What follows belongs to an exercise in optimizing a design on an open flow for small area and a short achievable clock period; a production flow would make more cautious choices. Only simulation tests tie the RTL to the original design; equivalence was not proved. The series may have gaps, and a smaller design here may also do less where the tests do not look. Power figures rest on the tool's default switching activity, not on a simulated workload.

$ cat flow/config.mk
export PLATFORM = sky130hd
export DESIGN_NAME = interrupt_controller
export DESIGN_NICKNAME = interrupt_controller
export VERILOG_FILES = /design/flow/design.v
export SDC_FILE = /design/flow/constraint.sdc
export NUM_CORES = 8
export LEC_CHECK = 0
export CAP_MARGIN = 20
export CORE_MARGIN = 2
export CORE_UTILIZATION = 40
export SLEW_MARGIN = 20
$ cat flow/constraint.sdc
create_clock -name core_clock -period 30.0 [get_ports {pclk_i}]
set_input_delay 6.0000 -clock core_clock [delete_from_list [all_inputs] [get_ports {pclk_i}]]
set_output_delay 6.0000 -clock core_clock [all_outputs]
set_load 0.01 [all_outputs]
$ cat flow/run.sh
#!/bin/bash
# synth_recipe.tcl (not shown) runs the flow's synth.tcl, then flattens the netlist and writes it again
# the make line also repeats each setting of config.mk as NAME=value (left out here)
make -C /OpenROAD-flow-scripts/flow DESIGN_CONFIG=/design/flow/config.mk WORK_HOME=/design/flow/orfs CLKGATE_MAP_FILE= SYNTH_SCRIPT=/design/flow/synth_recipe.tcl finish
$ cat flow/design.v
module interrupt_controller(
	pclk_i,
	prst_i,
	penable_i,
	pready_o,
	pwrite_i,
	paddr_i,
	pwdata_i,
	prdata_o,
	interrupt_active_i,
	interrupt_valid_o,
	interrupt_to_be_serviced_o,
	interrupt_serviced_i);
	parameter NUM_INTR=16;
	parameter WIDTH=$clog2(NUM_INTR);
	parameter S_NO_INTERRUPT = 3'b001;
	parameter S_ACTIVE_INTERRUPT = 3'b010;
	parameter S_SERVICED_DONE = 3'b100;
	input pclk_i,prst_i,penable_i,pwrite_i;
	input [WIDTH-1:0]paddr_i,pwdata_i;
	output reg pready_o;
	output reg [WIDTH-1:0] prdata_o;
	input [NUM_INTR-1:0]interrupt_active_i;
	input interrupt_serviced_i;
	output reg interrupt_valid_o;
	output reg [WIDTH-1:0] interrupt_to_be_serviced_o;
	reg [WIDTH-1:0] priority_reg[NUM_INTR-1:0];
	reg [2:0]state;
	integer i;
	reg flag;
	reg [WIDTH-1:0] highest_priority_value;
	reg [WIDTH-1:0] highest_priority_peri;
	always@(posedge pclk_i)begin
		if(prst_i==1)begin
			pready_o<=0;
			prdata_o<=0;
			for(i=0;i<NUM_INTR;i=i+1) priority_reg[i]<=0;
				end
		else begin
			if(penable_i)begin
				pready_o<=1;
				if(pwrite_i)begin
					priority_reg[paddr_i]<=pwdata_i;
				end
				else begin
					prdata_o<=priority_reg[paddr_i];
				end
			end
			else begin
				pready_o<=0;
			end
		end
	end
	always@(posedge pclk_i)begin
		if(prst_i==1)begin
			state<=S_NO_INTERRUPT;
			interrupt_valid_o<=0;
			flag=0;
			highest_priority_value=0;
	 		highest_priority_peri=0;
			interrupt_to_be_serviced_o<=0;
		end
		else begin
			case(state)
				S_NO_INTERRUPT:begin
					if(interrupt_active_i!=0) begin
						state<=S_ACTIVE_INTERRUPT;
						flag=1;
					end
					else state<=S_NO_INTERRUPT;
				end
				S_ACTIVE_INTERRUPT:begin
						flag=1;
						highest_priority_value=0;
						highest_priority_peri=0;
						for (i=0;i<NUM_INTR;i=i+1) begin
							if (interrupt_active_i[i] ==1 ) begin
								if (flag) begin
									highest_priority_value=priority_reg[i];
									highest_priority_peri=i;
									flag=0;
								end
								else begin
									if (highest_priority_value<priority_reg[i]) begin
										highest_priority_value=priority_reg[i];
										highest_priority_peri=i;
									end
						    	end
							end
						end
						interrupt_valid_o<=1;
						interrupt_to_be_serviced_o<=highest_priority_peri;
						state<=S_SERVICED_DONE;
						end
				S_SERVICED_DONE:begin
					if (interrupt_serviced_i)begin
						interrupt_valid_o<=0;
						interrupt_to_be_serviced_o<=0;
						highest_priority_value=0;
						highest_priority_peri=0;
						if (interrupt_active_i != 0) begin
							state<=S_ACTIVE_INTERRUPT;
							flag=1;
						end
						else begin
							state<= S_NO_INTERRUPT;
						end
					end
                end
				endcase
		end
end
endmodule
==> impl_metrics.env, run 1 <==
export IMPL_status="no timing/DRC/antenna violations"
export IMPL_port_buffers=38
export IMPL_reg2regPathDepth=116
export IMPL_wl_met3_um=836
export IMPL_critPathSlowestCell="clkdlybuf4s50_1"
export IMPL_grt_overflow=0
export IMPL_path_max_fanout=10
export IMPL_fin_crit_sh_pct=94.6
export IMPL_total_power_mw=0.452
export IMPL_design_area_um2=8070
export IMPL_layout_drive_gt1_share_pct=16.0
export IMPL_max_freq_ghz=0.0352
export IMPL_grt_first_pass_wirelength_um=29500
export IMPL_cts_resized=0
export IMPL_first_global_vias=5625
export IMPL_synthToLayoutAreaGrowth_pct=16.8
export IMPL_synth_top_area_cell="edfxtp_1"
export IMPL_period_minus_slack_ns=28.39
export IMPL_hold_violations=0
export IMPL_synth_xor_area_share_pct=0
export IMPL_top_layer="met5"
export IMPL_nets=881
export IMPL_dr_pass1_iters=5
export IMPL_synth_area_um2=6900
export IMPL_final_antenna_net_count=0
export IMPL_syn_avg_cell_area_um2=9.21
export IMPL_end_kind="flip-flop"
export IMPL_fp_row_count=48
export IMPL_placed_area_um2=7510
export IMPL_fin_ws_ns=1.61
export IMPL_synthMuxAreaShare_pct=9.35
export IMPL_routed_wl_um=18300
export IMPL_cap_viol_max_count=0
export IMPL_synth_compound_area_share_pct=19.9
export IMPL_wl_met1_um=8730
export IMPL_yosys_area_share_simple_pct=22.8
export IMPL_stdcell_count=1023
export IMPL_largest_reg_flops=64
export IMPL_utilization_pct=47.3
export IMPL_synth_common_cells="and2_1 (80), inv_1 (80), edfxtp_1 (64)"
export IMPL_synth_top_area_share_pct=27.8
export IMPL_synth_seq_cells=77
export IMPL_diodes=0
export IMPL_post_cts_setup_buffers=0
export IMPL_clkTransAtPathRegs_ns=0.06
export IMPL_antenna_found_initial=1
export IMPL_start_util_pct=40.5
export IMPL_met2_wirelength_um=8360
export IMPL_synth_area_leaders="edfxtp_1 (28%), ha_1 (11%), and2_1 (7.2%)"
export IMPL_pin_count=39
export IMPL_max_stage_delay_ns=0.57
export IMPL_synth_seq_area_share_pct=31.6
export IMPL_setup_tns_final_ns=0
export IMPL_ys_dominant_reg_cell="edfxtp_1"
export IMPL_vias=5723
export IMPL_drv_slew=0
export IMPL_cts_tree="yes"
export IMPL_finClkSkew_ns=0.00538
export IMPL_drt_initial_drc_count=463
export IMPL_cts_buffer_depth=2
export IMPL_critPathKind="in2reg"
export IMPL_drc_errors=0
export IMPL_die_area_um2=18300
export IMPL_relSlewSlack_pct=51.5
export IMPL_critical_path_most_common_cell="ha_1"
export IMPL_wl_per_cell_um=17.8
export IMPL_r2r_end="interrupt_to_be_serviced_o[1]$_SDFFE_PP0P_"
export IMPL_worstMarginPinSlew_ns=0.720
export IMPL_synth_edff_count=64
export IMPL_dpl_hpwl_um=14200
export IMPL_synth_fa_ha_area_share_pct=10.5
export IMPL_track_usage_pct=20.5
export IMPL_synthCells=750
export IMPL_gp_congestion=0.947
export IMPL_synthArstFlopShare_pct=0
export IMPL_htree_num_levels=3
export IMPL_hold_slack_ns=0.503
export IMPL_p_leak_nw=3.29
export IMPL_yosysWarnings=1
export IMPL_worstSetupStartpointType="primary input"
export IMPL_crit_required_ns=30.20
export IMPL_cp_startpoint="interrupt_active_i[0]"
export IMPL_place_inst=995
export IMPL_ff2ff_setup_slack_ns=7.46
export IMPL_setup_viol=0
export IMPL_syn_num_nets=837
export IMPL_pre_cts_slack_ns=0.219
export IMPL_vias_per_cell=5.59
export IMPL_cp_endpoint="interrupt_to_be_serviced_o[1]$_SDFFE_PP0P_"
export IMPL_cts_root_buf="clkbuf_16"
export IMPL_grt_max_degree=30
export IMPL_timing_rr_start="priority_reg[1][3]$_SDFFCE_PN0P_"
export IMPL_synth_top_family_by_area="simple AND/OR/NAND/NOR gates"
export IMPL_hp_class="reg2reg"
export IMPL_netlist_cell_type_count=77
export IMPL_cp_arrival_ns=28.59
export IMPL_p_per_area_nw_per_um2=56.1
export IMPL_hold_buffers=0
==> run 1: routing by layer <==
layer,track usage [%],vias to the layer above
met5,0,-
met2,32.5,143
met4,5.50,2
met1,29.1,2737
li1,-,2815
met3,3.29,26
==> run 1: power breakdown <==
part           internal [mW]  total (mW)  switching, mW
combinational         0.0960       0.217          0.121
sequential             0.122       0.129        0.00701
clock                 0.0642       0.106         0.0414
total                  0.282       0.452          0.170
==> run 1: critical path: cells and delay by family <==
family / cells / cell delay, ns
AO/OA/AOI/OAI: 66 / 12.41
adder cells (fa/ha/maj): 15 / 3.94
AND/OR/NAND/NOR: 23 / 3.56
buffers and inverters: 9 / 1.33
multiplexers: 4 / 1.33
==> run 1: area by class of cell <==
type | instances | area (um^2)
clock buffer | 10 | 229
clock inverter | 5 | 57.6
fill | 1626 | 8990
inverter | 81 | 304
multi-input combinational | 568 | 4490
sequential | 77 | 2180
tap | 225 | 282
timing repair buffer | 57 | 523
==> run 1: cells in the final DEF (no fill, tap or decap), types with 5 or more instances in the layout <==
cell	instances
ha_1	58
a21oi_1	26
dfxtp_1	13
nor3_1	14
o21ai_1	10
o21ai_0	21
or2_2	19
mux2i_1	7
nor2b_1	12
nand2b_1	11
nor2_1	57
nand3_1	21
a21o_1	13
inv_1	80
a211oi_1	5
and2_1	79
clkbuf_16	9
clkdlybuf4s50_1	38
o21a_1	14
a31oi_1	6
o21ai_2	9
mux2_2	8
mux4_2	20
buf_4	19
edfxtp_1	64
nand2_1	46
o211ai_1	16
nand3b_1	7
==> run 1: worst min-delay path by stage <==
stage,from,endpoint,slack [ns],cells after the start
final,prdata_o[2]$_SDFFE_PP0P_,prdata_o[2]$_SDFFE_PP0P_,0.50,2
after global routing,interrupt_to_be_serviced_o[2]$_SDFFE_PP0P_,interrupt_to_be_serviced_o[2]$_SDFFE_PP0P_,0.55,2
after CTS,prdata_o[2]$_SDFFE_PP0P_,prdata_o[2]$_SDFFE_PP0P_,0.52,2
after detailed placement,prdata_o[2]$_SDFFE_PP0P_,prdata_o[2]$_SDFFE_PP0P_,0.49,2
after global placement,prdata_o[2]$_SDFFE_PP0P_,prdata_o[2]$_SDFFE_PP0P_,0.49,2
after floorplan,interrupt_to_be_serviced_o[2]$_SDFFE_PP0P_,interrupt_to_be_serviced_o[2]$_SDFFE_PP0P_,0.51,2
Run 1, drive-strength map:
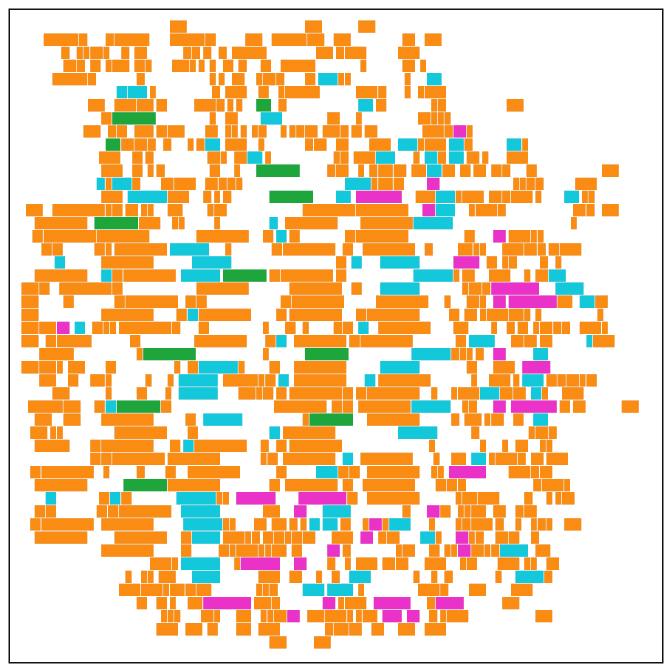
- drive 2: cyan (cells 83; share 10%; most used mux4_2)
- drive 1 or less: orange (cells 670; share 84%; most used inv_1)
- drive 6 and up: green (cells 12; share 1.5%; most used clkbuf_16)
- drive 3 to 4: magenta (cells 33; share 4.1%; most used buf_4)

Run 1, clock nets:
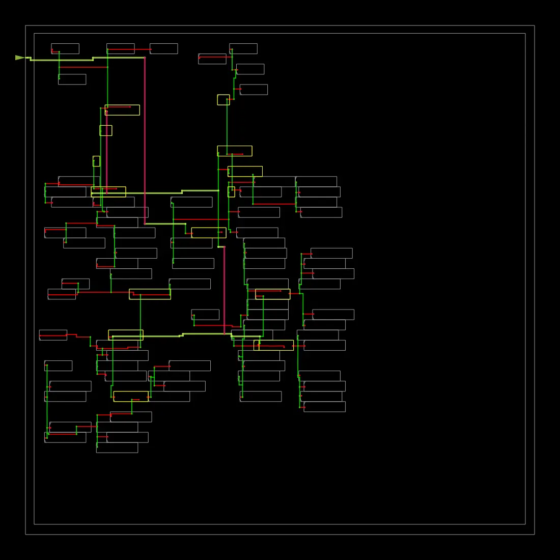
FF+latch count: 77
total clock sinks: 77
clock latency (worst-skew pair): 0.33 ns
Num CTS Buffers: 9

Run 1, floorplan with the power grid:
Scale bar: 50 um. Pins as bars on the die edge. Tap cells in gray.
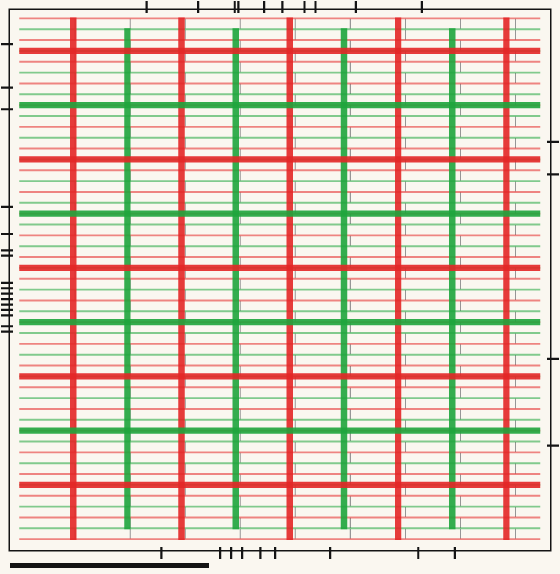
- VSS: red
- VDD: green
- rows: 48
- met1 rails: 49
- met4 straps: 9
- signal pins: 39
Core Box Area: 17100 um^2
chip height: 135 um
worst IR drop on VDD: 0.0378 mV
Die W: 135 um

Run 1, where the registers sit:
Other sequential cells in the stronger gray, the rest of the logic in the fainter gray.
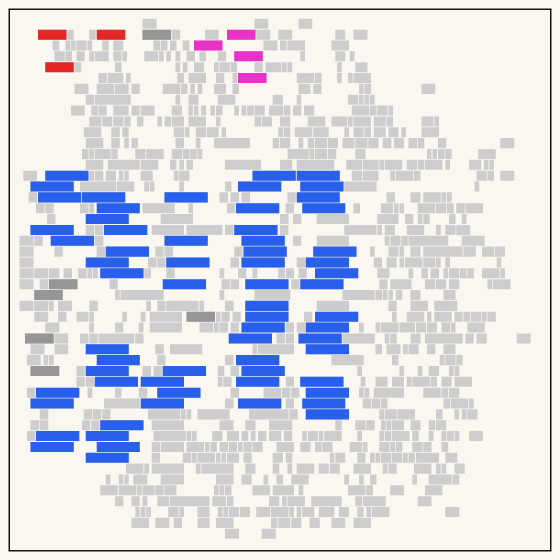

==> inputs of run 2 (changes only) <==
==> flow/design.v (replaced) <==
module interrupt_controller(
	pclk_i,
	prst_i,
	penable_i,
	pready_o,
	pwrite_i,
	paddr_i,
	pwdata_i,
	prdata_o,
	interrupt_active_i,
	interrupt_valid_o,
	interrupt_to_be_serviced_o,
	interrupt_serviced_i);
	input pclk_i,prst_i,penable_i,pwrite_i;
	input [3:0] paddr_i,pwdata_i;
	output reg pready_o;
	output reg [3:0] prdata_o;
	input [15:0] interrupt_active_i;
	input interrupt_serviced_i;
	output reg interrupt_valid_o;
	output reg [3:0] interrupt_to_be_serviced_o;
	reg arb;
	integer i;
	genvar g;
	reg [15:0] pb3, pb2, pb1, pb0;
	wire [3:0] wdata = pwdata_i & {4{~prst_i}};
	wire wr = penable_i & pwrite_i;
	wire [15:0] sel;
	generate
		for (g = 0; g < 16; g = g + 1) begin : regs
			assign sel[g] = paddr_i == g;
			always @(posedge pclk_i)
				if (prst_i | (wr & sel[g])) begin
					pb3[g] <= wdata[3];
					pb2[g] <= wdata[2];
					pb1[g] <= wdata[1];
					pb0[g] <= wdata[0];
				end
		end
	endgenerate
	wire [3:0] rdata = {|(sel & pb3), |(sel & pb2), |(sel & pb1), |(sel & pb0)};
	always @(posedge pclk_i) begin
		pready_o <= penable_i & ~prst_i;
		if (prst_i | (penable_i & ~pwrite_i))
			prdata_o <= rdata & {4{~prst_i}};
	end
	wire [15:0] c3 = interrupt_active_i;
	wire h3 = |(c3 & pb3);
	wire h2 = h3 ? |(c3 & pb3 & pb2) : |(c3 & pb2);
	wire [15:0] c1 = c3 & (pb3 | {16{~h3}}) & (pb2 | {16{~h2}});
	wire h1 = |(c1 & pb1);
	wire h0 = h1 ? |(c1 & pb1 & pb0) : |(c1 & pb0);
	wire [15:0] cw = c1 & (pb1 | {16{~h1}}) & (pb0 | {16{~h0}});
	wire [3:0] nz, lo_odd, lo_hi;
	generate
		for (g = 0; g < 4; g = g + 1) begin : quad
			wire [3:0] q = cw[4*g+3:4*g];
			assign nz[g] = |q;
			assign lo_hi[g] = ~q[0] & ~q[1];
			assign lo_odd[g] = ~q[0] & (q[1] | ~q[2]);
		end
	endgenerate
	wire [3:0] fq = {nz[3] & ~nz[2] & ~nz[1] & ~nz[0], nz[2] & ~nz[1] & ~nz[0],
	                 nz[1] & ~nz[0], nz[0]};
	wire [3:0] winner = {fq[3] | fq[2], fq[3] | fq[1], |(fq & lo_hi), |(fq & lo_odd)};
	always @(posedge pclk_i) begin
		if (prst_i) begin
			arb <= 1'b0;
			interrupt_valid_o <= 1'b0;
			interrupt_to_be_serviced_o <= 4'd0;
		end else begin
			arb <= (|interrupt_active_i) &
			       ((~arb & ~interrupt_valid_o) | (interrupt_valid_o & interrupt_serviced_i));
			interrupt_valid_o <= arb | (interrupt_valid_o & ~interrupt_serviced_i);
			if (arb) interrupt_to_be_serviced_o <= winner;
			else if (interrupt_serviced_i) interrupt_to_be_serviced_o <= 4'd0;
		end
	end
endmodule
==> flow/flow/run.sh (new file) <==
#!/bin/bash
# Own layout flow: the standard flow, with smaller port buffers and
# timing repair aimed below the clock period.
set -euo pipefail
bash standard.sh \
  "BUFFER_PORTS_ARGS=-buffer_cell sky130_fd_sc_hd__buf_2" \
  "SETUP_SLACK_MARGIN=21" \
  finish > standard_flow.log 2>&1
==> flow/standard.sh (new file) <==
#!/bin/bash
# synth_recipe.tcl (not shown) runs the flow's synth.tcl, then flattens the netlist and writes it again
# the make line also repeats each setting of config.mk as NAME=value (left out here)
make -C /OpenROAD-flow-scripts/flow DESIGN_CONFIG=/design/flow/config.mk WORK_HOME=/design/flow/orfs CLKGATE_MAP_FILE= SYNTH_SCRIPT=/design/flow/synth_recipe.tcl "${@:-finish}"
--- a/flow/config.mk
+++ b/flow/config.mk
@@ -5,6 +5,7 @@
 export SDC_FILE = /design/flow/constraint.sdc
 export NUM_CORES = 8
 export LEC_CHECK = 0
+export ABC_AREA = 1
 export CAP_MARGIN = 20
 export CORE_MARGIN = 2
 export CORE_UTILIZATION = 40
removed: flow/run.sh
Run 2, where the registers sit:
Other sequential cells in the stronger gray, the rest of the logic in the fainter gray.
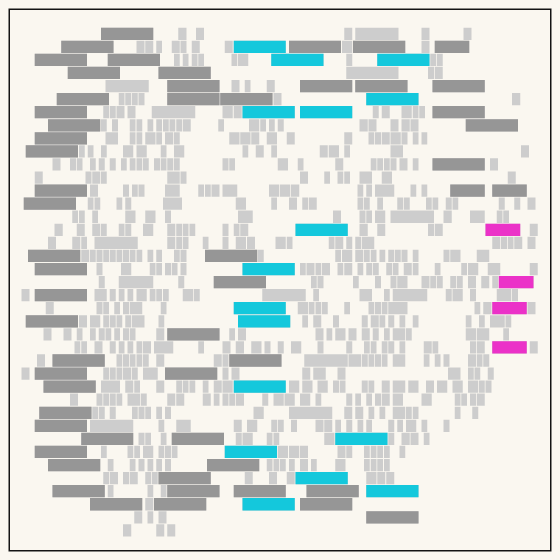
- interrupt_to_be_serviced_o: magenta (placed flops 4; where east)
- pb0: cyan (placed flops 16)
- not colored: 55
Seq/total area: 40.2%
sequential power: 0.132 mW
register area: 2180 um^2
Final Util: 47.6%

Run 2, floorplan with the power grid:
Scale bar: 20 um. Pins as bars on the die edge. Tap cells in gray.
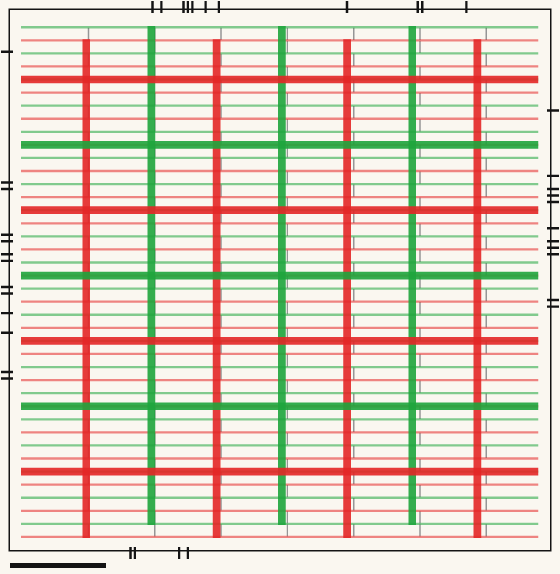
- VSS: red
- VDD: green
- met5 straps: 7
- signal pins: 39
- met1 rails: 40

==> run 2 against run 1 <==
Clock-buffer cell count down 1. Power decreased by 31%. Sequential share of layout area up 13 points. Critical path type unchanged. Still clean on timing, DRC and antenna.
==> impl_metrics.env, run 2 <==
export IMPL_status="no timing/DRC/antenna violations"
export IMPL_track_usage_pct=24.9
export IMPL_critPathSlowestCell="a21oi_1"
export IMPL_drt_initial_drc_count=481
export IMPL_first_global_vias=4134
export IMPL_vias=4594
export IMPL_ff2ff_setup_slack_ns=26.69
export IMPL_crit_family="simple AND/OR/NAND/NOR gates"
export IMPL_synthToLayoutAreaGrowth_pct=15.6
export IMPL_p_leak_nw=2.47
export IMPL_final_antenna_net_count=0
export IMPL_final_common_cell="nand2_1"
export IMPL_synth_common_cells="nand2_1 (184), inv_1 (100), nor2_1 (92)"
export IMPL_synthCells=639
export IMPL_grt_max_degree=18
export IMPL_netlist_cell_type_count=32
export IMPL_max_freq_ghz=0.116
export IMPL_setup_viol=0
export IMPL_yosysWarnings=1
export IMPL_fp_row_count=39
export IMPL_worstSetupStartpointType="primary input"
export IMPL_syn_avg_cell_area_um2=7.35
export IMPL_setup_tns_final_ns=0
export IMPL_design_area_um2=5430
export IMPL_routed_wl_um=15300
export IMPL_syn_num_nets=668
export IMPL_pre_cts_slack_ns=20.70
export IMPL_grt_first_pass_wirelength_um=23300
export IMPL_wl_met1_um=6930
export IMPL_synthArstFlopShare_pct=0
export IMPL_netSwitchingPower_mw=0.100
export IMPL_diodes=0
export IMPL_seq_power_share_pct=42.2
export IMPL_relSlewSlack_pct=32.9
export IMPL_power_frac_clock_pct=35.2
export IMPL_synth_fa_ha_area_share_pct=0
export IMPL_hp_class="reg2reg"
export IMPL_synth_xor_area_share_pct=0
export IMPL_end_kind="flip-flop"
export IMPL_placed_area_um2=5010
export IMPL_synth_seq_cells=75
export IMPL_pin_count=39
export IMPL_nets=721
export IMPL_start_util_pct=41.2
export IMPL_htree_num_levels=3
export IMPL_cts_buffer_depth=2
export IMPL_dpl_hpwl_um=12300
export IMPL_peakVddDrop_mv=0.0363
export IMPL_path_max_fanout=7
export IMPL_cts_made_buffers=9
export IMPL_vias_per_cell=5.47
export IMPL_synth_seq_area_share_pct=46.4
export IMPL_p_per_area_nw_per_um2=57.6
export IMPL_period_minus_slack_ns=8.62
export IMPL_core_um2=11400
export IMPL_dr_pass1_iters=5
export IMPL_synth_area_um2=4700
export IMPL_grt_overflow=0
export IMPL_die_w_um=112
export IMPL_drc_errors=0
## run 2: path summary, 6_finish.rpt
kind                                           endpoint  cells after the start                                  startpoint
min reg2reg  interrupt_to_be_serviced_o[3]$_SDFFE_PP0P_                      2  interrupt_to_be_serviced_o[3]$_SDFFE_PP0P_
max          interrupt_to_be_serviced_o[0]$_SDFFE_PP0P_                     26                      interrupt_active_i[14]
max reg2reg  interrupt_to_be_serviced_o[0]$_SDFFE_PP0P_                     25                           pb3[14]$_DFFE_PP_
min          interrupt_to_be_serviced_o[3]$_SDFFE_PP0P_                      2  interrupt_to_be_serviced_o[3]$_SDFFE_PP0P_
## run 2: what timing repair did
item                       CTS  global route
gates resized for setup      0             7
setup buffers                0            11
setup endpoints to repair    0             4
hold buffers                 0             0
## run 2: logic make-up after synthesis
kind of cell	after synthesis
simple gates	376
buf+inv	110
compound gates	78
flops	75
## run 2: cell type report
cell class,instances,area (um^2)
fillers,1192,5990
flip-flops and latches,75,2180
multi-input cells,454,2100
inverters,103,387
repair buffers,49,285
clock buffers,9,225
well taps,143,179
clock inverters,7,68.8
## run 2: layer usage
metal  up-vias  global-route usage (%)
li1       2217                       -
met5         -                       0
met1      2136                    36.3
met2       214                    37.6
met4         0                    9.84
met3        27                    3.40
## run 2: per-stage QoR
stage / hold WS (ns) / cells
after CTS: 0.464 / 829
after detailed placement: 0.454 / 813
final: 0.461 / 840
after global placement: 0.451 / 813
after global routing: 0.485 / 840
after floorplan: 0.481 / 639
## run 2: power groups by stage
| stage | Combinational [mW] | Clock [mW] | Sequential [mW] |
|---|---|---|---|
| finish | 0.0704 | 0.110 | 0.132 |
| global route | 0.0786 | 0.116 | 0.133 |
| CTS | 0.0622 | 0.112 | 0.132 |
| detailed placement | 0.0621 | 0 | 0.134 |
| global placement | 0.0625 | 0 | 0.134 |
| floorplan | 0.0451 | 0 | 0.132 |
Run 2, clock nets:
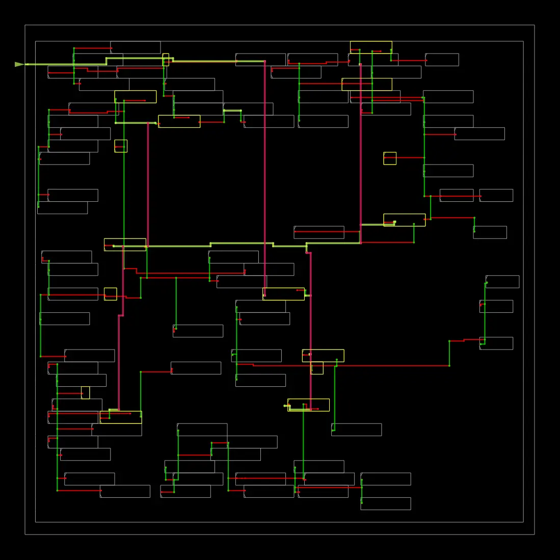

==> inputs of run 3 (changes only) <==
--- a/flow/design.v
+++ b/flow/design.v
@@ -51,18 +51,14 @@
 	wire h1 = |(c1 & pb1);
 	wire h0 = h1 ? |(c1 & pb1 & pb0) : |(c1 & pb0);
 	wire [15:0] cw = c1 & (pb1 | {16{~h1}}) & (pb0 | {16{~h0}});
-	wire [3:0] nz, lo_odd, lo_hi;
-	generate
-		for (g = 0; g < 4; g = g + 1) begin : quad
-			wire [3:0] q = cw[4*g+3:4*g];
-			assign nz[g] = |q;
-			assign lo_hi[g] = ~q[0] & ~q[1];
-			assign lo_odd[g] = ~q[0] & (q[1] | ~q[2]);
-		end
-	endgenerate
-	wire [3:0] fq = {nz[3] & ~nz[2] & ~nz[1] & ~nz[0], nz[2] & ~nz[1] & ~nz[0],
-	                 nz[1] & ~nz[0], nz[0]};
-	wire [3:0] winner = {fq[3] | fq[2], fq[3] | fq[1], |(fq & lo_hi), |(fq & lo_odd)};
+	wire [3:0] winner;
+	wire lo8 = |cw[7:0];
+	wire [7:0] e8 = lo8 ? cw[7:0] : cw[15:8];
+	wire lo4 = |e8[3:0];
+	wire [3:0] e4 = lo4 ? e8[3:0] : e8[7:4];
+	wire lo2 = |e4[1:0];
+	wire [1:0] e2 = lo2 ? e4[1:0] : e4[3:2];
+	assign winner = {~lo8 & (|cw[15:8]), ~lo4, ~lo2, ~e2[0]} & {4{|cw}};
 	always @(posedge pclk_i) begin
 		if (prst_i) begin
 			arb <= 1'b0;
==> flow/run.sh (new file) <==
#!/bin/bash
# synth_recipe.tcl (not shown) runs the flow's synth.tcl, then flattens the netlist and writes it again
# the make line also repeats each setting of config.mk as NAME=value (left out here)
make -C /OpenROAD-flow-scripts/flow DESIGN_CONFIG=/design/flow/config.mk WORK_HOME=/design/flow/orfs CLKGATE_MAP_FILE= SYNTH_SCRIPT=/design/flow/synth_recipe.tcl finish
removed: flow/flow/run.sh
removed: flow/standard.sh
Run 3, clock nets:
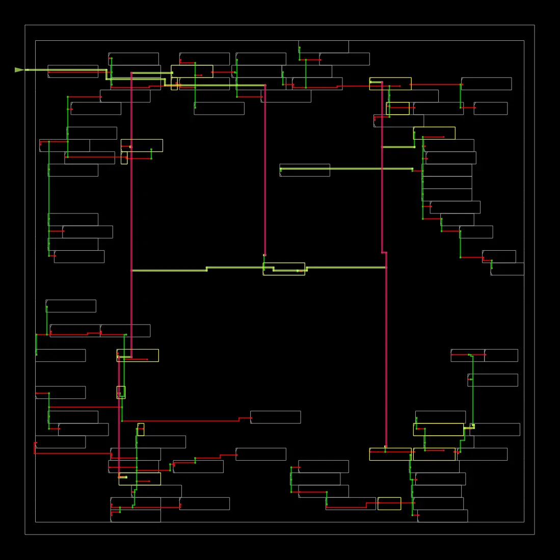
# clk buffers: 14
Clock group: 0.110 mW
total clock sinks: 75
Setup Skew: 0.00713 ns
FF+latch count: 75

==> run 3 against run 2 <==
Global-route usage is 1.6 points higher. Maximum frequency is 13% lower. Clock skew is 0.0026 ns higher. Largest cell class unchanged. Largest power group unchanged. Critical path type unchanged. First-iteration DRC count is 31% lower. Core utilization is 0.64 points higher. Sequential share of layout area is 0.53 points lower. Worst hold slack better by 0.0065 ns. Non-clock buffer count is 8 lower.
==> impl_metrics.env, run 3 <==
export IMPL_dpl_hpwl_um=12400
export IMPL_cp_arrival_ns=10.16
export IMPL_start_util_pct=41.0
export IMPL_synthCells=625
export IMPL_pin_count=39
export IMPL_hold_buffers=0
export IMPL_fin_crit_sh_pct=33.2
export IMPL_cts_resized=0
export IMPL_placed_area_um2=5200
export IMPL_synthToLayoutAreaGrowth_pct=17.5
export IMPL_period_minus_slack_ns=9.95
export IMPL_synth_seq_cells=75
export IMPL_first_global_vias=4249
export IMPL_port_buffers=38
export IMPL_syn_num_nets=654
export IMPL_status="no timing/DRC/antenna violations"
export IMPL_final_cell_mix="nand2_1 (171), inv_1 (101), nor2_1 (69), edfxtp_1 (68), nand3_1 (57)"
export IMPL_netSwitchingPower_mw=0.0929
export IMPL_worstMarginPinSlew_ns=0.864
export IMPL_cap_viol_max_count=0
export IMPL_reg2regPathDepth=28
export IMPL_layout_drive_gt1_share_pct=6.82
export IMPL_hold_violations=0
export IMPL_vias_per_cell=5.39
export IMPL_dr_pass1_iters=4
export IMPL_global_route_usage_met1_pct=36.1
export IMPL_yosysWarnings=1
export IMPL_critical_path_most_common_cell="nand2_1"
export IMPL_synthArstFlopShare_pct=0
export IMPL_fp_row_count=39
export IMPL_stdcell_count=817
export IMPL_die_h_um=112
export IMPL_hp_class="reg2reg"
export IMPL_track_usage_pct=26.4
export IMPL_crit_required_ns=30.21
export IMPL_grt_util_met2_pct=41.1
export IMPL_setup_tns_final_ns=0
export IMPL_peakVddDrop_mv=0.0419
export IMPL_whs_path_depth=2
export IMPL_drc_errors=0
export IMPL_grtUsageMet3_pct=4.70
export IMPL_drv_slew=0
export IMPL_synth_edff_count=68
export IMPL_vias=4407
export IMPL_synth_top_area_share_pct=43.6
export IMPL_drt_initial_drc_count=332
export IMPL_cts_made_buffers=9
export IMPL_rsz0062_at_grt="false"
export IMPL_synth_common_cells="nand2_1 (171), inv_1 (101), nor2_1 (70)"
export IMPL_critPathSlowestCell="clkdlybuf4s50_1"
export IMPL_cts_tree="yes"
export IMPL_synth_area_leaders="edfxtp_1 (44%), nand2_1 (14%), inv_1 (8.1%)"
export IMPL_netlist_cell_type_count=34
export IMPL_nets=698
export IMPL_total_power_mw=0.308
export IMPL_gp_congestion=1.00
export IMPL_routed_wl_um=16000
export IMPL_max_stage_delay_ns=0.47
export IMPL_ys_dominant_reg_cell="edfxtp_1"
export IMPL_die_w_um=112
export IMPL_relSlewSlack_pct=42.3
export IMPL_yosysMostFrequentCell="nand2_1"
export IMPL_grt_busiest_layer="met2"
export IMPL_final_common_cell="nand2_1"
export IMPL_synth_top_area_cell="edfxtp_1"
export IMPL_post_cts_setup_buffers=0
export IMPL_p_comb_share_pct=21.3
export IMPL_p_leak_nw=2.44
export IMPL_synth_area_um2=4690
export IMPL_wl_per_cell_um=19.6
export IMPL_clkTransAtPathRegs_ns=0.06
export IMPL_die_area_um2=12600
export IMPL_pre_cts_slack_ns=19.73
export IMPL_worstSetupStartpointType="primary input"
export IMPL_antenna_found_initial=0
export IMPL_clk_latency_ns=0.35
export IMPL_max_freq_ghz=0.101
export IMPL_final_antenna_net_count=0
export IMPL_diodes=0
export IMPL_design_area_um2=5500
export IMPL_p_sw_share_pct=30.2
export IMPL_grt_max_degree=18
export IMPL_fin_ws_ns=20.05
export IMPL_seq_power_share_pct=43.1
export IMPL_cts_buffer_depth=2
export IMPL_grt_first_pass_wirelength_um=24400
export IMPL_cts_root_buf="clkbuf_16"
export IMPL_path_max_fanout=16
export IMPL_htree_num_levels=3
export IMPL_p_int_mw=0.215
export IMPL_critPathKind="in2reg"
export IMPL_place_inst=801
export IMPL_core_um2=11400
export IMPL_setup_viol=0
export IMPL_end_kind="flip-flop"
export IMPL_power_frac_clock_pct=35.6
export IMPL_synth_seq_area_share_pct=46.6
export IMPL_syn_avg_cell_area_um2=7.50
export IMPL_p_per_area_nw_per_um2=55.9
export IMPL_grt_overflow=0
Run 3, where the registers sit:
Other sequential cells in the stronger gray, the rest of the logic in the fainter gray.
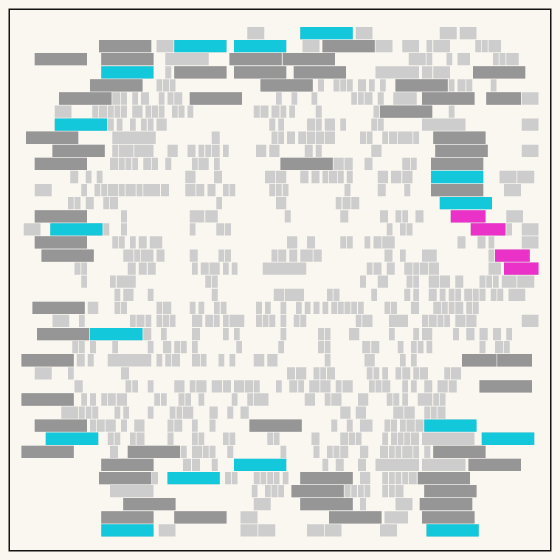
- interrupt_to_be_serviced_o: magenta (placed flops 4; where east)
- pb0: cyan (placed flops 16; where spread over the die)
- not colored: 55

run 3: kinds of logic (layout without fill, tap and decap cells):
group,Yosys count,in the layout,synth area share [%]
buffers and inverters,112,161,9.77
AND/OR/NAND/NOR,349,349,32.6
AO/OA/AOI/OAI,89,89,11.1
flip-flops,75,75,46.6
run 3: power by group through the flow:
stage	Clock, mW	Sequential (mW)	Combinational, mW
floorplan	0	0.132	0.0438
global route	0.115	0.133	0.0731
detailed placement	0	0.134	0.0649
CTS	0.111	0.132	0.0651
global placement	0	0.135	0.0650
finish	0.110	0.133	0.0656
run 3: metal layers:
metal	wire length (um)	up-vias
met5	0	-
met1	7180	2007
met4	659	0
met3	1090	34
li1	-	2169
met2	7090	197
run 3: cell type report:
| class | instances | area [um^2] |
|---|---|---|
| fillers | 1156 | 5910 |
| flip-flops and latches | 75 | 2180 |
| multi-input cells | 438 | 2050 |
| repair buffers | 41 | 403 |
| inverters | 104 | 393 |
| clock buffers | 14 | 264 |
| well taps | 143 | 179 |
| clock inverters | 2 | 35.0 |
run 3: worst max-delay path: cells and delay by family:
kind	cells	cell delay (ns)
and+or+nand+nor	26	3.60
AOI/OAI and AO/OA	1	0.05
buffers and inverters	2	0.52
run 3: final timing paths:
check                                                           startpoint                                         end  slack, ns
worst min-delay path            interrupt_to_be_serviced_o[1]$_SDFFE_PP0P_  interrupt_to_be_serviced_o[1]$_SDFFE_PP0P_       0.47
worst max-delay path                                 interrupt_active_i[0]  interrupt_to_be_serviced_o[0]$_SDFFE_PP0P_      20.05
worst min register to register  interrupt_to_be_serviced_o[1]$_SDFFE_PP0P_  interrupt_to_be_serviced_o[1]$_SDFFE_PP0P_       0.47
worst max register to register                            pb3[2]$_DFFE_PP_  interrupt_to_be_serviced_o[0]$_SDFFE_PP0P_      25.75
run 3: per-stage QoR:
step                      utilization, %  hold WS [ns]
final                               48.2         0.468
after global routing                48.2         0.498
after CTS                           48.2         0.471
after detailed placement            45.6         0.463
after global placement              45.6         0.454
after floorplan                        -         0.487
Run 3, floorplan with the power grid:
Scale bar: 20 um. Pins as bars on the die edge. Tap cells in gray.
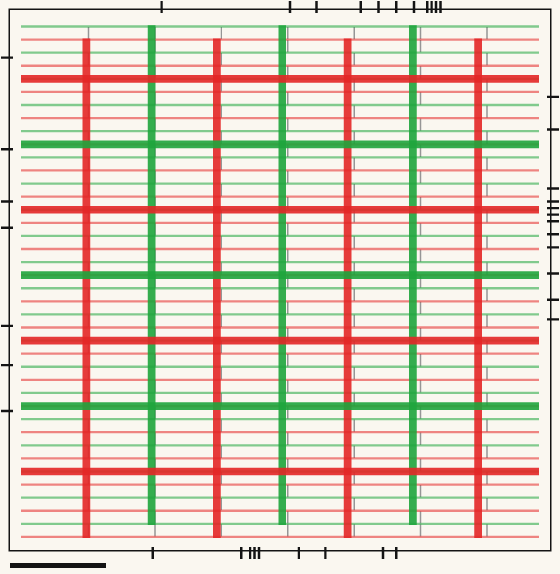

==> inputs of run 4 (changes only) <==
--- a/flow/design.v
+++ b/flow/design.v
@@ -51,14 +51,18 @@
 	wire h1 = |(c1 & pb1);
 	wire h0 = h1 ? |(c1 & pb1 & pb0) : |(c1 & pb0);
 	wire [15:0] cw = c1 & (pb1 | {16{~h1}}) & (pb0 | {16{~h0}});
-	wire [3:0] winner;
-	wire lo8 = |cw[7:0];
-	wire [7:0] e8 = lo8 ? cw[7:0] : cw[15:8];
-	wire lo4 = |e8[3:0];
-	wire [3:0] e4 = lo4 ? e8[3:0] : e8[7:4];
-	wire lo2 = |e4[1:0];
-	wire [1:0] e2 = lo2 ? e4[1:0] : e4[3:2];
-	assign winner = {~lo8 & (|cw[15:8]), ~lo4, ~lo2, ~e2[0]} & {4{|cw}};
+	wire [3:0] nz, lo_odd, lo_hi;
+	generate
+		for (g = 0; g < 4; g = g + 1) begin : quad
+			wire [3:0] q = cw[4*g+3:4*g];
+			assign nz[g] = |q;
+			assign lo_hi[g] = ~q[0] & ~q[1];
+			assign lo_odd[g] = ~q[0] & (q[1] | ~q[2]);
+		end
+	endgenerate
+	wire [3:0] fq = {nz[3] & ~nz[2] & ~nz[1] & ~nz[0], nz[2] & ~nz[1] & ~nz[0],
+	                 nz[1] & ~nz[0], nz[0]};
+	wire [3:0] winner = {fq[3] | fq[2], fq[3] | fq[1], |(fq & lo_hi), |(fq & lo_odd)};
 	always @(posedge pclk_i) begin
 		if (prst_i) begin
 			arb <= 1'b0;
==> flow/flow/run.sh (new file) <==
#!/bin/bash
# Own layout flow: the standard flow (standard.sh) with
#  - the standard synthesis, except that ABC maps with flow/abc.script
#    (registers are mapped before ABC runs, so they are unchanged),
#  - smaller port buffers,
#  - timing repair aimed at a setup slack margin below the clock period.
# Each step's full output is in standard_flow.log and ORFS's logs/.
set -euo pipefail
source flow/params.sh
export MY_ABC_SCRIPT=$PWD/flow/abc.script
args=("BUFFER_PORTS_ARGS=-buffer_cell $PORT_BUF" "SETUP_SLACK_MARGIN=$MARGIN")
if [[ "${OWN_ABC:-1}" == 1 ]]; then args+=("SYNTH_SCRIPT=$PWD/flow/synth.tcl"); fi
bash standard.sh "${args[@]}" finish > standard_flow.log 2>&1
==> flow/flow/abc.script (new file) <==
&get -n
 &st
 &dch
 &nf -R 1000
 &put
 topo
 upsize -c
 dnsize -c
==> flow/flow/params.sh (new file) <==
PORT_BUF=sky130_fd_sc_hd__buf_1
MARGIN=21
==> flow/flow/synth.tcl (new file) <==
# synth_recipe.tcl (the standard synthesis), with ABC's script replaced by
# flow/abc.script when MY_ABC_SCRIPT names it.
proc synth {args} { yosys synth -nofsm -noshare {*}$args }
proc abc {args} {
  set i [lsearch -exact $args -script]
  if { $i >= 0 && [info exists ::env(MY_ABC_SCRIPT)] } {
    lset args [expr {$i + 1}] $::env(MY_ABC_SCRIPT)
  }
  puts "abc wrapper: $args"
  yosys abc {*}$args
}
source $::env(SCRIPTS_DIR)/synth.tcl
# left out here: clear keep_hierarchy, flatten, clean up, hide names made inside functions, write 1_2_yosys.v
==> flow/standard.sh (new file) <==
#!/bin/bash
# synth_recipe.tcl (not shown) runs the flow's synth.tcl, then flattens the netlist and writes it again
# the make line also repeats each setting of config.mk as NAME=value (left out here)
make -C /OpenROAD-flow-scripts/flow DESIGN_CONFIG=/design/flow/config.mk WORK_HOME=/design/flow/orfs CLKGATE_MAP_FILE= SYNTH_SCRIPT=/design/flow/synth_recipe.tcl "${@:-finish}"
--- a/flow/config.mk
+++ b/flow/config.mk
@@ -9,4 +9,5 @@
 export CAP_MARGIN = 20
 export CORE_MARGIN = 2
 export CORE_UTILIZATION = 40
+export CTS_BUF_LIST = sky130_fd_sc_hd__clkbuf_8
 export SLEW_MARGIN = 20
removed: flow/run.sh
Run 4, floorplan with the power grid:
Scale bar: 20 um. Pins as bars on the die edge. Tap cells in gray.
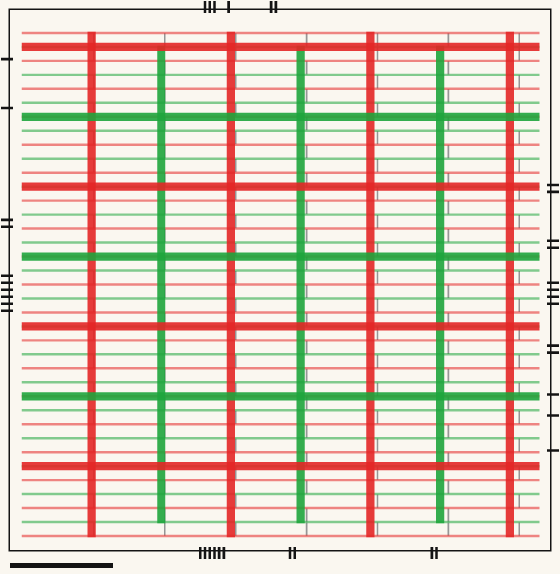
- VSS: red
- VDD: green
- rows: 36
- signal pins: 39
- met5 straps: 7
chip height: 105 um
Core Box Area: 9860 um^2
Die W: 105 um

Run 4, drive-strength map:
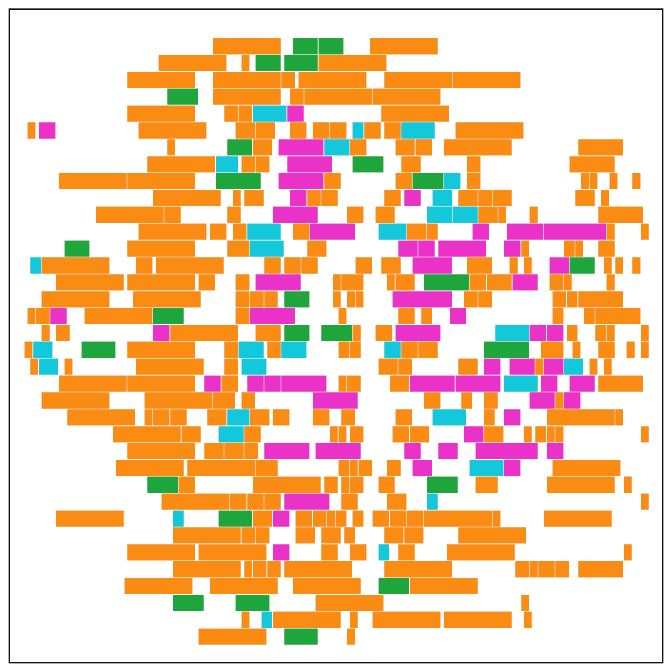
- drive 1 or less: orange (cells 293; share 73%; most used edfxtp_1)
- drive 2: cyan (cells 30; share 7.4%; most used o221a_2)
- drive 6 and up: green (cells 25; share 6.2%; most used clkbuf_8)
- drive 3 to 4: magenta (cells 55; share 14%; most used buf_4)

==> run 4 against run 3 <==
Core utilization grew 3.3 points. Via count fell by 18%. Clock skew grew 0.0044 ns. Critical path type unchanged. Critical endpoint unchanged.
==> impl_metrics.env, run 4 <==
export IMPL_critPathKind="in2reg"
export IMPL_routed_wl_um=13100
export IMPL_ys_dominant_reg_cell="edfxtp_1"
export IMPL_hold_slack_ns=0.455
export IMPL_status="no timing/DRC/antenna violations"
export IMPL_synth_top_family_by_area="compound AO/OA/AOI/OAI gates"
export IMPL_cp_arrival_ns=9.77
export IMPL_hp_class="reg2reg"
export IMPL_setup_tns_final_ns=0
export IMPL_utilization_pct=51.5
export IMPL_clkTransAtPathRegs_ns=0.08
export IMPL_whs_path_depth=2
export IMPL_relSlewSlack_pct=31.3
export IMPL_diodes=0
export IMPL_synth_seq_cells=75
export IMPL_min_to="interrupt_to_be_serviced_o[1]$_SDFFE_PP0P_"
export IMPL_hold_violations=0
export IMPL_synth_compound_area_share_pct=30.5
export IMPL_grt_max_degree=33
export IMPL_synthMuxAreaShare_pct=0
export IMPL_first_global_vias=3406
export IMPL_yosysMostFrequentCell="edfxtp_1"
export IMPL_worstMarginPinSlew_ns=1.03
export IMPL_design_area_um2=5080
export IMPL_synth_area_um2=4090
export IMPL_synthToLayoutAreaGrowth_pct=24.3
export IMPL_stdcell_count=536
export IMPL_cap_viol_max_count=0
export IMPL_drv_slew=0
export IMPL_period_minus_slack_ns=9.47
export IMPL_pin_count=39
export IMPL_cts_root_buf="clkbuf_8"
export IMPL_nets=427
export IMPL_dr_pass1_iters=5
export IMPL_setup_viol=0
export IMPL_place_inst=496
export IMPL_final_cell_mix="edfxtp_1 (68), a22oi_1 (33), buf_1 (26), buf_4 (23), nor2_1 (19)"
export IMPL_p_leak_nw=1.86
export IMPL_multiInputGateArea_um2=2090
export IMPL_vias=3627
export IMPL_synthArstFlopShare_pct=0
export IMPL_netlist_cell_type_count=51
export IMPL_fin_crit_sh_pct=31.6
export IMPL_synth_top_area_cell="edfxtp_1"
export IMPL_die_area_um2=11000
export IMPL_max_stage_delay_ns=0.44
export IMPL_syn_num_nets=351
export IMPL_crit_required_ns=30.31
export IMPL_total_power_mw=0.268
export IMPL_hold_buffers=0
export IMPL_yosys_area_share_simple_pct=15.8
export IMPL_peakVddDrop_mv=0.0239
export IMPL_rsz0062_at_grt="true"
export IMPL_antenna_found_initial=0
export IMPL_fp_row_count=36
export IMPL_syn_avg_cell_area_um2=12.7
export IMPL_finClkSkew_ns=0.0116
export IMPL_port_buffers=38
export IMPL_drt_initial_drc_count=599
export IMPL_reg2regPathDepth=21
export IMPL_worstSetupStartpointType="primary input"
export IMPL_final_antenna_net_count=0
export IMPL_vias_per_cell=6.77
export IMPL_pre_cts_slack_ns=19.65
export IMPL_cts_tree="yes"
export IMPL_synthCells=322
export IMPL_path_max_fanout=8
export IMPL_synth_area_leaders="edfxtp_1 (50%), a22oi_1 (6.2%), o221a_2 (5.0%)"
export IMPL_worstHoldStart="interrupt_to_be_serviced_o[1]$_SDFFE_PP0P_"
export IMPL_htree_num_levels=3
export IMPL_cts_sinks=75
export IMPL_wl_per_cell_um=24.4
export IMPL_crit_family="compound AO/OA/AOI/OAI gates"
export IMPL_grt_first_pass_wirelength_um=19500
export IMPL_path_buf_inv=4
export IMPL_fin_ws_ns=20.53
export IMPL_start_util_pct=41.5
export IMPL_end_kind="flip-flop"
export IMPL_synth_edff_count=68
export IMPL_clk_latency_ns=0.37
export IMPL_yosysWarnings=1
export IMPL_track_usage_pct=23.6
export IMPL_synth_xor_area_share_pct=0
export IMPL_synth_seq_area_share_pct=53.4
export IMPL_gp_congestion=0.958
export IMPL_max_freq_ghz=0.106
export IMPL_synth_top_area_share_pct=49.9
[run 4: changes by cell type in the layout (fill, tap and decap cells not counted), sizes merged, moves of 31 or more]
cell           delta
nor2             -57
inv             -104
clkdlybuf4s50    -38
buf              +61
a22oi            +33
o21ai            -31
nand3            -52
nand2           -167
[run 4: worst max-delay path by stage]
stage | start | endpoint | slack [ns]
after floorplan | interrupt_active_i[8] | interrupt_to_be_serviced_o[0]$_SDFFE_PP0P_ | 20.44
after global placement | interrupt_active_i[8] | interrupt_to_be_serviced_o[0]$_SDFFE_PP0P_ | 19.72
after detailed placement | interrupt_active_i[8] | interrupt_to_be_serviced_o[1]$_SDFFE_PP0P_ | 19.65
after CTS | interrupt_active_i[3] | interrupt_to_be_serviced_o[1]$_SDFFE_PP0P_ | 20.56
after global routing | interrupt_active_i[10] | interrupt_to_be_serviced_o[2]$_SDFFE_PP0P_ | 20.36
final | interrupt_active_i[4] | interrupt_to_be_serviced_o[0]$_SDFFE_PP0P_ | 20.53
[run 4: what timing repair did]
action,4_1_cts,5_1_grt
gates cloned,0,0
buffers inserted,13,11
setup endpoints to repair,4,4
pin swaps,21,26
gates resized for setup,30,39
[run 4: cells by family after synthesis]
| family | Yosys count |
|---|---|
| AO/OA/AOI/OAI | 142 |
| flip-flops | 75 |
| buffers and inverters | 4 |
| AND/OR/NAND/NOR | 101 |
[run 4: routing by layer]
metal  GRT usage (%)  up-vias  routed length [um]  share of wire [%]
met2            34.9      252                5860                 45
li1                -     1573                   -                  -
met4            15.0        0                 745                5.7
met3            3.62       54                1130                8.7
met5               0        -                   0                  0
met1            32.4     1748                5360                 41
[run 4: report_power, final]
| part | total [mW] | internal [mW] | switching [mW] | leakage, nW |
|---|---|---|---|---|
| registers | 0.137 | 0.125 | 0.0121 | 0.719 |
| clock network | 0.0664 | 0.0288 | 0.0376 | 0.0836 |
| logic | 0.0648 | 0.0295 | 0.0354 | 1.05 |
| total | 0.268 | 0.183 | 0.0851 | 1.86 |
[run 4: area by class of cell]
cell class                      count  area share [%]
Inverter                            4           0.295
Clock inverter                      7           0.689
Sequential cell                    75            42.9
Timing Repair Buffer               65            9.16
Multi-Input combinational cell    243            41.2
Tap cell                          133            3.28
Clock buffer                        9            2.44
Run 4, clock nets:
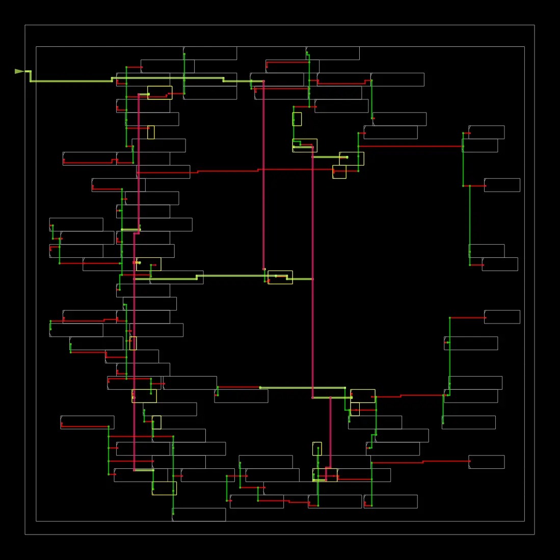

==> inputs of run 5 (changes only) <==
==> flow/flow/params.sh (replaced) <==
PORT_BUF=sky130_fd_sc_hd__buf_1
MARGIN=21
OWN_ABC=0
Run 5, clock nets:
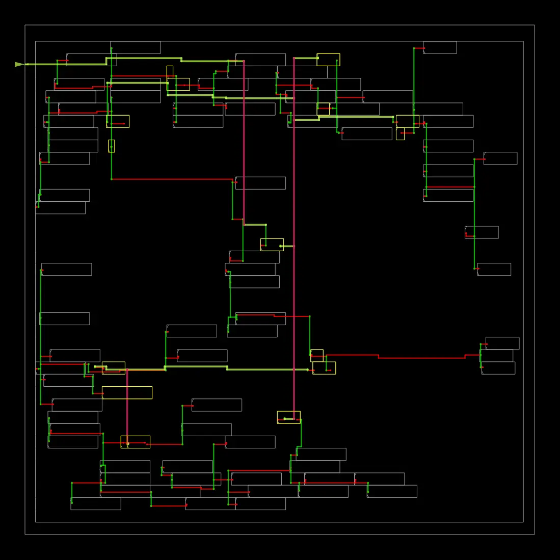
Clock group: 0.0765 mW
Setup Skew: 0.0125 ns
# clk buffers: 9

==> run 5 against run 4 <==
Still clean. Synthesized cell count rose by 98%. Clock power up 15%. Setup slack improved by 0.80 ns. Die area is 14% higher. Global-route usage grew 1.4 points. Cell area grew 3.2%. Sequential share of layout area fell by 1.3 points. Maximum frequency increased by 9.3%. Power up 2.9%. Cell count grew 57%. Wire length grew 18%. Non-clock buffer count fell by 17. Critical path type unchanged. Largest cell class unchanged. Largest power group unchanged. Highest routed layer unchanged.
==> impl_metrics.env, run 5 <==
export IMPL_crit_required_ns=30.31
export IMPL_relSlewSlack_pct=39.7
export IMPL_fin_ws_ns=21.34
export IMPL_synthToLayoutAreaGrowth_pct=11.6
export IMPL_grt_max_degree=18
export IMPL_setup_tns_final_ns=0
export IMPL_gp_congestion=0.981
export IMPL_status="no timing/DRC/antenna violations"
export IMPL_start_util_pct=41.2
export IMPL_die_area_um2=12600
export IMPL_p_per_area_nw_per_um2=52.6
export IMPL_final_cell_mix="nand2_1 (184), inv_1 (102), nor2_1 (88), edfxtp_1 (68), nand3_1 (58)"
export IMPL_comb_power_mw=0.0669
export IMPL_largestClassByArea="registers"
export IMPL_final_antenna_net_count=0
export IMPL_multi_input_area_share_pct=39.9
export IMPL_fp_row_count=39
export IMPL_track_usage_pct=25.0
export IMPL_synthArstFlopShare_pct=0
export IMPL_p_sw_share_pct=33.5
export IMPL_routed_wl_um=15500
export IMPL_critPathKind="in2reg"
export IMPL_met2_wirelength_um=6940
export IMPL_first_global_vias=4214
export IMPL_drc_errors=0
export IMPL_cts_sinks=75
export IMPL_p_leak_nw=2.31
export IMPL_peakVddDrop_mv=0.0360
export IMPL_synth_area_leaders="edfxtp_1 (43%), nand2_1 (15%), inv_1 (8.0%)"
export IMPL_hp_class="reg2reg"
export IMPL_wl_met3_um=1310
export IMPL_p_seq_mw=0.132
export IMPL_rsz0062_at_grt="false"
export IMPL_crit_family="simple AND/OR/NAND/NOR gates"
export IMPL_grt_first_pass_wirelength_um=23400
export IMPL_end_kind="flip-flop"
export IMPL_wl_met1_um=6820
export IMPL_die_w_um=112
export IMPL_drv_slew=0
export IMPL_whs_path_depth=2
export IMPL_die_h_um=112
export IMPL_setup_viol=0
export IMPL_reg2regPathDepth=26
export IMPL_synth_seq_cells=75
export IMPL_yosysWarnings=1
export IMPL_netSwitchingPower_mw=0.0924
export IMPL_multi_input_cells=454
export IMPL_fin_crit_sh_pct=28.9
export IMPL_synth_top_area_cell="edfxtp_1"
export IMPL_top_layer="met4"
export IMPL_layout_area_seq_um2=2180
export IMPL_nNonClkInverters=103
export IMPL_wl_per_cell_um=18.5
export IMPL_port_buffers=38
export IMPL_drt_initial_drc_count=615
export IMPL_seq_share_pct=41.6
export IMPL_cts_buffer_depth=2
export IMPL_synth_top_area_share_pct=43.5
export IMPL_syn_avg_cell_area_um2=7.35
export IMPL_clkTransAtPathRegs_ns=0.08
Run 5, where the registers sit:
Other sequential cells in the stronger gray, the rest of the logic in the fainter gray.
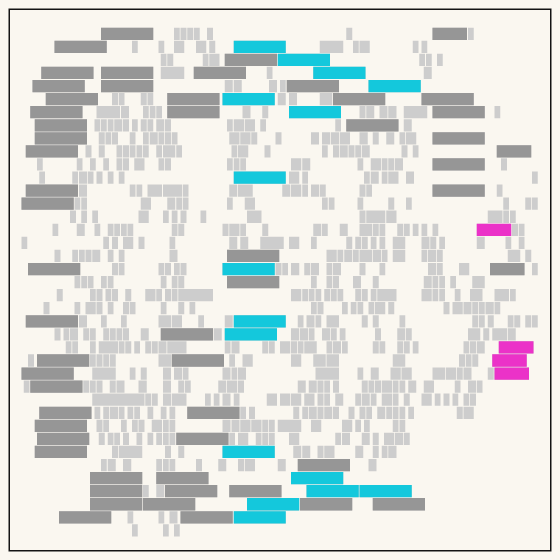
- interrupt_to_be_serviced_o: magenta (placed flops 4)
- pb0: cyan (placed flops 16)
- not colored: 55

[run 5: path summary, 6_finish.rpt]
kind | slack, ns | start | endpoint
worst min-delay path | 0.47 | interrupt_to_be_serviced_o[2]$_SDFFE_PP0P_ | interrupt_to_be_serviced_o[2]$_SDFFE_PP0P_
worst max-delay path | 21.34 | interrupt_active_i[14] | interrupt_to_be_serviced_o[0]$_SDFFE_PP0P_
worst max register to register | 26.63 | pb3[10]$_DFFE_PP_ | interrupt_to_be_serviced_o[0]$_SDFFE_PP0P_
worst min register to register | 0.47 | interrupt_to_be_serviced_o[2]$_SDFFE_PP0P_ | interrupt_to_be_serviced_o[2]$_SDFFE_PP0P_
[run 5: kinds of logic (layout without fill, tap and decap cells)]
family	count (synthesis)	after routing	synth area share, %
buffers and inverters	110	167	9.42
and+or+nand+nor	376	376	34.2
AOI/OAI and AO/OA	78	78	9.93
DFF	75	75	46.4
[run 5: through the flow]
stage	area (um^2)	hold slack [ns]	std cells	utilization [%]	power [mW]
6_report	5240	0.467	839	45.9	0.276
5_1_grt	5240	0.506	839	45.9	0.289
4_1_cts	5160	0.472	830	45.2	0.271
3_5_place_dp	4970	0.460	814	43.5	0.195
3_3_place_gp	4970	0.453	814	43.5	0.195
2_1_floorplan	4700	0.481	639	-	0.177
[run 5: layer usage]
| layer | GRT usage (%) | vias to the layer above |
|---|---|---|
| li1 | - | 2213 |
| met1 | 35.3 | 2055 |
| met2 | 38.9 | 236 |
| met3 | 4.91 | 29 |
| met5 | 0 | - |
| met4 | 8.13 | 0 |
[run 5: worst register-to-register path, cell delays in order, from the launching register on]
cell	delay, ns
edfxtp_1	0.46
nand2_1	0.10
nand2_1	0.05
nor2_1	0.09
nand2_1	0.11
nor2_4	0.18
nand2_2	0.11
nand2_8	0.12
nand2_1	0.12
nand3_1	0.14
nand2_1	0.07
nor2_1	0.19
nand2_1	0.13
nor2_4	0.20
nand2_1	0.12
nand2_4	0.14
buf_4	0.14
nand2_1	0.05
nand2_1	0.08
nand2_1	0.06
clkinv_1	0.05
nand2_2	0.07
nor2_2	0.15
nand3_1	0.10
nand3_1	0.08
nand2_1	0.06
a21oi_2	0.12
[run 5: repair_timing]
action	4_1_cts	5_1_grt
setup buffers	0	9
endpoints found under the setup margin	0	4
endpoints found under the hold margin	0	0
gates resized for setup	0	1
hold buffers	0	0
Run 5, drive-strength map:
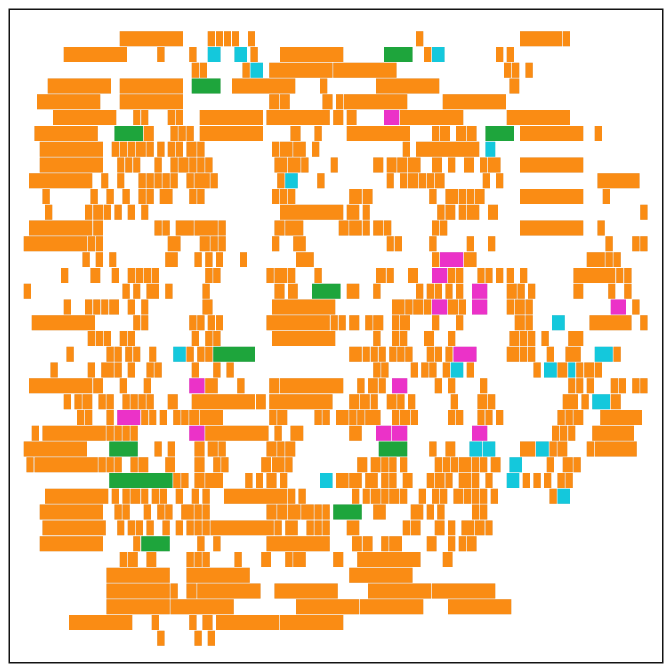

==> inputs of run 6 (changes only) <==
==> flow/flow/params.sh (replaced) <==
PORT_BUF=sky130_fd_sc_hd__buf_1
MARGIN=20
--- a/flow/config.mk
+++ b/flow/config.mk
@@ -10,4 +10,6 @@
 export CORE_MARGIN = 2
 export CORE_UTILIZATION = 40
 export CTS_BUF_LIST = sky130_fd_sc_hd__clkbuf_8
+export CTS_CLUSTER_DIAMETER = 150
+export CTS_CLUSTER_SIZE = 25
 export SLEW_MARGIN = 20
Run 6, drive-strength map:
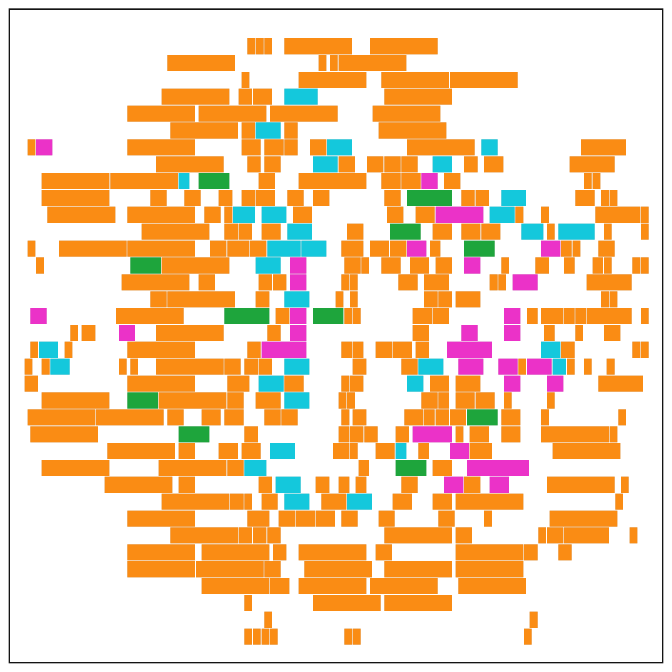
- drive 2: cyan (cells 33; share 8.5%; most used o221a_2)
- drive 6 and up: green (cells 11; share 2.8%; most used clkbuf_8)
- drive 1 or less: orange (cells 315; share 81%; most used edfxtp_1)
- drive 3 to 4: magenta (cells 28; share 7.2%; most used buf_4)
bufs w/o clock: 51
fin area: 4650 um^2

Run 6, floorplan with the power grid:
Scale bar: 20 um. Pins as bars on the die edge. Tap cells in gray.
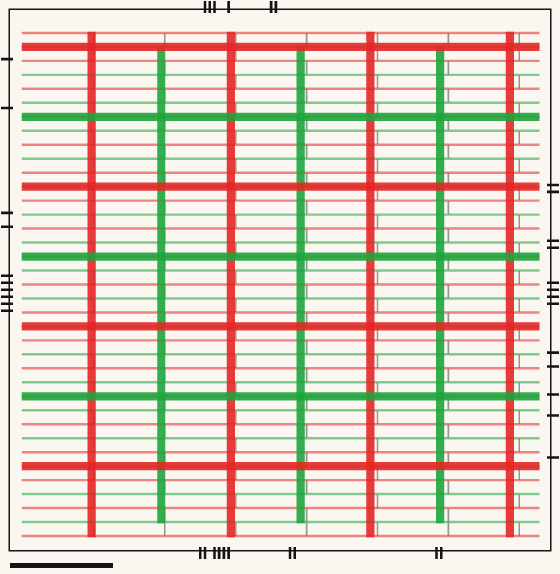
- VSS: red
- VDD: green
- signal pins: 39
- rows: 36
- met4 straps: 7
- met1 rails: 37
- met5 straps: 7
worst IR drop on VDD: 0.0273 mV

==> run 6 against run 5 <==
Clock-buffer cell count did not move. Global-route usage fell by 2.8 points. Wire length fell by 21%. Critical endpoint unchanged. Die area fell by 13%. Still clean. Non-clock buffer count rose by 3. Largest cell class unchanged.
==> impl_metrics.env, run 6 <==
export IMPL_p_per_area_nw_per_um2=53.9
export IMPL_synth_top_area_cell="edfxtp_1"
export IMPL_synth_common_cells="edfxtp_1 (68), a22oi_1 (34), nor2_1 (19)"
export IMPL_path_max_fanout=8
export IMPL_diodes=0
export IMPL_clkTransAtPathRegs_ns=0.07
export IMPL_status="no timing/DRC/antenna violations"
export IMPL_vias=3552
export IMPL_p_sw_share_pct=30.3
export IMPL_yosysMostFrequentCell="edfxtp_1"
export IMPL_power_frac_clock_pct=24.9
export IMPL_critPathSlowestCell="a2111oi_4"
export IMPL_cp_endpoint="interrupt_to_be_serviced_o[0]$_SDFFE_PP0P_"
export IMPL_r2r_end="interrupt_to_be_serviced_o[0]$_SDFFE_PP0P_"
export IMPL_ff2ff_setup_slack_ns=25.56
export IMPL_setup_viol=0
export IMPL_grt_util_met2_pct=33.1
export IMPL_drv_slew=0
export IMPL_max_freq_ghz=0.102
export IMPL_hold_buffers=0
export IMPL_hold_violations=0
export IMPL_wl_per_cell_um=23.6
export IMPL_synth_edff_count=68
export IMPL_max_stage_delay_ns=0.36
export IMPL_setup_tns_final_ns=0
export IMPL_cp_startpoint="interrupt_active_i[10]"
export IMPL_die_area_um2=11000
export IMPL_synthCells=322
export IMPL_cts_resized=0
export IMPL_fin_ws_ns=20.23
export IMPL_gp_congestion=0.941
export IMPL_synth_area_leaders="edfxtp_1 (50%), a22oi_1 (6.2%), o221a_2 (5.0%)"
export IMPL_utilization_pct=47.1
export IMPL_synth_seq_area_share_pct=53.4
export IMPL_routed_wl_um=12200
export IMPL_top_layer="met4"
export IMPL_grt_first_pass_wirelength_um=18600
export IMPL_crit_family="compound AO/OA/AOI/OAI gates"
export IMPL_worstMarginPinSlew_ns=0.983
export IMPL_htree_num_levels=3
export IMPL_critPathKind="in2reg"
export IMPL_timing_rr_start="pb3[10]$_DFFE_PP_"
export IMPL_synth_seq_cells=75
export IMPL_p_comb_share_pct=21.2
export IMPL_final_cell_mix="edfxtp_1 (68), buf_1 (38), a22oi_1 (34), nor2_1 (19), o221a_2 (18)"
export IMPL_total_power_mw=0.251
export IMPL_critical_path_most_common_cell="buf_4"
export IMPL_dpl_hpwl_um=9220
export IMPL_p_int_mw=0.175
export IMPL_finClkSkew_ns=0.00409
export IMPL_core_um2=9860
export IMPL_placed_area_um2=4420
export IMPL_ys_dominant_reg_cell="edfxtp_1"
export IMPL_cts_made_buffers=9
export IMPL_hp_class="reg2reg"
export IMPL_global_route_usage_met1_pct=30.6
export IMPL_end_kind="flip-flop"
export IMPL_n_fill_cell=896
export IMPL_cap_viol_max_count=0
export IMPL_rsz0062_at_grt="false"
export IMPL_place_inst=496
export IMPL_stdcell_count=520
export IMPL_hold_slack_ns=0.459
export IMPL_final_antenna_net_count=0
export IMPL_dr_pass1_iters=5
export IMPL_crit_required_ns=30.28
export IMPL_synth_area_um2=4090
export IMPL_drc_errors=0
export IMPL_yosysWarnings=1
export IMPL_reg2regPathDepth=22
export IMPL_cts_root_buf="clkbuf_8"
export IMPL_p_leak_nw=1.62
export IMPL_synthArstFlopShare_pct=0
export IMPL_grtUsageMet3_pct=4.55
export IMPL_cts_tree="yes"
export IMPL_fp_row_count=36
export IMPL_synthToLayoutAreaGrowth_pct=13.7
export IMPL_grt_busiest_layer="met2"
export IMPL_grt_overflow=0
export IMPL_clk_latency_ns=0.35
export IMPL_cts_sinks=75
export IMPL_syn_num_nets=351
export IMPL_die_h_um=105
run 6: changes by cell type in the layout (fill, tap and decap cells not counted), sizes merged, moves of 17 or more:
cell	change
inv	-101
a21o	+17
nor2	-74
o221a	+22
nand2	-179
o22ai	-17
o21ai	-25
a22oi	+34
nand3	-53
run 6: power groups by stage:
stage | Clock, mW | Sequential (mW) | Combinational, mW
finish | 0.0623 | 0.135 | 0.0532
global route | 0.0670 | 0.136 | 0.0574
CTS | 0.0637 | 0.134 | 0.0488
detailed placement | 0 | 0.137 | 0.0483
global placement | 0 | 0.137 | 0.0478
floorplan | 0 | 0.133 | 0.0338
run 6: worst min path at each step:
stage / end / slack (ns) / cells past startpoint / start
5_1_grt: interrupt_to_be_serviced_o[1]$_SDFFE_PP0P_ / 0.50 / 2 / interrupt_to_be_serviced_o[1]$_SDFFE_PP0P_
4_1_cts: interrupt_to_be_serviced_o[1]$_SDFFE_PP0P_ / 0.46 / 2 / interrupt_to_be_serviced_o[1]$_SDFFE_PP0P_
3_5_place_dp: interrupt_to_be_serviced_o[1]$_SDFFE_PP0P_ / 0.46 / 2 / interrupt_to_be_serviced_o[1]$_SDFFE_PP0P_
3_3_place_gp: interrupt_to_be_serviced_o[0]$_SDFFE_PP0P_ / 0.45 / 2 / interrupt_to_be_serviced_o[0]$_SDFFE_PP0P_
2_1_floorplan: interrupt_to_be_serviced_o[0]$_SDFFE_PP0P_ / 0.47 / 2 / interrupt_to_be_serviced_o[0]$_SDFFE_PP0P_
6_report: interrupt_to_be_serviced_o[1]$_SDFFE_PP0P_ / 0.46 / 2 / interrupt_to_be_serviced_o[1]$_SDFFE_PP0P_
run 6: layout make-up:
class	count	area (um^2)	area share, %
repair buffers	51	240	5.17
well taps	133	166	3.58
multi-input cells	243	1900	40.8
inverters	4	15.0	0.323
clock buffers	9	124	2.66
clock inverters	5	25.0	0.538
flip-flops and latches	75	2180	46.9
run 6: logic make-up (layout without fill, tap and decap cells):
group	Yosys count	in the layout	share of synthesized area [%]
AOI/OAI and AO/OA	142	142	30.5
buffers and inverters	4	69	0.367
DFF	75	75	53.4
and+or+nand+nor	101	101	15.8
run 6: tightest hold or removal path, cell delays in order (launching register included):
cell	delay, ns
dfxtp_1	0.31
nand2_1	0.05
a21oi_1	0.05
run 6: repair_timing:
item | CTS | global route
pin swaps | 1 | 4
setup endpoints to repair | 2 | 4
setup buffers | 2 | 8
hold endpoints to repair | 0 | 0
Run 6, clock nets:
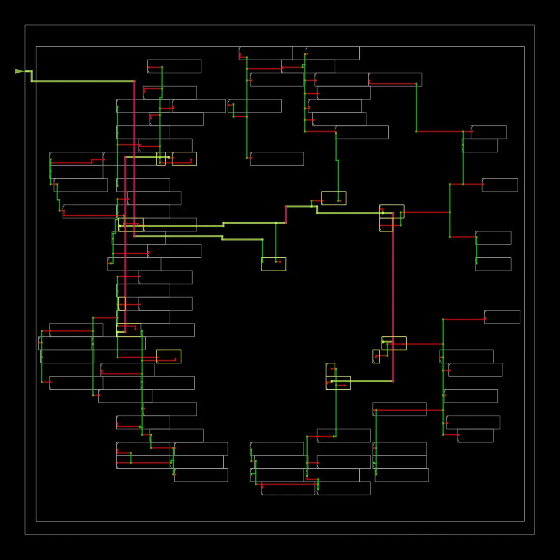

==> inputs of run 7 (changes only) <==
==> flow/flow/params.sh (replaced) <==
PORT_BUF=sky130_fd_sc_hd__buf_1
MARGIN=20.5
--- a/flow/config.mk
+++ b/flow/config.mk
@@ -9,7 +9,5 @@
 export CAP_MARGIN = 20
 export CORE_MARGIN = 2
 export CORE_UTILIZATION = 40
-export CTS_BUF_LIST = sky130_fd_sc_hd__clkbuf_8
-export CTS_CLUSTER_DIAMETER = 150
-export CTS_CLUSTER_SIZE = 25
+export CTS_BUF_LIST = sky130_fd_sc_hd__clkbuf_4 sky130_fd_sc_hd__clkbuf_8
 export SLEW_MARGIN = 20
Run 7, clock nets:
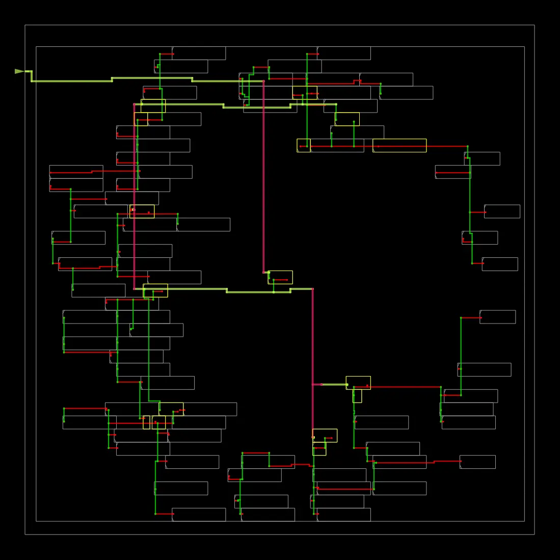
Clock group: 0.0762 mW
Setup Skew: 0.00452 ns
clock latency (worst-skew pair): 0.35 ns
# clk buffers: 13

Run 7, floorplan with the power grid:
Scale bar: 20 um. Pins as bars on the die edge. Tap cells in gray.
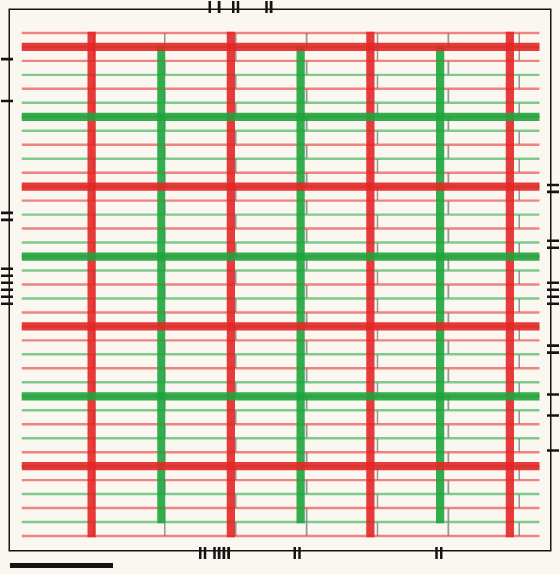
- VSS: red
- VDD: green
- rows: 36
- signal pins: 39
- tap cells: 133
- met4 straps: 7

==> run 7 against run 6 <==
Core utilization is 4.5 points higher. Clock power is 22% higher. Non-clock buffer count is 8 higher. Critical path depth is 2 lower. Cell count is 1.9% higher. Register-to-register slack better by 0.17 ns. Maximum frequency is 2.6% higher. Synthesized cell count stayed put. First-iteration DRC count is 16% higher. Via count is 1.4% higher. Sequential share of layout area is 4.1 points lower. Clock skew hardly changed. Critical path type unchanged. Critical endpoint is now interrupt_to_be_serviced_o[1]$_SDFFE_PP0P_. Largest cell class unchanged.
==> impl_metrics.env, run 7 <==
export IMPL_relSlewSlack_pct=31.9
export IMPL_fp_row_count=36
export IMPL_ys_dominant_reg_cell="edfxtp_1"
export IMPL_die_h_um=105
export IMPL_p_leak_nw=1.87
export IMPL_dr_pass1_iters=5
export IMPL_yosys_area_share_simple_pct=15.8
export IMPL_clkTransAtPathRegs_ns=0.07
export IMPL_final_antenna_net_count=0
export IMPL_met2_wirelength_um=5700
export IMPL_p_per_area_nw_per_um2=54.9
export IMPL_netlist_cell_type_count=51
export IMPL_utilization_pct=51.7
export IMPL_crit_required_ns=30.28
export IMPL_syn_num_nets=351
export IMPL_path_buf_inv=3
export IMPL_die_area_um2=11000
export IMPL_cp_endpoint="interrupt_to_be_serviced_o[1]$_SDFFE_PP0P_"
export IMPL_peakVddDrop_mv=0.0248
export IMPL_synth_common_cells="edfxtp_1 (68), a22oi_1 (34), nor2_1 (19)"
export IMPL_gp_congestion=0.974
export IMPL_cp_startpoint="interrupt_active_i[12]"
export IMPL_fin_crit_sh_pct=31.8
export IMPL_setup_viol=0
export IMPL_drt_initial_drc_count=523
export IMPL_cap_viol_max_count=0
export IMPL_max_freq_ghz=0.105
export IMPL_grt_overflow=0
export IMPL_cts_made_buffers=9
export IMPL_nets=421
export IMPL_r2r_end="interrupt_to_be_serviced_o[1]$_SDFFE_PP0P_"
export IMPL_synth_area_um2=4090
export IMPL_worstSetupStartpointType="primary input"
export IMPL_synthArstFlopShare_pct=0
export IMPL_cts_root_buf="clkbuf_8"
export IMPL_synth_top_area_cell="edfxtp_1"
export IMPL_path_max_fanout=6
export IMPL_critPathKind="in2reg"
export IMPL_cts_tree="yes"
export IMPL_diodes=0
export IMPL_path_cells="buf_4 > a222oi_1 > nand3_2 > nor2_8 > a211oi_4 > buf_6 > o221a_4 > and2_4 > a2111oi_4 > nand3_4 > nor2_8 > a211oi_4 > buf_12 > o221a_4 > or2_4 > nor2_4 > nand2_1 > or2_4 > o32ai_4 > o21ai_1 > a21oi_1"
export IMPL_design_area_um2=5100
export IMPL_placed_area_um2=4420
export IMPL_timing_rr_start="pb3[4]$_DFFE_PP_"
export IMPL_drv_slew=0
export IMPL_track_usage_pct=23.2
export IMPL_htree_num_levels=3
export IMPL_period_minus_slack_ns=9.53
export IMPL_grtUsageMet3_pct=6.86
export IMPL_port_buffers=38
export IMPL_synth_compound_area_share_pct=30.5
export IMPL_grt_first_pass_wirelength_um=19300
export IMPL_synth_top_family_by_area="compound AO/OA/AOI/OAI gates"
export IMPL_critPathSlowestCell="a222oi_1"
export IMPL_cts_buffer_depth=2
export IMPL_final_cell_mix="edfxtp_1 (68), a22oi_1 (34), buf_1 (26), nor2_1 (19)"
export IMPL_status="no timing/DRC/antenna violations"
export IMPL_synth_seq_cells=75
export IMPL_routed_wl_um=12700
export IMPL_grt_busiest_layer="met2"
export IMPL_cts_sinks=75
export IMPL_synth_seq_area_share_pct=53.4
export IMPL_dpl_hpwl_um=9330
export IMPL_first_global_vias=3427
export IMPL_synth_edff_count=68
export IMPL_max_stage_delay_ns=0.41
export IMPL_synthCells=322
export IMPL_reg2regPathDepth=20
export IMPL_hold_violations=0
export IMPL_pin_count=39
export IMPL_final_common_cell="edfxtp_1"
export IMPL_vias=3600
export IMPL_core_um2=9860
export IMPL_vias_per_cell=6.79
export IMPL_setup_tns_final_ns=0
export IMPL_syn_avg_cell_area_um2=12.7
export IMPL_yosysMostFrequentCell="edfxtp_1"
export IMPL_synthMuxAreaShare_pct=0
export IMPL_synth_area_leaders="edfxtp_1 (50%), a22oi_1 (6.2%), o221a_2 (5.0%)"
export IMPL_start_util_pct=41.5
export IMPL_end_kind="flip-flop"
export IMPL_wl_met1_um=5150
export IMPL_global_route_usage_met1_pct=30.0
export IMPL_die_w_um=105
export IMPL_hp_class="reg2reg"
export IMPL_n_fill_cell=871
export IMPL_crit_family="compound AO/OA/AOI/OAI gates"
export IMPL_wl_met3_um=1190
export IMPL_drc_errors=0
export IMPL_synth_fa_ha_area_share_pct=0
export IMPL_rsz0062_at_grt="true"
export IMPL_wl_per_cell_um=23.9
export IMPL_cp_arrival_ns=9.81
export IMPL_layout_drive_gt1_share_pct=26.4
export IMPL_synthToLayoutAreaGrowth_pct=24.7
export IMPL_crit_cells=21
export IMPL_grt_util_met2_pct=34.3
export IMPL_top_layer="met4"
export IMPL_synth_xor_area_share_pct=0
export IMPL_hold_buffers=0
export IMPL_grt_max_degree=33
export IMPL_synth_top_area_share_pct=49.9
export IMPL_worstMarginPinSlew_ns=1.02
export IMPL_yosysWarnings=1
export IMPL_ff2ff_setup_slack_ns=25.73
export IMPL_antenna_found_initial=0
run 7: cell counts after synthesis:
Identical to the previous run, type by type.
run 7: through the flow:
| step | power, mW | hold slack (ns) | instances | worst slack (ns) |
|---|---|---|---|---|
| 2_1_floorplan | 0.167 | 0.470 | 322 | 20.44 |
| 3_3_place_gp | 0.186 | 0.440 | 496 | 19.71 |
| 3_5_place_dp | 0.185 | 0.448 | 496 | 19.68 |
| 4_1_cts | 0.276 | 0.461 | 527 | 20.48 |
| 5_1_grt | 0.291 | 0.483 | 530 | 20.36 |
| 6_report | 0.280 | 0.453 | 530 | 20.47 |
run 7: how the worst min path moves through the flow:
stage          slack (ns)  cells past startpoint                                         end                                  startpoint
2_1_floorplan        0.47                      2  interrupt_to_be_serviced_o[0]$_SDFFE_PP0P_  interrupt_to_be_serviced_o[0]$_SDFFE_PP0P_
3_3_place_gp         0.44                      2  interrupt_to_be_serviced_o[1]$_SDFFE_PP0P_  interrupt_to_be_serviced_o[1]$_SDFFE_PP0P_
3_5_place_dp         0.45                      2  interrupt_to_be_serviced_o[1]$_SDFFE_PP0P_  interrupt_to_be_serviced_o[1]$_SDFFE_PP0P_
4_1_cts              0.46                      2  interrupt_to_be_serviced_o[1]$_SDFFE_PP0P_  interrupt_to_be_serviced_o[1]$_SDFFE_PP0P_
5_1_grt              0.48                      2  interrupt_to_be_serviced_o[0]$_SDFFE_PP0P_  interrupt_to_be_serviced_o[0]$_SDFFE_PP0P_
6_report             0.45                      2  interrupt_to_be_serviced_o[1]$_SDFFE_PP0P_  interrupt_to_be_serviced_o[1]$_SDFFE_PP0P_
run 7: report_power, final:
| part | internal [mW] | switching (mW) |
|---|---|---|
| clock | 0.0418 | 0.0344 |
| sequential | 0.125 | 0.0125 |
| combinational | 0.0310 | 0.0357 |
| total | 0.197 | 0.0827 |
run 7: layout make-up:
class	count	area [um^2]	share of cell area (%)
clock inverters	3	38.8	0.761
multi-input cells	243	2130	41.8
repair buffers	59	410	8.05
clock buffers	13	154	3.02
inverters	4	15.0	0.295
well taps	133	166	3.26
flip-flops and latches	75	2180	42.8
run 7: what timing repair did:
| item | CTS | global route |
|---|---|---|
| gates cloned | 2 | 0 |
| setup buffers | 13 | 3 |
| setup endpoints to repair | 4 | 4 |
| pin swaps | 29 | 22 |
| resized for setup | 42 | 26 |
Run 7, signal wires by layer:
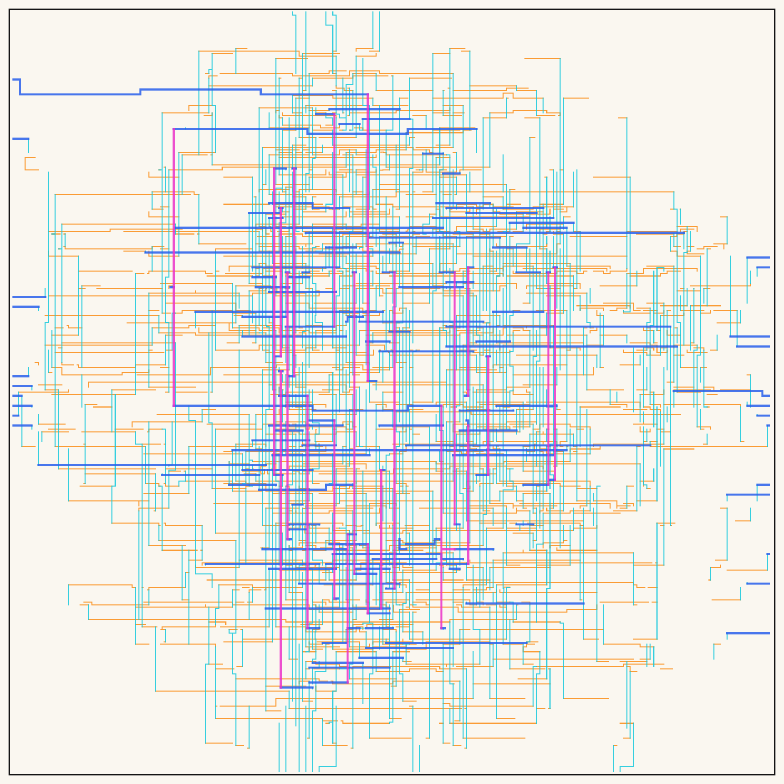

==> inputs of run 8 (changes only) <==
==> flow/flow/params.sh (replaced) <==
PORT_BUF=sky130_fd_sc_hd__buf_1
MARGIN=20
--- a/flow/config.mk
+++ b/flow/config.mk
@@ -9,5 +9,7 @@
 export CAP_MARGIN = 20
 export CORE_MARGIN = 2
 export CORE_UTILIZATION = 40
-export CTS_BUF_LIST = sky130_fd_sc_hd__clkbuf_4 sky130_fd_sc_hd__clkbuf_8
+export CTS_BUF_LIST = sky130_fd_sc_hd__clkbuf_16
+export CTS_CLUSTER_DIAMETER = 150
+export CTS_CLUSTER_SIZE = 40
 export SLEW_MARGIN = 20
Run 8, signal wires by layer:
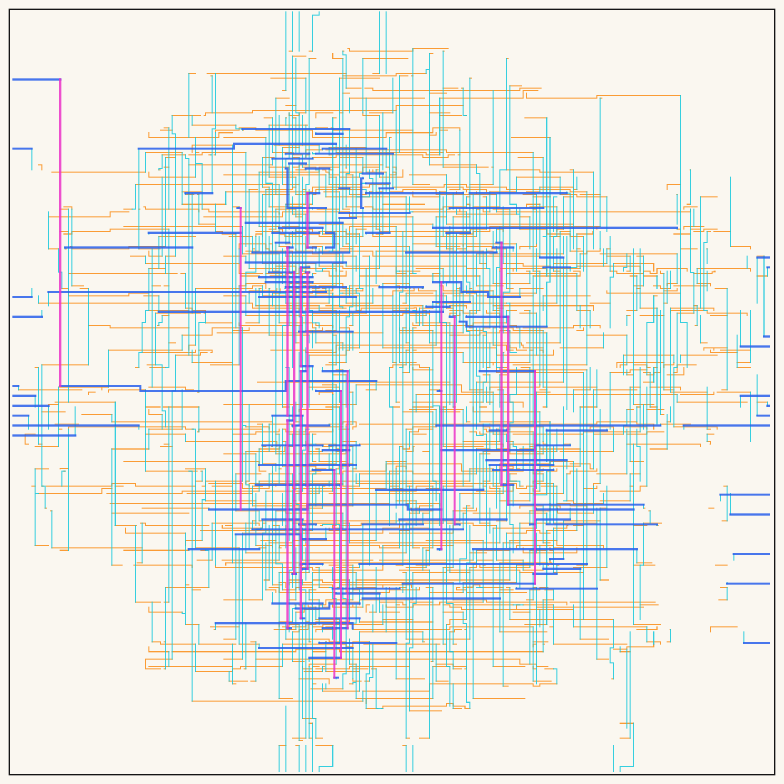
- met3: blue (wire length 1180 um)
- met1: orange (wire length 5170 um)
- met4: magenta (wire length 527 um)
- met2: cyan (wire length 5430 um)
Via Count: 3576
Overall Global Routing Usage: 22.5%
wire per inst: 23.7 um

Run 8, clock nets:
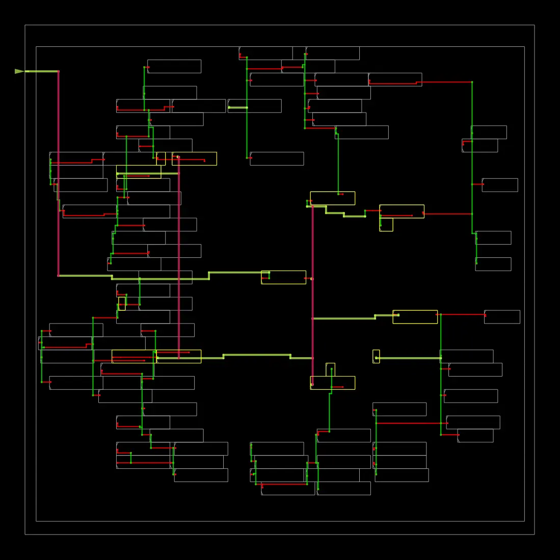
# clk buffers: 9
clock latency (worst-skew pair): 0.33 ns

==> run 8 against run 7 <==
Core utilization shrank 3.5 points. Sequential cell count is the same. Synthesized cell count is the same. Clock-buffer cell count shrank 4. Critical path depth is the same. Cell count shrank 1.9%. Via count shrank 0.67%. Setup slack lost 0.27 ns. Power grew 0.24%. Critical path type unchanged.
==> impl_metrics.env, run 8 <==
export IMPL_status="no timing/DRC/antenna violations"
export IMPL_crit_required_ns=30.26
export IMPL_yosysMostFrequentCell="edfxtp_1"
export IMPL_max_freq_ghz=0.102
export IMPL_synth_area_leaders="edfxtp_1 (50%), a22oi_1 (6.2%), o221a_2 (5.0%)"
export IMPL_finClkSkew_ns=0.00322
export IMPL_core_um2=9860
export IMPL_cts_sinks=75
export IMPL_place_inst=496
export IMPL_cts_root_buf="clkbuf_16"
export IMPL_path_max_fanout=8
export IMPL_pin_count=39
export IMPL_setup_viol=0
export IMPL_clkTransAtPathRegs_ns=0.05
export IMPL_stdcell_count=520
export IMPL_path_cells="buf_1 > a222oi_1 > nand3_2 > nor2_8 > a211oi_4 > buf_4 > o221a_1 > and2_4 > a2111oi_4 > nand3_4 > nor2_8 > a211oi_4 > buf_4 > o221a_1 > or2_4 > nor2_2 > nand2_1 > or2_4 > nor3_1 > o21ai_1 > a21oi_1"
export IMPL_max_stage_delay_ns=0.44
export IMPL_netlist_cell_type_count=51
export IMPL_wl_met1_um=5170
export IMPL_synth_edff_count=68
export IMPL_synth_fa_ha_area_share_pct=0
export IMPL_path_buf_inv=3
export IMPL_synthCells=322
export IMPL_cts_tree="yes"
export IMPL_die_area_um2=11000
export IMPL_first_global_vias=3378
export IMPL_synth_seq_area_share_pct=53.4
export IMPL_syn_avg_cell_area_um2=12.7
export IMPL_die_w_um=105
export IMPL_grt_max_degree=33
export IMPL_cp_arrival_ns=10.06
export IMPL_cts_buffer_depth=2
export IMPL_wl_met3_um=1180
export IMPL_final_antenna_net_count=0
export IMPL_cts_resized=0
export IMPL_ys_dominant_reg_cell="edfxtp_1"
export IMPL_cap_viol_max_count=0
export IMPL_fp_row_count=36
export IMPL_die_h_um=105
export IMPL_dpl_hpwl_um=9220
export IMPL_dr_pass1_iters=5
export IMPL_synth_area_um2=4090
export IMPL_buf_share_pct=5.06
export IMPL_grt_overflow=0
export IMPL_gp_congestion=0.941
export IMPL_vias_per_cell=6.88
export IMPL_top_layer="met4"
export IMPL_nNonClkInverters=4
export IMPL_seq_share_pct=45.9
export IMPL_grt_first_pass_wirelength_um=18700
export IMPL_synth_seq_cells=75
export IMPL_hold_violations=0
export IMPL_synth_top_family_by_area="compound AO/OA/AOI/OAI gates"
export IMPL_diodes=0
export IMPL_p_per_area_nw_per_um2=59.1
export IMPL_fin_crit_sh_pct=32.6
export IMPL_multiInputGateArea_um2=1900
export IMPL_layout_area_seq_um2=2180
export IMPL_taps=133
export IMPL_htree_num_levels=3
export IMPL_post_cts_setup_buffers=2
export IMPL_p_leak_nw=1.67
export IMPL_largestClassByArea="registers"
-- run 8: changes by cell type in the layout (fill, tap and decap cells not counted), moves of 3 or more --
| cell | change |
|---|---|
| buf_4 | -3 |
| clkbuf_16 | +9 |
| o221a_2 | +15 |
| buf_1 | +12 |
| o221ai_1 | +5 |
| o221ai_2 | -3 |
| o221a_4 | -17 |
| clkbuf_4 | -4 |
| clkbuf_8 | -9 |
| buf_6 | -8 |
| clkbuf_2 | -3 |
-- run 8: worst paths after layout --
path | start | to | slack (ns) | depth (start not counted)
max | interrupt_active_i[4] | interrupt_to_be_serviced_o[0]$_SDFFE_PP0P_ | 20.21 | 21
min | interrupt_to_be_serviced_o[1]$_SDFFE_PP0P_ | interrupt_to_be_serviced_o[1]$_SDFFE_PP0P_ | 0.46 | 2
max reg2reg | pb3[4]$_DFFE_PP_ | interrupt_to_be_serviced_o[0]$_SDFFE_PP0P_ | 25.57 | 20
min reg2reg | interrupt_to_be_serviced_o[1]$_SDFFE_PP0P_ | interrupt_to_be_serviced_o[1]$_SDFFE_PP0P_ | 0.46 | 2
-- run 8: cells by family (layout without fill, tap and decap cells) --
logic type             Yosys count  after routing
buffers and inverters            4             69
AOI/OAI and AO/OA              142            142
and+or+nand+nor                101            101
DFF                             75             75
-- run 8: metal layers --
layer / vias to the layer above / track usage, %
met5: - / 0
met2: 249 / 33.4
met3: 40 / 5.49
met1: 1746 / 30.4
li1: 1541 / -
met4: 0 / 11.2
-- run 8: through the flow --
step / worst slack (ns) / utilization, %
detailed placement: 19.59 / 44.8
global route: 19.99 / 48.2
floorplan: 20.40 / -
finish: 20.21 / 48.2
CTS: 20.00 / 47.5
global placement: 19.74 / 44.8
-- run 8: worst reg2reg max path: stages (launching register included) --
cell	delay, ns
edfxtp_1	0.46
a222oi_1	0.43
nand3_2	0.20
nor2_8	0.18
a211oi_4	0.08
buf_4	0.17
o221a_1	0.31
and2_4	0.20
a2111oi_4	0.37
nand3_4	0.16
nor2_8	0.16
a211oi_4	0.08
buf_4	0.16
o221a_1	0.24
or2_4	0.27
nor2_2	0.14
nand2_1	0.07
or2_4	0.24
nor3_1	0.20
o21ai_1	0.10
a21oi_1	0.14
-- run 8: power breakdown --
part           internal, mW  switching, mW  leakage, nW
clock                0.0540         0.0382        0.130
sequential            0.125         0.0107        0.719
combinational        0.0220         0.0311        0.819
Run 8, drive-strength map:
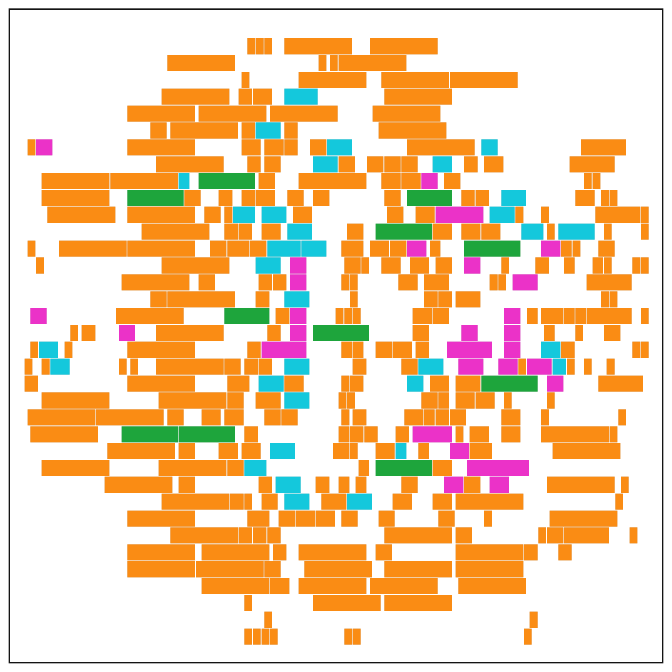

==> inputs of run 9 (changes only) <==
--- a/flow/config.mk
+++ b/flow/config.mk
@@ -8,8 +8,7 @@
 export ABC_AREA = 1
 export CAP_MARGIN = 20
 export CORE_MARGIN = 2
-export CORE_UTILIZATION = 40
-export CTS_BUF_LIST = sky130_fd_sc_hd__clkbuf_16
-export CTS_CLUSTER_DIAMETER = 150
-export CTS_CLUSTER_SIZE = 40
+export CORE_UTILIZATION = 60
+export CTS_BUF_LIST = sky130_fd_sc_hd__clkbuf_8
+export PLACE_DENSITY = 0.75
 export SLEW_MARGIN = 20
Run 9, drive-strength map:
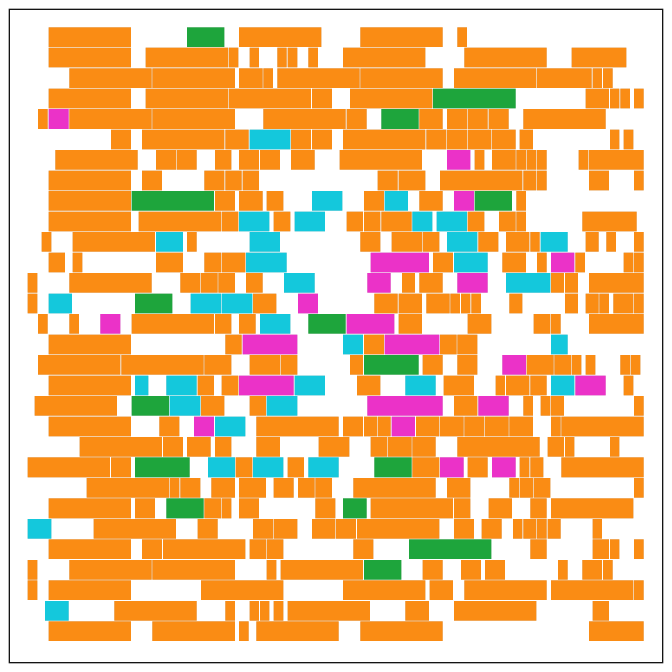
- drive 1 or less: orange (cells 313; share 82%; most used edfxtp_1)
- drive 3 to 4: magenta (cells 21; share 5.5%; most used buf_4)
- drive 2: cyan (cells 34; share 8.9%; most used o221a_2)
- drive 6 and up: green (cells 15; share 3.9%; most used clkbuf_8)

==> run 9 against run 8 <==
Clock power increased by 2%. Setup slack got worse by 0.011 ns. Cell area decreased by 2.1%. Synthesized cell count unchanged. First-iteration DRC count increased by 28%. Critical endpoint is now interrupt_to_be_serviced_o[1]$_SDFFE_PP0P_. Synthesized area unchanged. Via count increased by 1.2%. Cell count decreased by 11%. Worst hold slack got worse by 0.0026 ns. Maximum frequency decreased by 0.11%. Register-to-register slack got worse by 0.04 ns. Clock-buffer cell count unchanged. Still clean on timing, DRC and antenna.
==> impl_metrics.env, run 9 <==
export IMPL_worstSetupStartpointType="primary input"
export IMPL_hp_class="reg2reg"
export IMPL_drt_initial_drc_count=570
export IMPL_drc_errors=0
export IMPL_pin_count=39
export IMPL_utilization_pct=69.6
export IMPL_synthArstFlopShare_pct=0
export IMPL_grt_overflow=0
export IMPL_synth_area_um2=4090
export IMPL_synth_edff_count=68
export IMPL_vias_per_cell=7.82
export IMPL_gp_congestion=1.06
export IMPL_ff2ff_setup_slack_ns=25.53
export IMPL_final_antenna_net_count=0
export IMPL_timing_rr_start="pb3[10]$_DFFE_PP_"
export IMPL_cts_made_buffers=9
export IMPL_cts_buffer_depth=2
export IMPL_relSlewSlack_pct=27.7
export IMPL_syn_avg_cell_area_um2=12.7
export IMPL_ys_dominant_reg_cell="edfxtp_1"
export IMPL_core_um2=6680
export IMPL_peakVddDrop_mv=0.0359
export IMPL_crit_required_ns=30.30
export IMPL_clk_latency_ns=0.37
export IMPL_die_h_um=86.6
export IMPL_cts_root_buf="clkbuf_8"
export IMPL_cap_viol_max_count=0
export IMPL_netlist_cell_type_count=51
export IMPL_finClkSkew_ns=0.0108
export IMPL_synth_seq_area_share_pct=53.4
export IMPL_cts_tree="yes"
export IMPL_grt_max_degree=33
export IMPL_antenna_found_initial=0
export IMPL_cts_sinks=75
export IMPL_p_leak_nw=1.63
export IMPL_setup_viol=0
export IMPL_drv_slew=0
export IMPL_max_freq_ghz=0.102
export IMPL_p_per_area_nw_per_um2=60.4
export IMPL_clkTransAtPathRegs_ns=0.08
export IMPL_hold_violations=0
export IMPL_min_to="interrupt_to_be_serviced_o[1]$_SDFFE_PP0P_"
export IMPL_hold_buffers=0
export IMPL_cp_arrival_ns=10.10
export IMPL_status="no timing/DRC/antenna violations"
export IMPL_port_buffers=38
export IMPL_fin_crit_sh_pct=32.7
export IMPL_synth_area_leaders="edfxtp_1 (50%), a22oi_1 (6.2%), o221a_2 (5.0%)"
export IMPL_grt_first_pass_wirelength_um=18200
export IMPL_start_util_pct=61.2
export IMPL_fp_row_count=30
export IMPL_synth_common_cells="edfxtp_1 (68), a22oi_1 (34), nor2_1 (19)"
export IMPL_reg2regPathDepth=19
export IMPL_first_global_vias=3206
export IMPL_setup_tns_final_ns=0
export IMPL_synth_top_area_share_pct=49.9
export IMPL_r2r_end="interrupt_to_be_serviced_o[1]$_SDFFE_PP0P_"
export IMPL_hold_slack_ns=0.454
export IMPL_dpl_hpwl_um=8760
export IMPL_pre_cts_slack_ns=19.76
export IMPL_die_w_um=86.6
export IMPL_synth_top_area_cell="edfxtp_1"
export IMPL_synthCells=322
export IMPL_nets=407
export IMPL_end_kind="flip-flop"
export IMPL_synth_seq_cells=75
export IMPL_cp_startpoint="interrupt_active_i[10]"
export IMPL_final_cell_mix="edfxtp_1 (68), buf_1 (38), a22oi_1 (34), nor2_1 (19), o221a_2 (18)"
export IMPL_synthToLayoutAreaGrowth_pct=13.7
export IMPL_critPathKind="in2reg"
export IMPL_syn_num_nets=351
export IMPL_worstMarginPinSlew_ns=1.08
export IMPL_die_area_um2=7490
export IMPL_placed_area_um2=4350
export IMPL_total_power_mw=0.281
export IMPL_n_fill_cell=487
export IMPL_rsz0062_at_grt="false"
export IMPL_whs_path_depth=2
export IMPL_path_max_fanout=18
export IMPL_diodes=0
export IMPL_worstHoldStart="interrupt_to_be_serviced_o[1]$_SDFFE_PP0P_"
export IMPL_layout_drive_gt1_share_pct=18.3
export IMPL_yosysMostFrequentCell="edfxtp_1"
export IMPL_period_minus_slack_ns=9.80
Run 9, signal wires by layer:
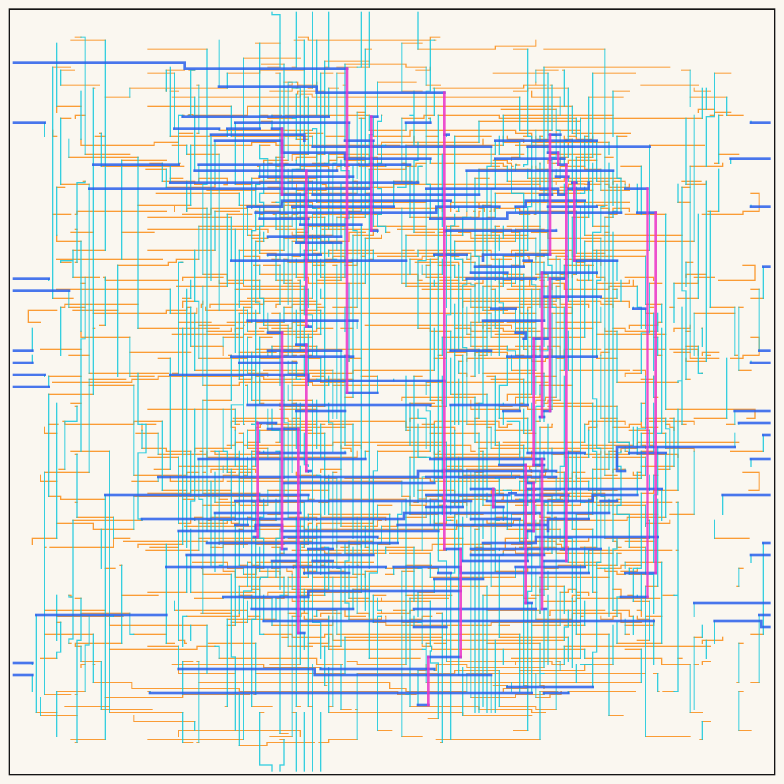
- met3: blue (wire length 1630 um)
- met4: magenta (wire length 460 um)
- met2: cyan (wire length 5370 um)
- met1: orange (wire length 4680 um)
WL final: 12100 um
wire per inst: 26.2 um
Via Count: 3620
Overall Global Routing Usage: 33.1%

run 9: cell counts after synthesis:
No cell type changed its count.
run 9: cell families (layout without fill, tap and decap cells):
| kind of cell | Yosys count | count (layout) | share of synthesized area [%] |
|---|---|---|---|
| AOI/OAI and AO/OA | 142 | 144 | 30.5 |
| buffers and inverters | 4 | 63 | 0.367 |
| and+or+nand+nor | 101 | 101 | 15.8 |
| DFF | 75 | 75 | 53.4 |
run 9: what timing repair did:
action	CTS	global route
setup endpoints to repair	0	4
resized for setup	0	1
setup buffers	0	3
endpoints found under the hold margin	0	0
run 9: final cells by class:
| class | count | area (um^2) | area share, % |
|---|---|---|---|
| multi-input cells | 245 | 1930 | 41.5 |
| well taps | 80 | 100 | 2.15 |
| inverters | 4 | 15.0 | 0.323 |
| clock inverters | 7 | 116 | 2.50 |
| flip-flops and latches | 75 | 2180 | 46.9 |
| repair buffers | 43 | 180 | 3.88 |
| clock buffers | 9 | 124 | 2.66 |
run 9: worst max-delay path, cell delays in order:
cell	delay (ns)
buf_1	0.13
a22o_1	0.26
a221oi_2	0.26
nand3_2	0.19
nor2_8	0.26
a211oi_4	0.14
o221a_1	0.30
and2_4	0.19
a2111oi_4	0.37
nand3_4	0.14
nor2_8	0.26
a211oi_2	0.20
o221a_2	0.30
or2_4	0.25
nor2_2	0.12
nand2_1	0.06
or2_4	0.24
o32ai_2	0.20
o21ai_1	0.08
a21oi_1	0.14
run 9: report_power, final:
part / internal (mW) / leakage, nW / switching (mW)
Clock: 0.0552 / 0.125 / 0.0388
Combinational: 0.0199 / 0.784 / 0.0317
Sequential: 0.124 / 0.719 / 0.0108
run 9: layer usage:
| layer | track usage (%) | routed length [um] | vias up |
|---|---|---|---|
| met5 | 0 | 0 | - |
| met2 | 47.6 | 5370 | 308 |
| met1 | 46.9 | 4680 | 1716 |
| li1 | - | - | 1543 |
| met3 | 9.33 | 1630 | 53 |
| met4 | 14.6 | 460 | 0 |
Run 9, where the registers sit:
Other sequential cells in the stronger gray, the rest of the logic in the fainter gray.
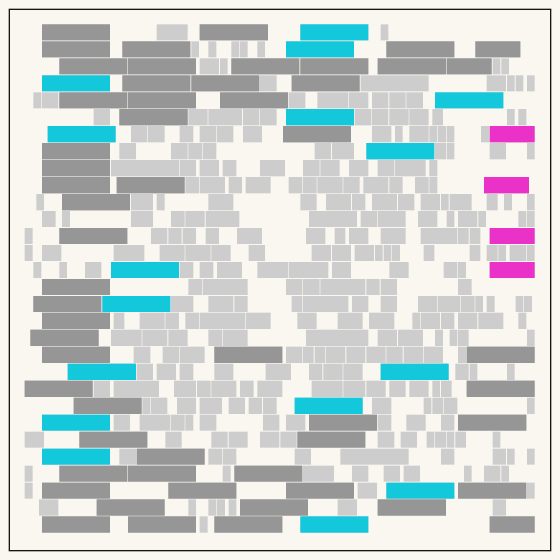

==> inputs of run 10 (changes only) <==
--- a/flow/config.mk
+++ b/flow/config.mk
@@ -8,7 +8,7 @@
 export ABC_AREA = 1
 export CAP_MARGIN = 20
 export CORE_MARGIN = 2
-export CORE_UTILIZATION = 60
+export CORE_UTILIZATION = 70
 export CTS_BUF_LIST = sky130_fd_sc_hd__clkbuf_8
-export PLACE_DENSITY = 0.75
+export PLACE_DENSITY = 0.85
 export SLEW_MARGIN = 20
Run 10, where the registers sit:
Other sequential cells in the stronger gray, the rest of the logic in the fainter gray.
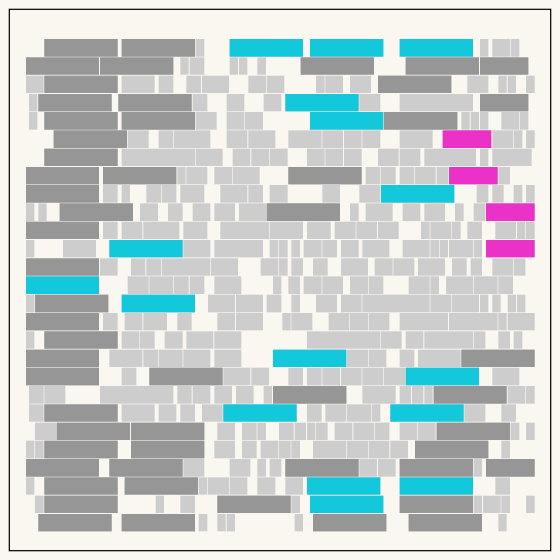
- interrupt_to_be_serviced_o: magenta (placed flops 4)
- pb0: cyan (placed flops 16)

==> run 10 against run 9 <==
Global-route usage increased by 7.9 points. Cell count decreased by 1.9%. Sequential power about the same. Power increased by 2.8%. Sequential share of layout area about the same. Worst hold slack got worse by 0.0021 ns. Cell area about the same. Clock-buffer cell count unchanged. Combinational power increased by 4.5%. Critical path depth increased by 1. Critical path type unchanged. Critical endpoint is now interrupt_to_be_serviced_o[0]$_SDFFE_PP0P_. Largest power group unchanged. Highest routed layer unchanged.
==> impl_metrics.env, run 10 <==
export IMPL_path_max_fanout=16
export IMPL_min_to="interrupt_to_be_serviced_o[1]$_SDFFE_PP0P_"
export IMPL_rsz0062_at_grt="false"
export IMPL_vias=3732
export IMPL_utilization_pct=83.5
export IMPL_netlist_cell_type_count=51
export IMPL_track_usage_pct=41.0
export IMPL_port_buffers=38
export IMPL_synth_edff_count=68
export IMPL_start_util_pct=73.4
export IMPL_antenna_found_initial=0
export IMPL_p_comb_share_pct=18.7
export IMPL_synth_top_area_share_pct=49.9
export IMPL_drv_slew=0
export IMPL_worstHoldStart="interrupt_to_be_serviced_o[1]$_SDFFE_PP0P_"
export IMPL_hold_violations=0
export IMPL_synth_top_area_cell="edfxtp_1"
export IMPL_p_per_area_nw_per_um2=62.1
export IMPL_gp_congestion=0.985
export IMPL_synthToLayoutAreaGrowth_pct=13.8
export IMPL_worstSetupStartpointType="primary input"
export IMPL_p_int_mw=0.209
export IMPL_synth_common_cells="edfxtp_1 (68), a22oi_1 (34), nor2_1 (19)"
export IMPL_whs_path_depth=2
export IMPL_worstMarginPinSlew_ns=0.983
export IMPL_drc_errors=0
export IMPL_fin_crit_sh_pct=32.3
export IMPL_max_stage_delay_ns=0.35
export IMPL_p_leak_nw=1.64
export IMPL_synth_seq_cells=75
export IMPL_grt_max_degree=33
export IMPL_yosysMostFrequentCell="edfxtp_1"
export IMPL_htree_num_levels=3
export IMPL_wl_per_cell_um=27.4
export IMPL_status="no timing/DRC/antenna violations"
export IMPL_synth_area_leaders="edfxtp_1 (50%), a22oi_1 (6.2%), o221a_2 (5.0%)"
export IMPL_placed_area_um2=4330
export IMPL_relSlewSlack_pct=34.5
export IMPL_die_area_um2=6470
export IMPL_ys_dominant_reg_cell="edfxtp_1"
export IMPL_layout_drive_gt1_share_pct=17.3
export IMPL_end_kind="flip-flop"
export IMPL_synth_area_um2=4090
export IMPL_final_common_cell="edfxtp_1"
export IMPL_cts_tree="yes"
export IMPL_routed_wl_um=12400
export IMPL_cap_viol_max_count=0
export IMPL_period_minus_slack_ns=9.70
export IMPL_clk_latency_ns=0.35
export IMPL_syn_avg_cell_area_um2=12.7
export IMPL_cts_sinks=75
export IMPL_grt_first_pass_wirelength_um=19000
export IMPL_hp_class="reg2reg"
export IMPL_critPathSlowestCell="a2111o_1"
export IMPL_netSwitchingPower_mw=0.0800
export IMPL_fp_row_count=27
export IMPL_r2r_end="interrupt_to_be_serviced_o[0]$_SDFFE_PP0P_"
export IMPL_nets=406
export IMPL_critPathKind="in2reg"
export IMPL_cts_made_buffers=9
export IMPL_diodes=0
export IMPL_path_cells="buf_1 > a22o_1 > a221oi_1 > nand4_1 > a2111o_1 > a211oi_4 > buf_12 > o221a_2 > a22oi_1 > and4_1 > nand4_1 > a211oi_4 > buf_12 > o221ai_1 > nand2_1 > nor2_4 > nand2_1 > or2_4 > nor3_1 > o21ai_1 > a21oi_1"
export IMPL_vias_per_cell=8.22
export IMPL_finClkSkew_ns=0.00468
Run 10, floorplan with the power grid:
Scale bar: 20 um. Pins as bars on the die edge. Tap cells in gray.
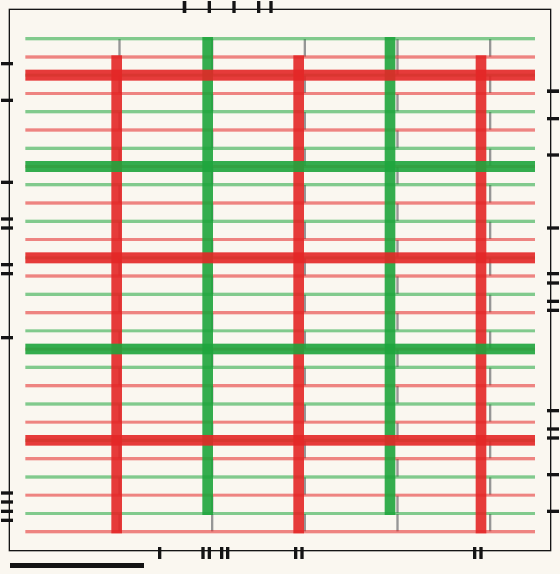
- VDD: green
- VSS: red
- met4 straps: 5
- met1 rails: 28
Core Box Area: 5570 um^2
chip height: 80.4 um
Die W: 80.4 um
worst IR drop on VDD: 0.0549 mV

run 10: cell counts after synthesis:
No cell type changed its count.
run 10: worst max-delay path by stage:
stage                                                            end  cells past startpoint  slack (ns)                  start
final                     interrupt_to_be_serviced_o[0]$_SDFFE_PP0P_                     21       20.30  interrupt_active_i[8]
after global routing      interrupt_to_be_serviced_o[2]$_SDFFE_PP0P_                     20       20.11  interrupt_active_i[8]
after CTS                 interrupt_to_be_serviced_o[0]$_SDFFE_PP0P_                     19       20.00  interrupt_active_i[8]
after detailed placement  interrupt_to_be_serviced_o[0]$_SDFFE_PP0P_                     19       19.65  interrupt_active_i[8]
after global placement    interrupt_to_be_serviced_o[0]$_SDFFE_PP0P_                     19       19.85  interrupt_active_i[8]
after floorplan           interrupt_to_be_serviced_o[1]$_SDFFE_PP0P_                     18       20.40  interrupt_active_i[3]
run 10: cell families after synthesis:
family                 after synthesis  share of synthesized area (%)
DFF                                 75                           53.4
and+or+nand+nor                    101                           15.8
buffers and inverters                4                          0.367
AOI/OAI and AO/OA                  142                           30.5
run 10: critical path: cells and delay by family:
family                 cells  cell delay [ns]
AOI/OAI and AO/OA         10             2.11
buffers and inverters      3             0.50
and+or+nand+nor            8             1.36
run 10: cell type report:
type                       instances  area, um^2
multi-input combinational        243        1900
fill                             330         922
inverter                           4        15.0
clock inverter                     7         131
timing repair buffer              44         213
clock buffer                       9         124
sequential                        75        2180
tap                               72        90.1
run 10: power groups by stage:
stage	Clock, mW	Sequential, mW	Combinational, mW
global placement	0	0.137	0.0464
CTS	0.100	0.134	0.0488
finish	0.0993	0.136	0.0539
detailed placement	0	0.137	0.0484
global route	0.104	0.136	0.0570
floorplan	0	0.133	0.0338
run 10: stage by stage:
stage          worst slack [ns]  cells  hold slack (ns)
5_1_grt                   20.11    454            0.469
3_3_place_gp              19.85    433            0.440
6_report                  20.30    454            0.452
2_1_floorplan             20.40    322            0.470
4_1_cts                   20.00    449            0.453
3_5_place_dp              19.65    433            0.443
run 10: layer usage:
metal  vias up  track usage, %  share of wire (%)
li1       1535               -                  -
met1      1736            54.9                 36
met2       373            60.2                 44
met3        88            11.1                 14
met4         0            23.7                5.4
met5         -               0                  0
run 10: repair_timing:
action,4_1_cts,5_1_grt
setup buffers,0,5
hold buffers,0,0
gates resized for setup,0,0
endpoints found under the setup margin,0,4
endpoints found under the hold margin,0,0
Run 10, signal wires by layer:
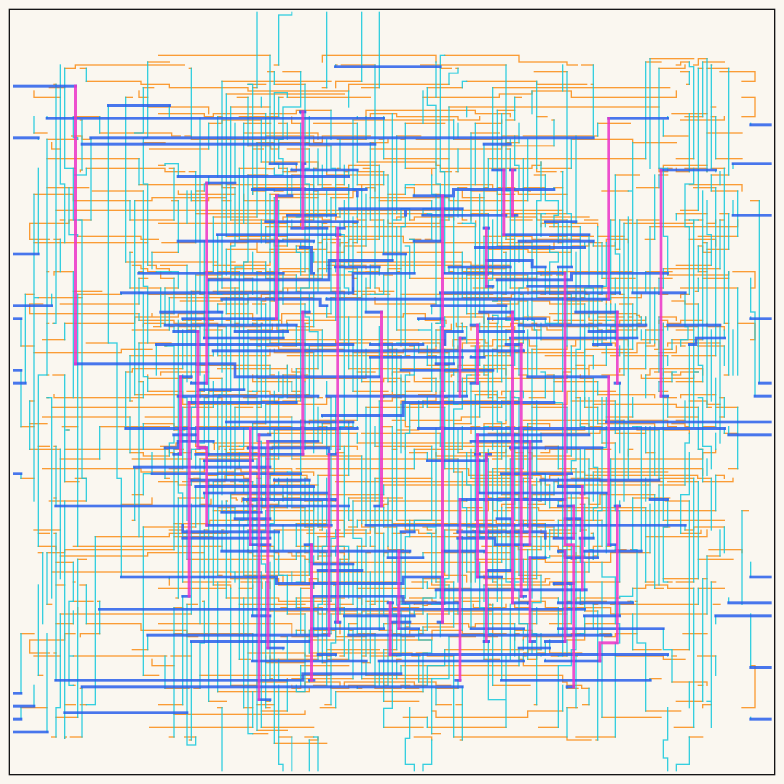

==> inputs of run 11 (changes only) <==
--- a/flow/config.mk
+++ b/flow/config.mk
@@ -8,7 +8,6 @@
 export ABC_AREA = 1
 export CAP_MARGIN = 20
 export CORE_MARGIN = 2
-export CORE_UTILIZATION = 70
+export CORE_UTILIZATION = 40
 export CTS_BUF_LIST = sky130_fd_sc_hd__clkbuf_8
-export PLACE_DENSITY = 0.85
 export SLEW_MARGIN = 20
Run 11, signal wires by layer:
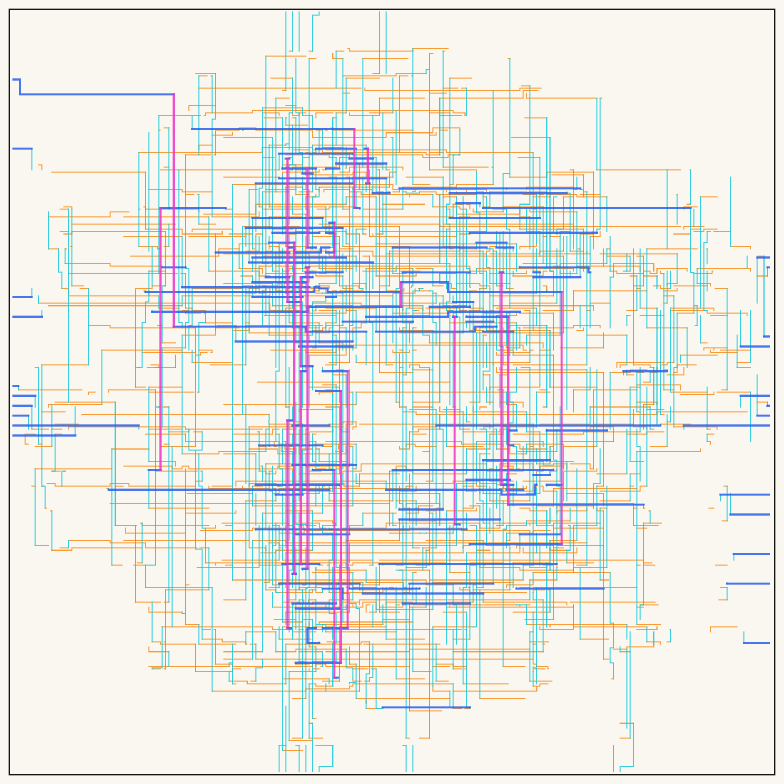
- met3: blue (wire length 1150 um)
- met2: cyan (wire length 5340 um)
- met4: magenta (wire length 496 um)
- met1: orange (wire length 5260 um)

Run 11, where the registers sit:
Other sequential cells in the stronger gray, the rest of the logic in the fainter gray.
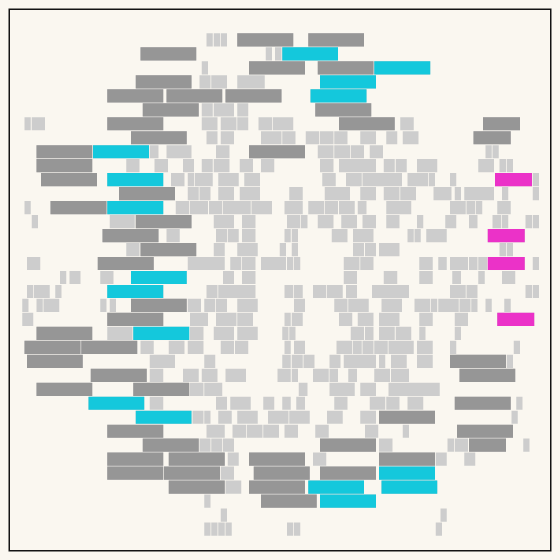
- pb0: cyan (placed flops 16)
- interrupt_to_be_serviced_o: magenta (placed flops 4; where east)
- not colored: 55
Seq/total area: 46.9%
Final Util: 47.1%

==> run 11 against run 10 <==
Sequential cell count is the same. Non-clock buffer count rose by 7. Global-route usage fell by 19 points. Sequential share of layout area barely moved. Cell area about the same. Clock-buffer cell count unchanged. Synthesized area is the same. Wire length shrank 1.5%. Worst hold slack better by 0.0071 ns. Critical endpoint unchanged. Highest routed layer unchanged. Core utilization is 36 points lower. Still clean. Power down 13%. Sequential power hardly changed.
==> impl_metrics.env, run 11 <==
export IMPL_status="no timing/DRC/antenna violations"
export IMPL_ys_dominant_reg_cell="edfxtp_1"
export IMPL_nets=413
export IMPL_fin_crit_sh_pct=32.6
export IMPL_first_global_vias=3352
export IMPL_max_stage_delay_ns=0.36
export IMPL_die_area_um2=11000
export IMPL_cap_viol_max_count=0
export IMPL_crit_required_ns=30.28
export IMPL_pin_count=39
export IMPL_synthArstFlopShare_pct=0
export IMPL_dr_pass1_iters=5
export IMPL_drc_errors=0
export IMPL_dpl_hpwl_um=9220
export IMPL_worstSetupStartpointType="primary input"
export IMPL_hold_violations=0
export IMPL_synth_area_leaders="edfxtp_1 (50%), a22oi_1 (6.2%), o221a_2 (5.0%)"
export IMPL_place_inst=496
export IMPL_syn_num_nets=351
export IMPL_path_max_fanout=8
export IMPL_grt_first_pass_wirelength_um=18600
export IMPL_die_h_um=105
export IMPL_drt_initial_drc_count=449
export IMPL_hp_class="reg2reg"
export IMPL_antenna_found_initial=0
export IMPL_grt_overflow=0
export IMPL_drv_slew=0
export IMPL_p_per_area_nw_per_um2=53.9
export IMPL_htree_num_levels=3
export IMPL_rsz0062_at_grt="false"
export IMPL_yosysMostFrequentCell="edfxtp_1"
export IMPL_final_antenna_net_count=0
export IMPL_hold_buffers=0
export IMPL_port_buffers=38
export IMPL_stdcell_count=520
export IMPL_cts_made_buffers=9
export IMPL_critical_path_most_common_cell="buf_4"
export IMPL_relSlewSlack_pct=34.4
export IMPL_pre_cts_slack_ns=19.59
export IMPL_synthCells=322
export IMPL_synth_common_cells="edfxtp_1 (68), a22oi_1 (34), nor2_1 (19)"
export IMPL_grt_max_degree=33
export IMPL_gp_congestion=0.941
export IMPL_p_leak_nw=1.62
export IMPL_max_freq_ghz=0.102
export IMPL_cts_root_buf="clkbuf_8"
export IMPL_synth_top_area_share_pct=49.9
export IMPL_synth_edff_count=68
export IMPL_cts_tree="yes"
export IMPL_vias=3552
export IMPL_syn_avg_cell_area_um2=12.7
export IMPL_fin_ws_ns=20.23
export IMPL_final_common_cell="edfxtp_1"
export IMPL_core_um2=9860
export IMPL_peakVddDrop_mv=0.0273
export IMPL_worstMarginPinSlew_ns=0.983
export IMPL_clk_latency_ns=0.35
export IMPL_critPathSlowestCell="a2111oi_4"
export IMPL_cts_sinks=75
export IMPL_critPathKind="in2reg"
export IMPL_synthToLayoutAreaGrowth_pct=13.7
export IMPL_diodes=0
export IMPL_track_usage_pct=22.2
export IMPL_finClkSkew_ns=0.00409
export IMPL_fp_row_count=36
export IMPL_start_util_pct=41.5
export IMPL_setup_viol=0
export IMPL_wl_per_cell_um=23.6
export IMPL_path_cells="buf_1 > a22o_1 > a221oi_2 > nand3_2 > nor2_8 > a211oi_4 > buf_4 > o221a_1 > and2_4 > a2111oi_4 > nand3_4 > nor2_8 > a211oi_4 > buf_4 > buf_4 > o221ai_1 > nand2_1 > nor2_4 > nand2_1 > or2_4 > nor3_1 > o21ai_1 > a21oi_1"
export IMPL_setup_tns_final_ns=0
export IMPL_vias_per_cell=6.83
export IMPL_cts_buffer_depth=2
export IMPL_period_minus_slack_ns=9.77
export IMPL_netlist_cell_type_count=51
export IMPL_routed_wl_um=12200
export IMPL_die_w_um=105
export IMPL_cp_arrival_ns=10.06
export IMPL_yosysWarnings=1
export IMPL_final_cell_mix="edfxtp_1 (68), buf_1 (38), a22oi_1 (34), nor2_1 (19), o221a_2 (18)"
export IMPL_synth_seq_cells=75
export IMPL_end_kind="flip-flop"
export IMPL_clkTransAtPathRegs_ns=0.07
## run 11: path summary, 6_finish.rpt
path         slack, ns                                         end                                       start  cells past startpoint
max              20.23  interrupt_to_be_serviced_o[0]$_SDFFE_PP0P_                      interrupt_active_i[10]                     23
min               0.46  interrupt_to_be_serviced_o[1]$_SDFFE_PP0P_  interrupt_to_be_serviced_o[1]$_SDFFE_PP0P_                      2
min reg2reg       0.46  interrupt_to_be_serviced_o[1]$_SDFFE_PP0P_  interrupt_to_be_serviced_o[1]$_SDFFE_PP0P_                      2
max reg2reg      25.56  interrupt_to_be_serviced_o[0]$_SDFFE_PP0P_                           pb3[10]$_DFFE_PP_                     22
## run 11: repair_timing
item | 4_1_cts | 5_1_grt
endpoints found under the setup margin | 2 | 4
pin swaps | 1 | 4
buffers inserted | 2 | 8
## run 11: area by class of cell
cell class	instances	area (um^2)
timing repair buffer	51	240
clock inverter	5	25.0
fill	896	5220
sequential	75	2180
multi-input combinational	243	1900
tap	133	166
inverter	4	15.0
clock buffer	9	124
## run 11: per-stage QoR
stage / instance area, um^2 / total power [mW] / hold WS, ns
2_1_floorplan: 4090 / 0.167 / 0.470
3_3_place_gp: 4420 / 0.185 / 0.450
3_5_place_dp: 4420 / 0.185 / 0.456
4_1_cts: 4580 / 0.247 / 0.464
5_1_grt: 4650 / 0.260 / 0.497
6_report: 4650 / 0.251 / 0.459
## run 11: cell families (layout without fill, tap and decap cells)
logic type      after synthesis  in the layout  synth area share, %
flops                        75             75                 53.4
buf+inv                       4             69                0.367
simple gates                101            101                 15.8
compound gates              142            142                 30.5
## run 11: routing by layer
| metal | global-route usage (%) | vias to the layer above | wire length [um] | share of wire, % |
|---|---|---|---|---|
| met2 | 33.1 | 239 | 5340 | 44 |
| li1 | - | 1541 | - | - |
| met3 | 4.55 | 42 | 1150 | 9.4 |
| met5 | 0 | - | 0 | 0 |
| met1 | 30.6 | 1730 | 5260 | 43 |
| met4 | 11.0 | 0 | 496 | 4.1 |
## run 11: report_power, final
group	internal, mW	total (mW)	switching, mW	leakage [nW]
clock network	0.0281	0.0623	0.0342	0.0833
logic	0.0220	0.0532	0.0312	0.819
registers	0.125	0.135	0.0107	0.719
total	0.175	0.251	0.0761	1.62
## run 11: worst max-delay path: cells and delay by family
family                 cells  cell delay, ns
buffers and inverters      4            0.60
AND/OR/NAND/NOR           10            1.68
AO/OA/AOI/OAI              9            1.78

==> notes/layouts.md <==
Pictures saved along the way, in no particular order.

Signal wires by layer.
panel A
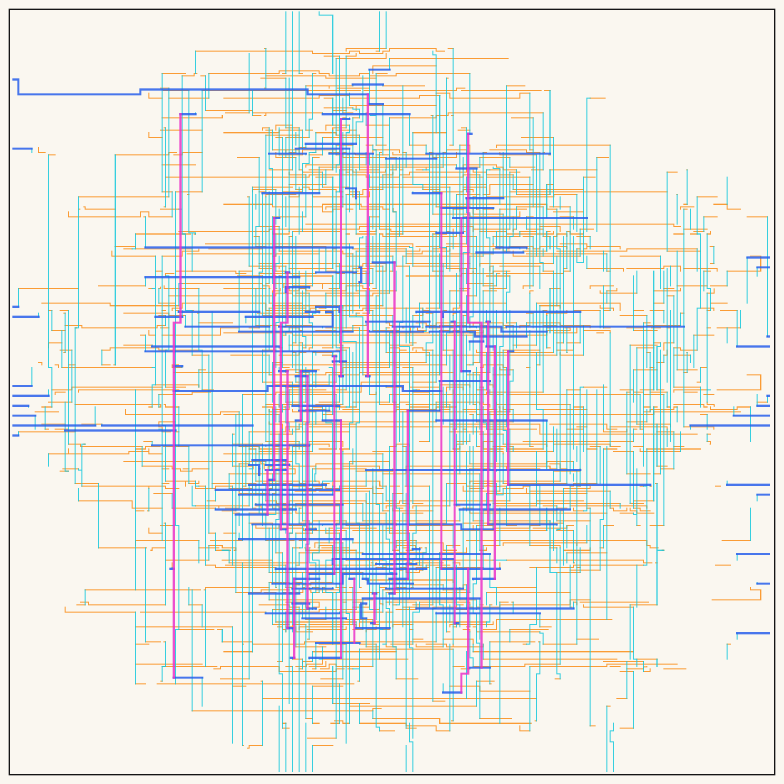
panel B
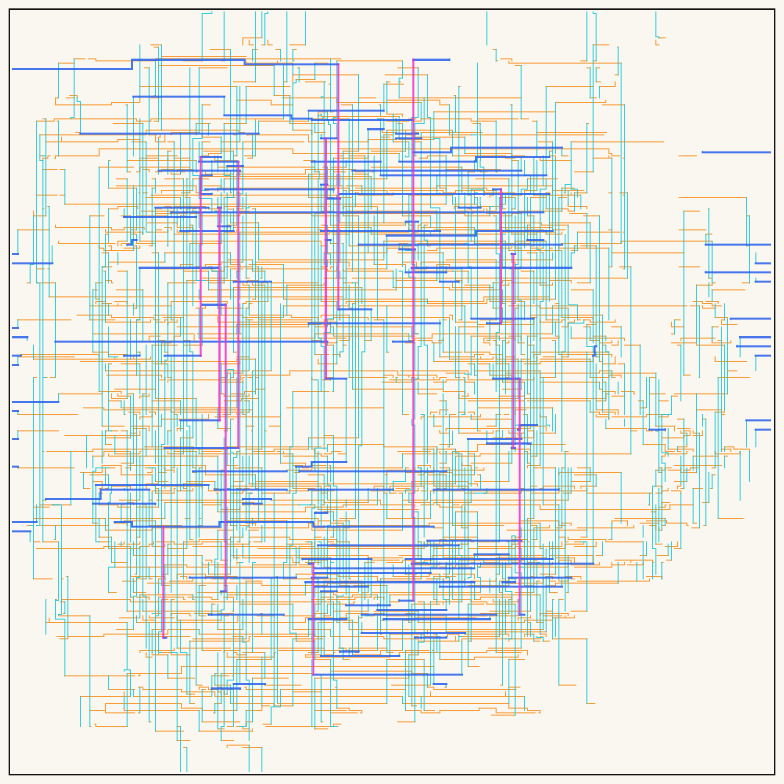
panel C
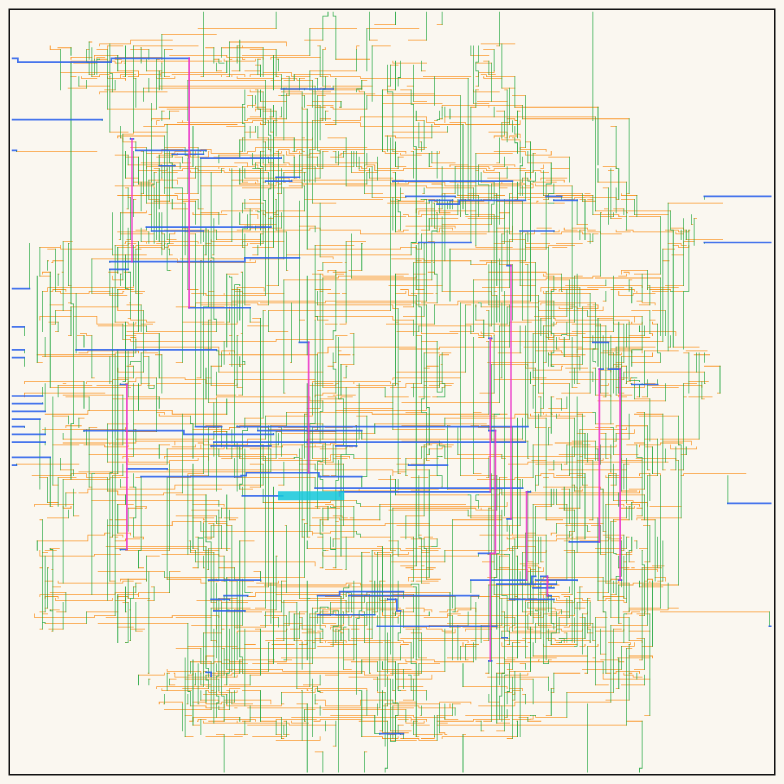
panel D
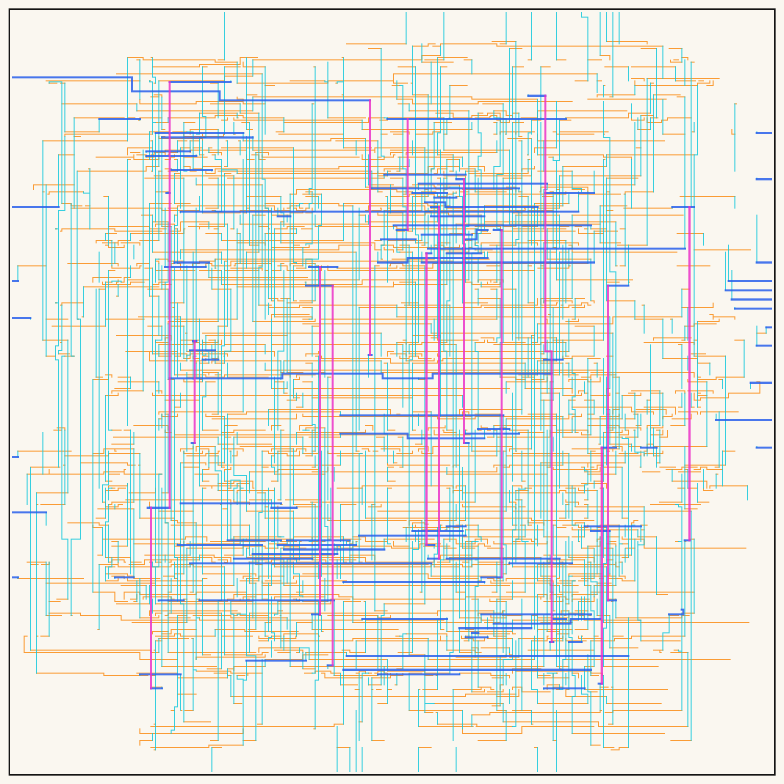
panel D -> run 3
panel B -> run 5
panel C -> run 1
panel A -> run 4
- least wire: panel A


==> screenshots <==
Drive-strength map.
picture 1
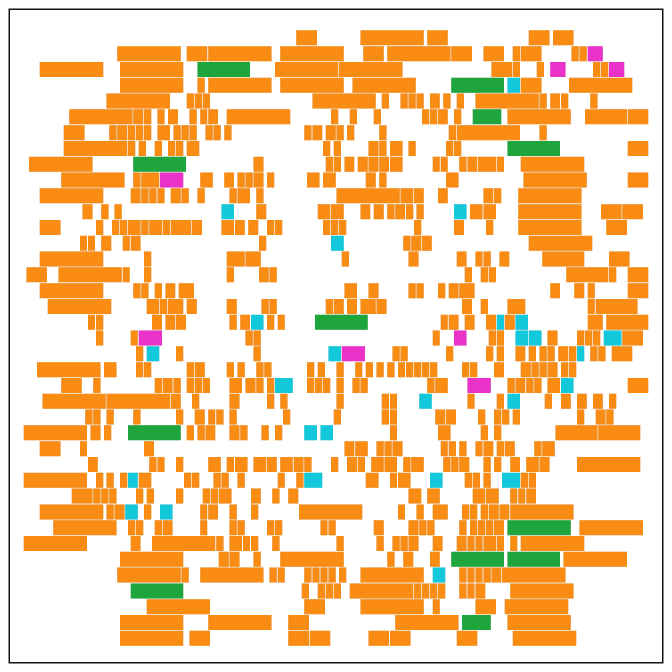
picture 2
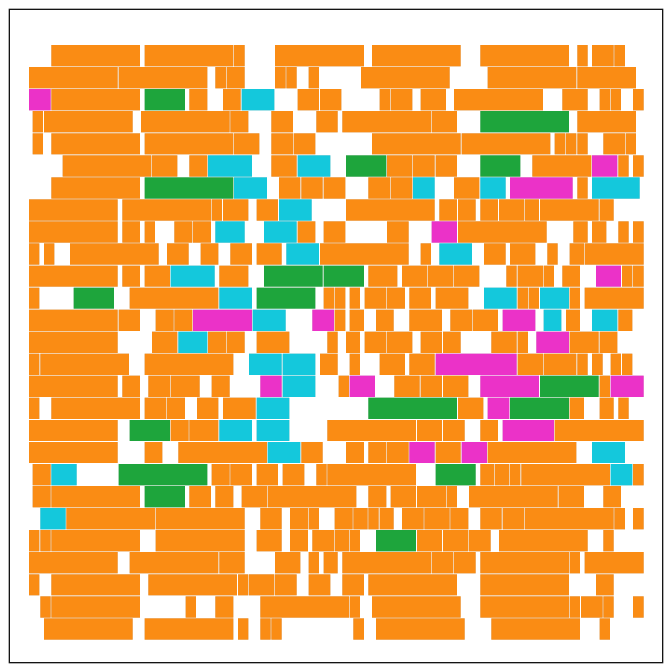
Of these, most cells: picture 1
Run 3 is picture 1.
Run 10 is picture 2.

Setup slack of run 11, layout unchanged: 20.227 ns with ideal ports, 20.238 ns with driving cells assumed (clock clkbuf_16, inputs buf_2), 19.858 ns with port delays also shifted by the 0.380 ns mid clock arrival.
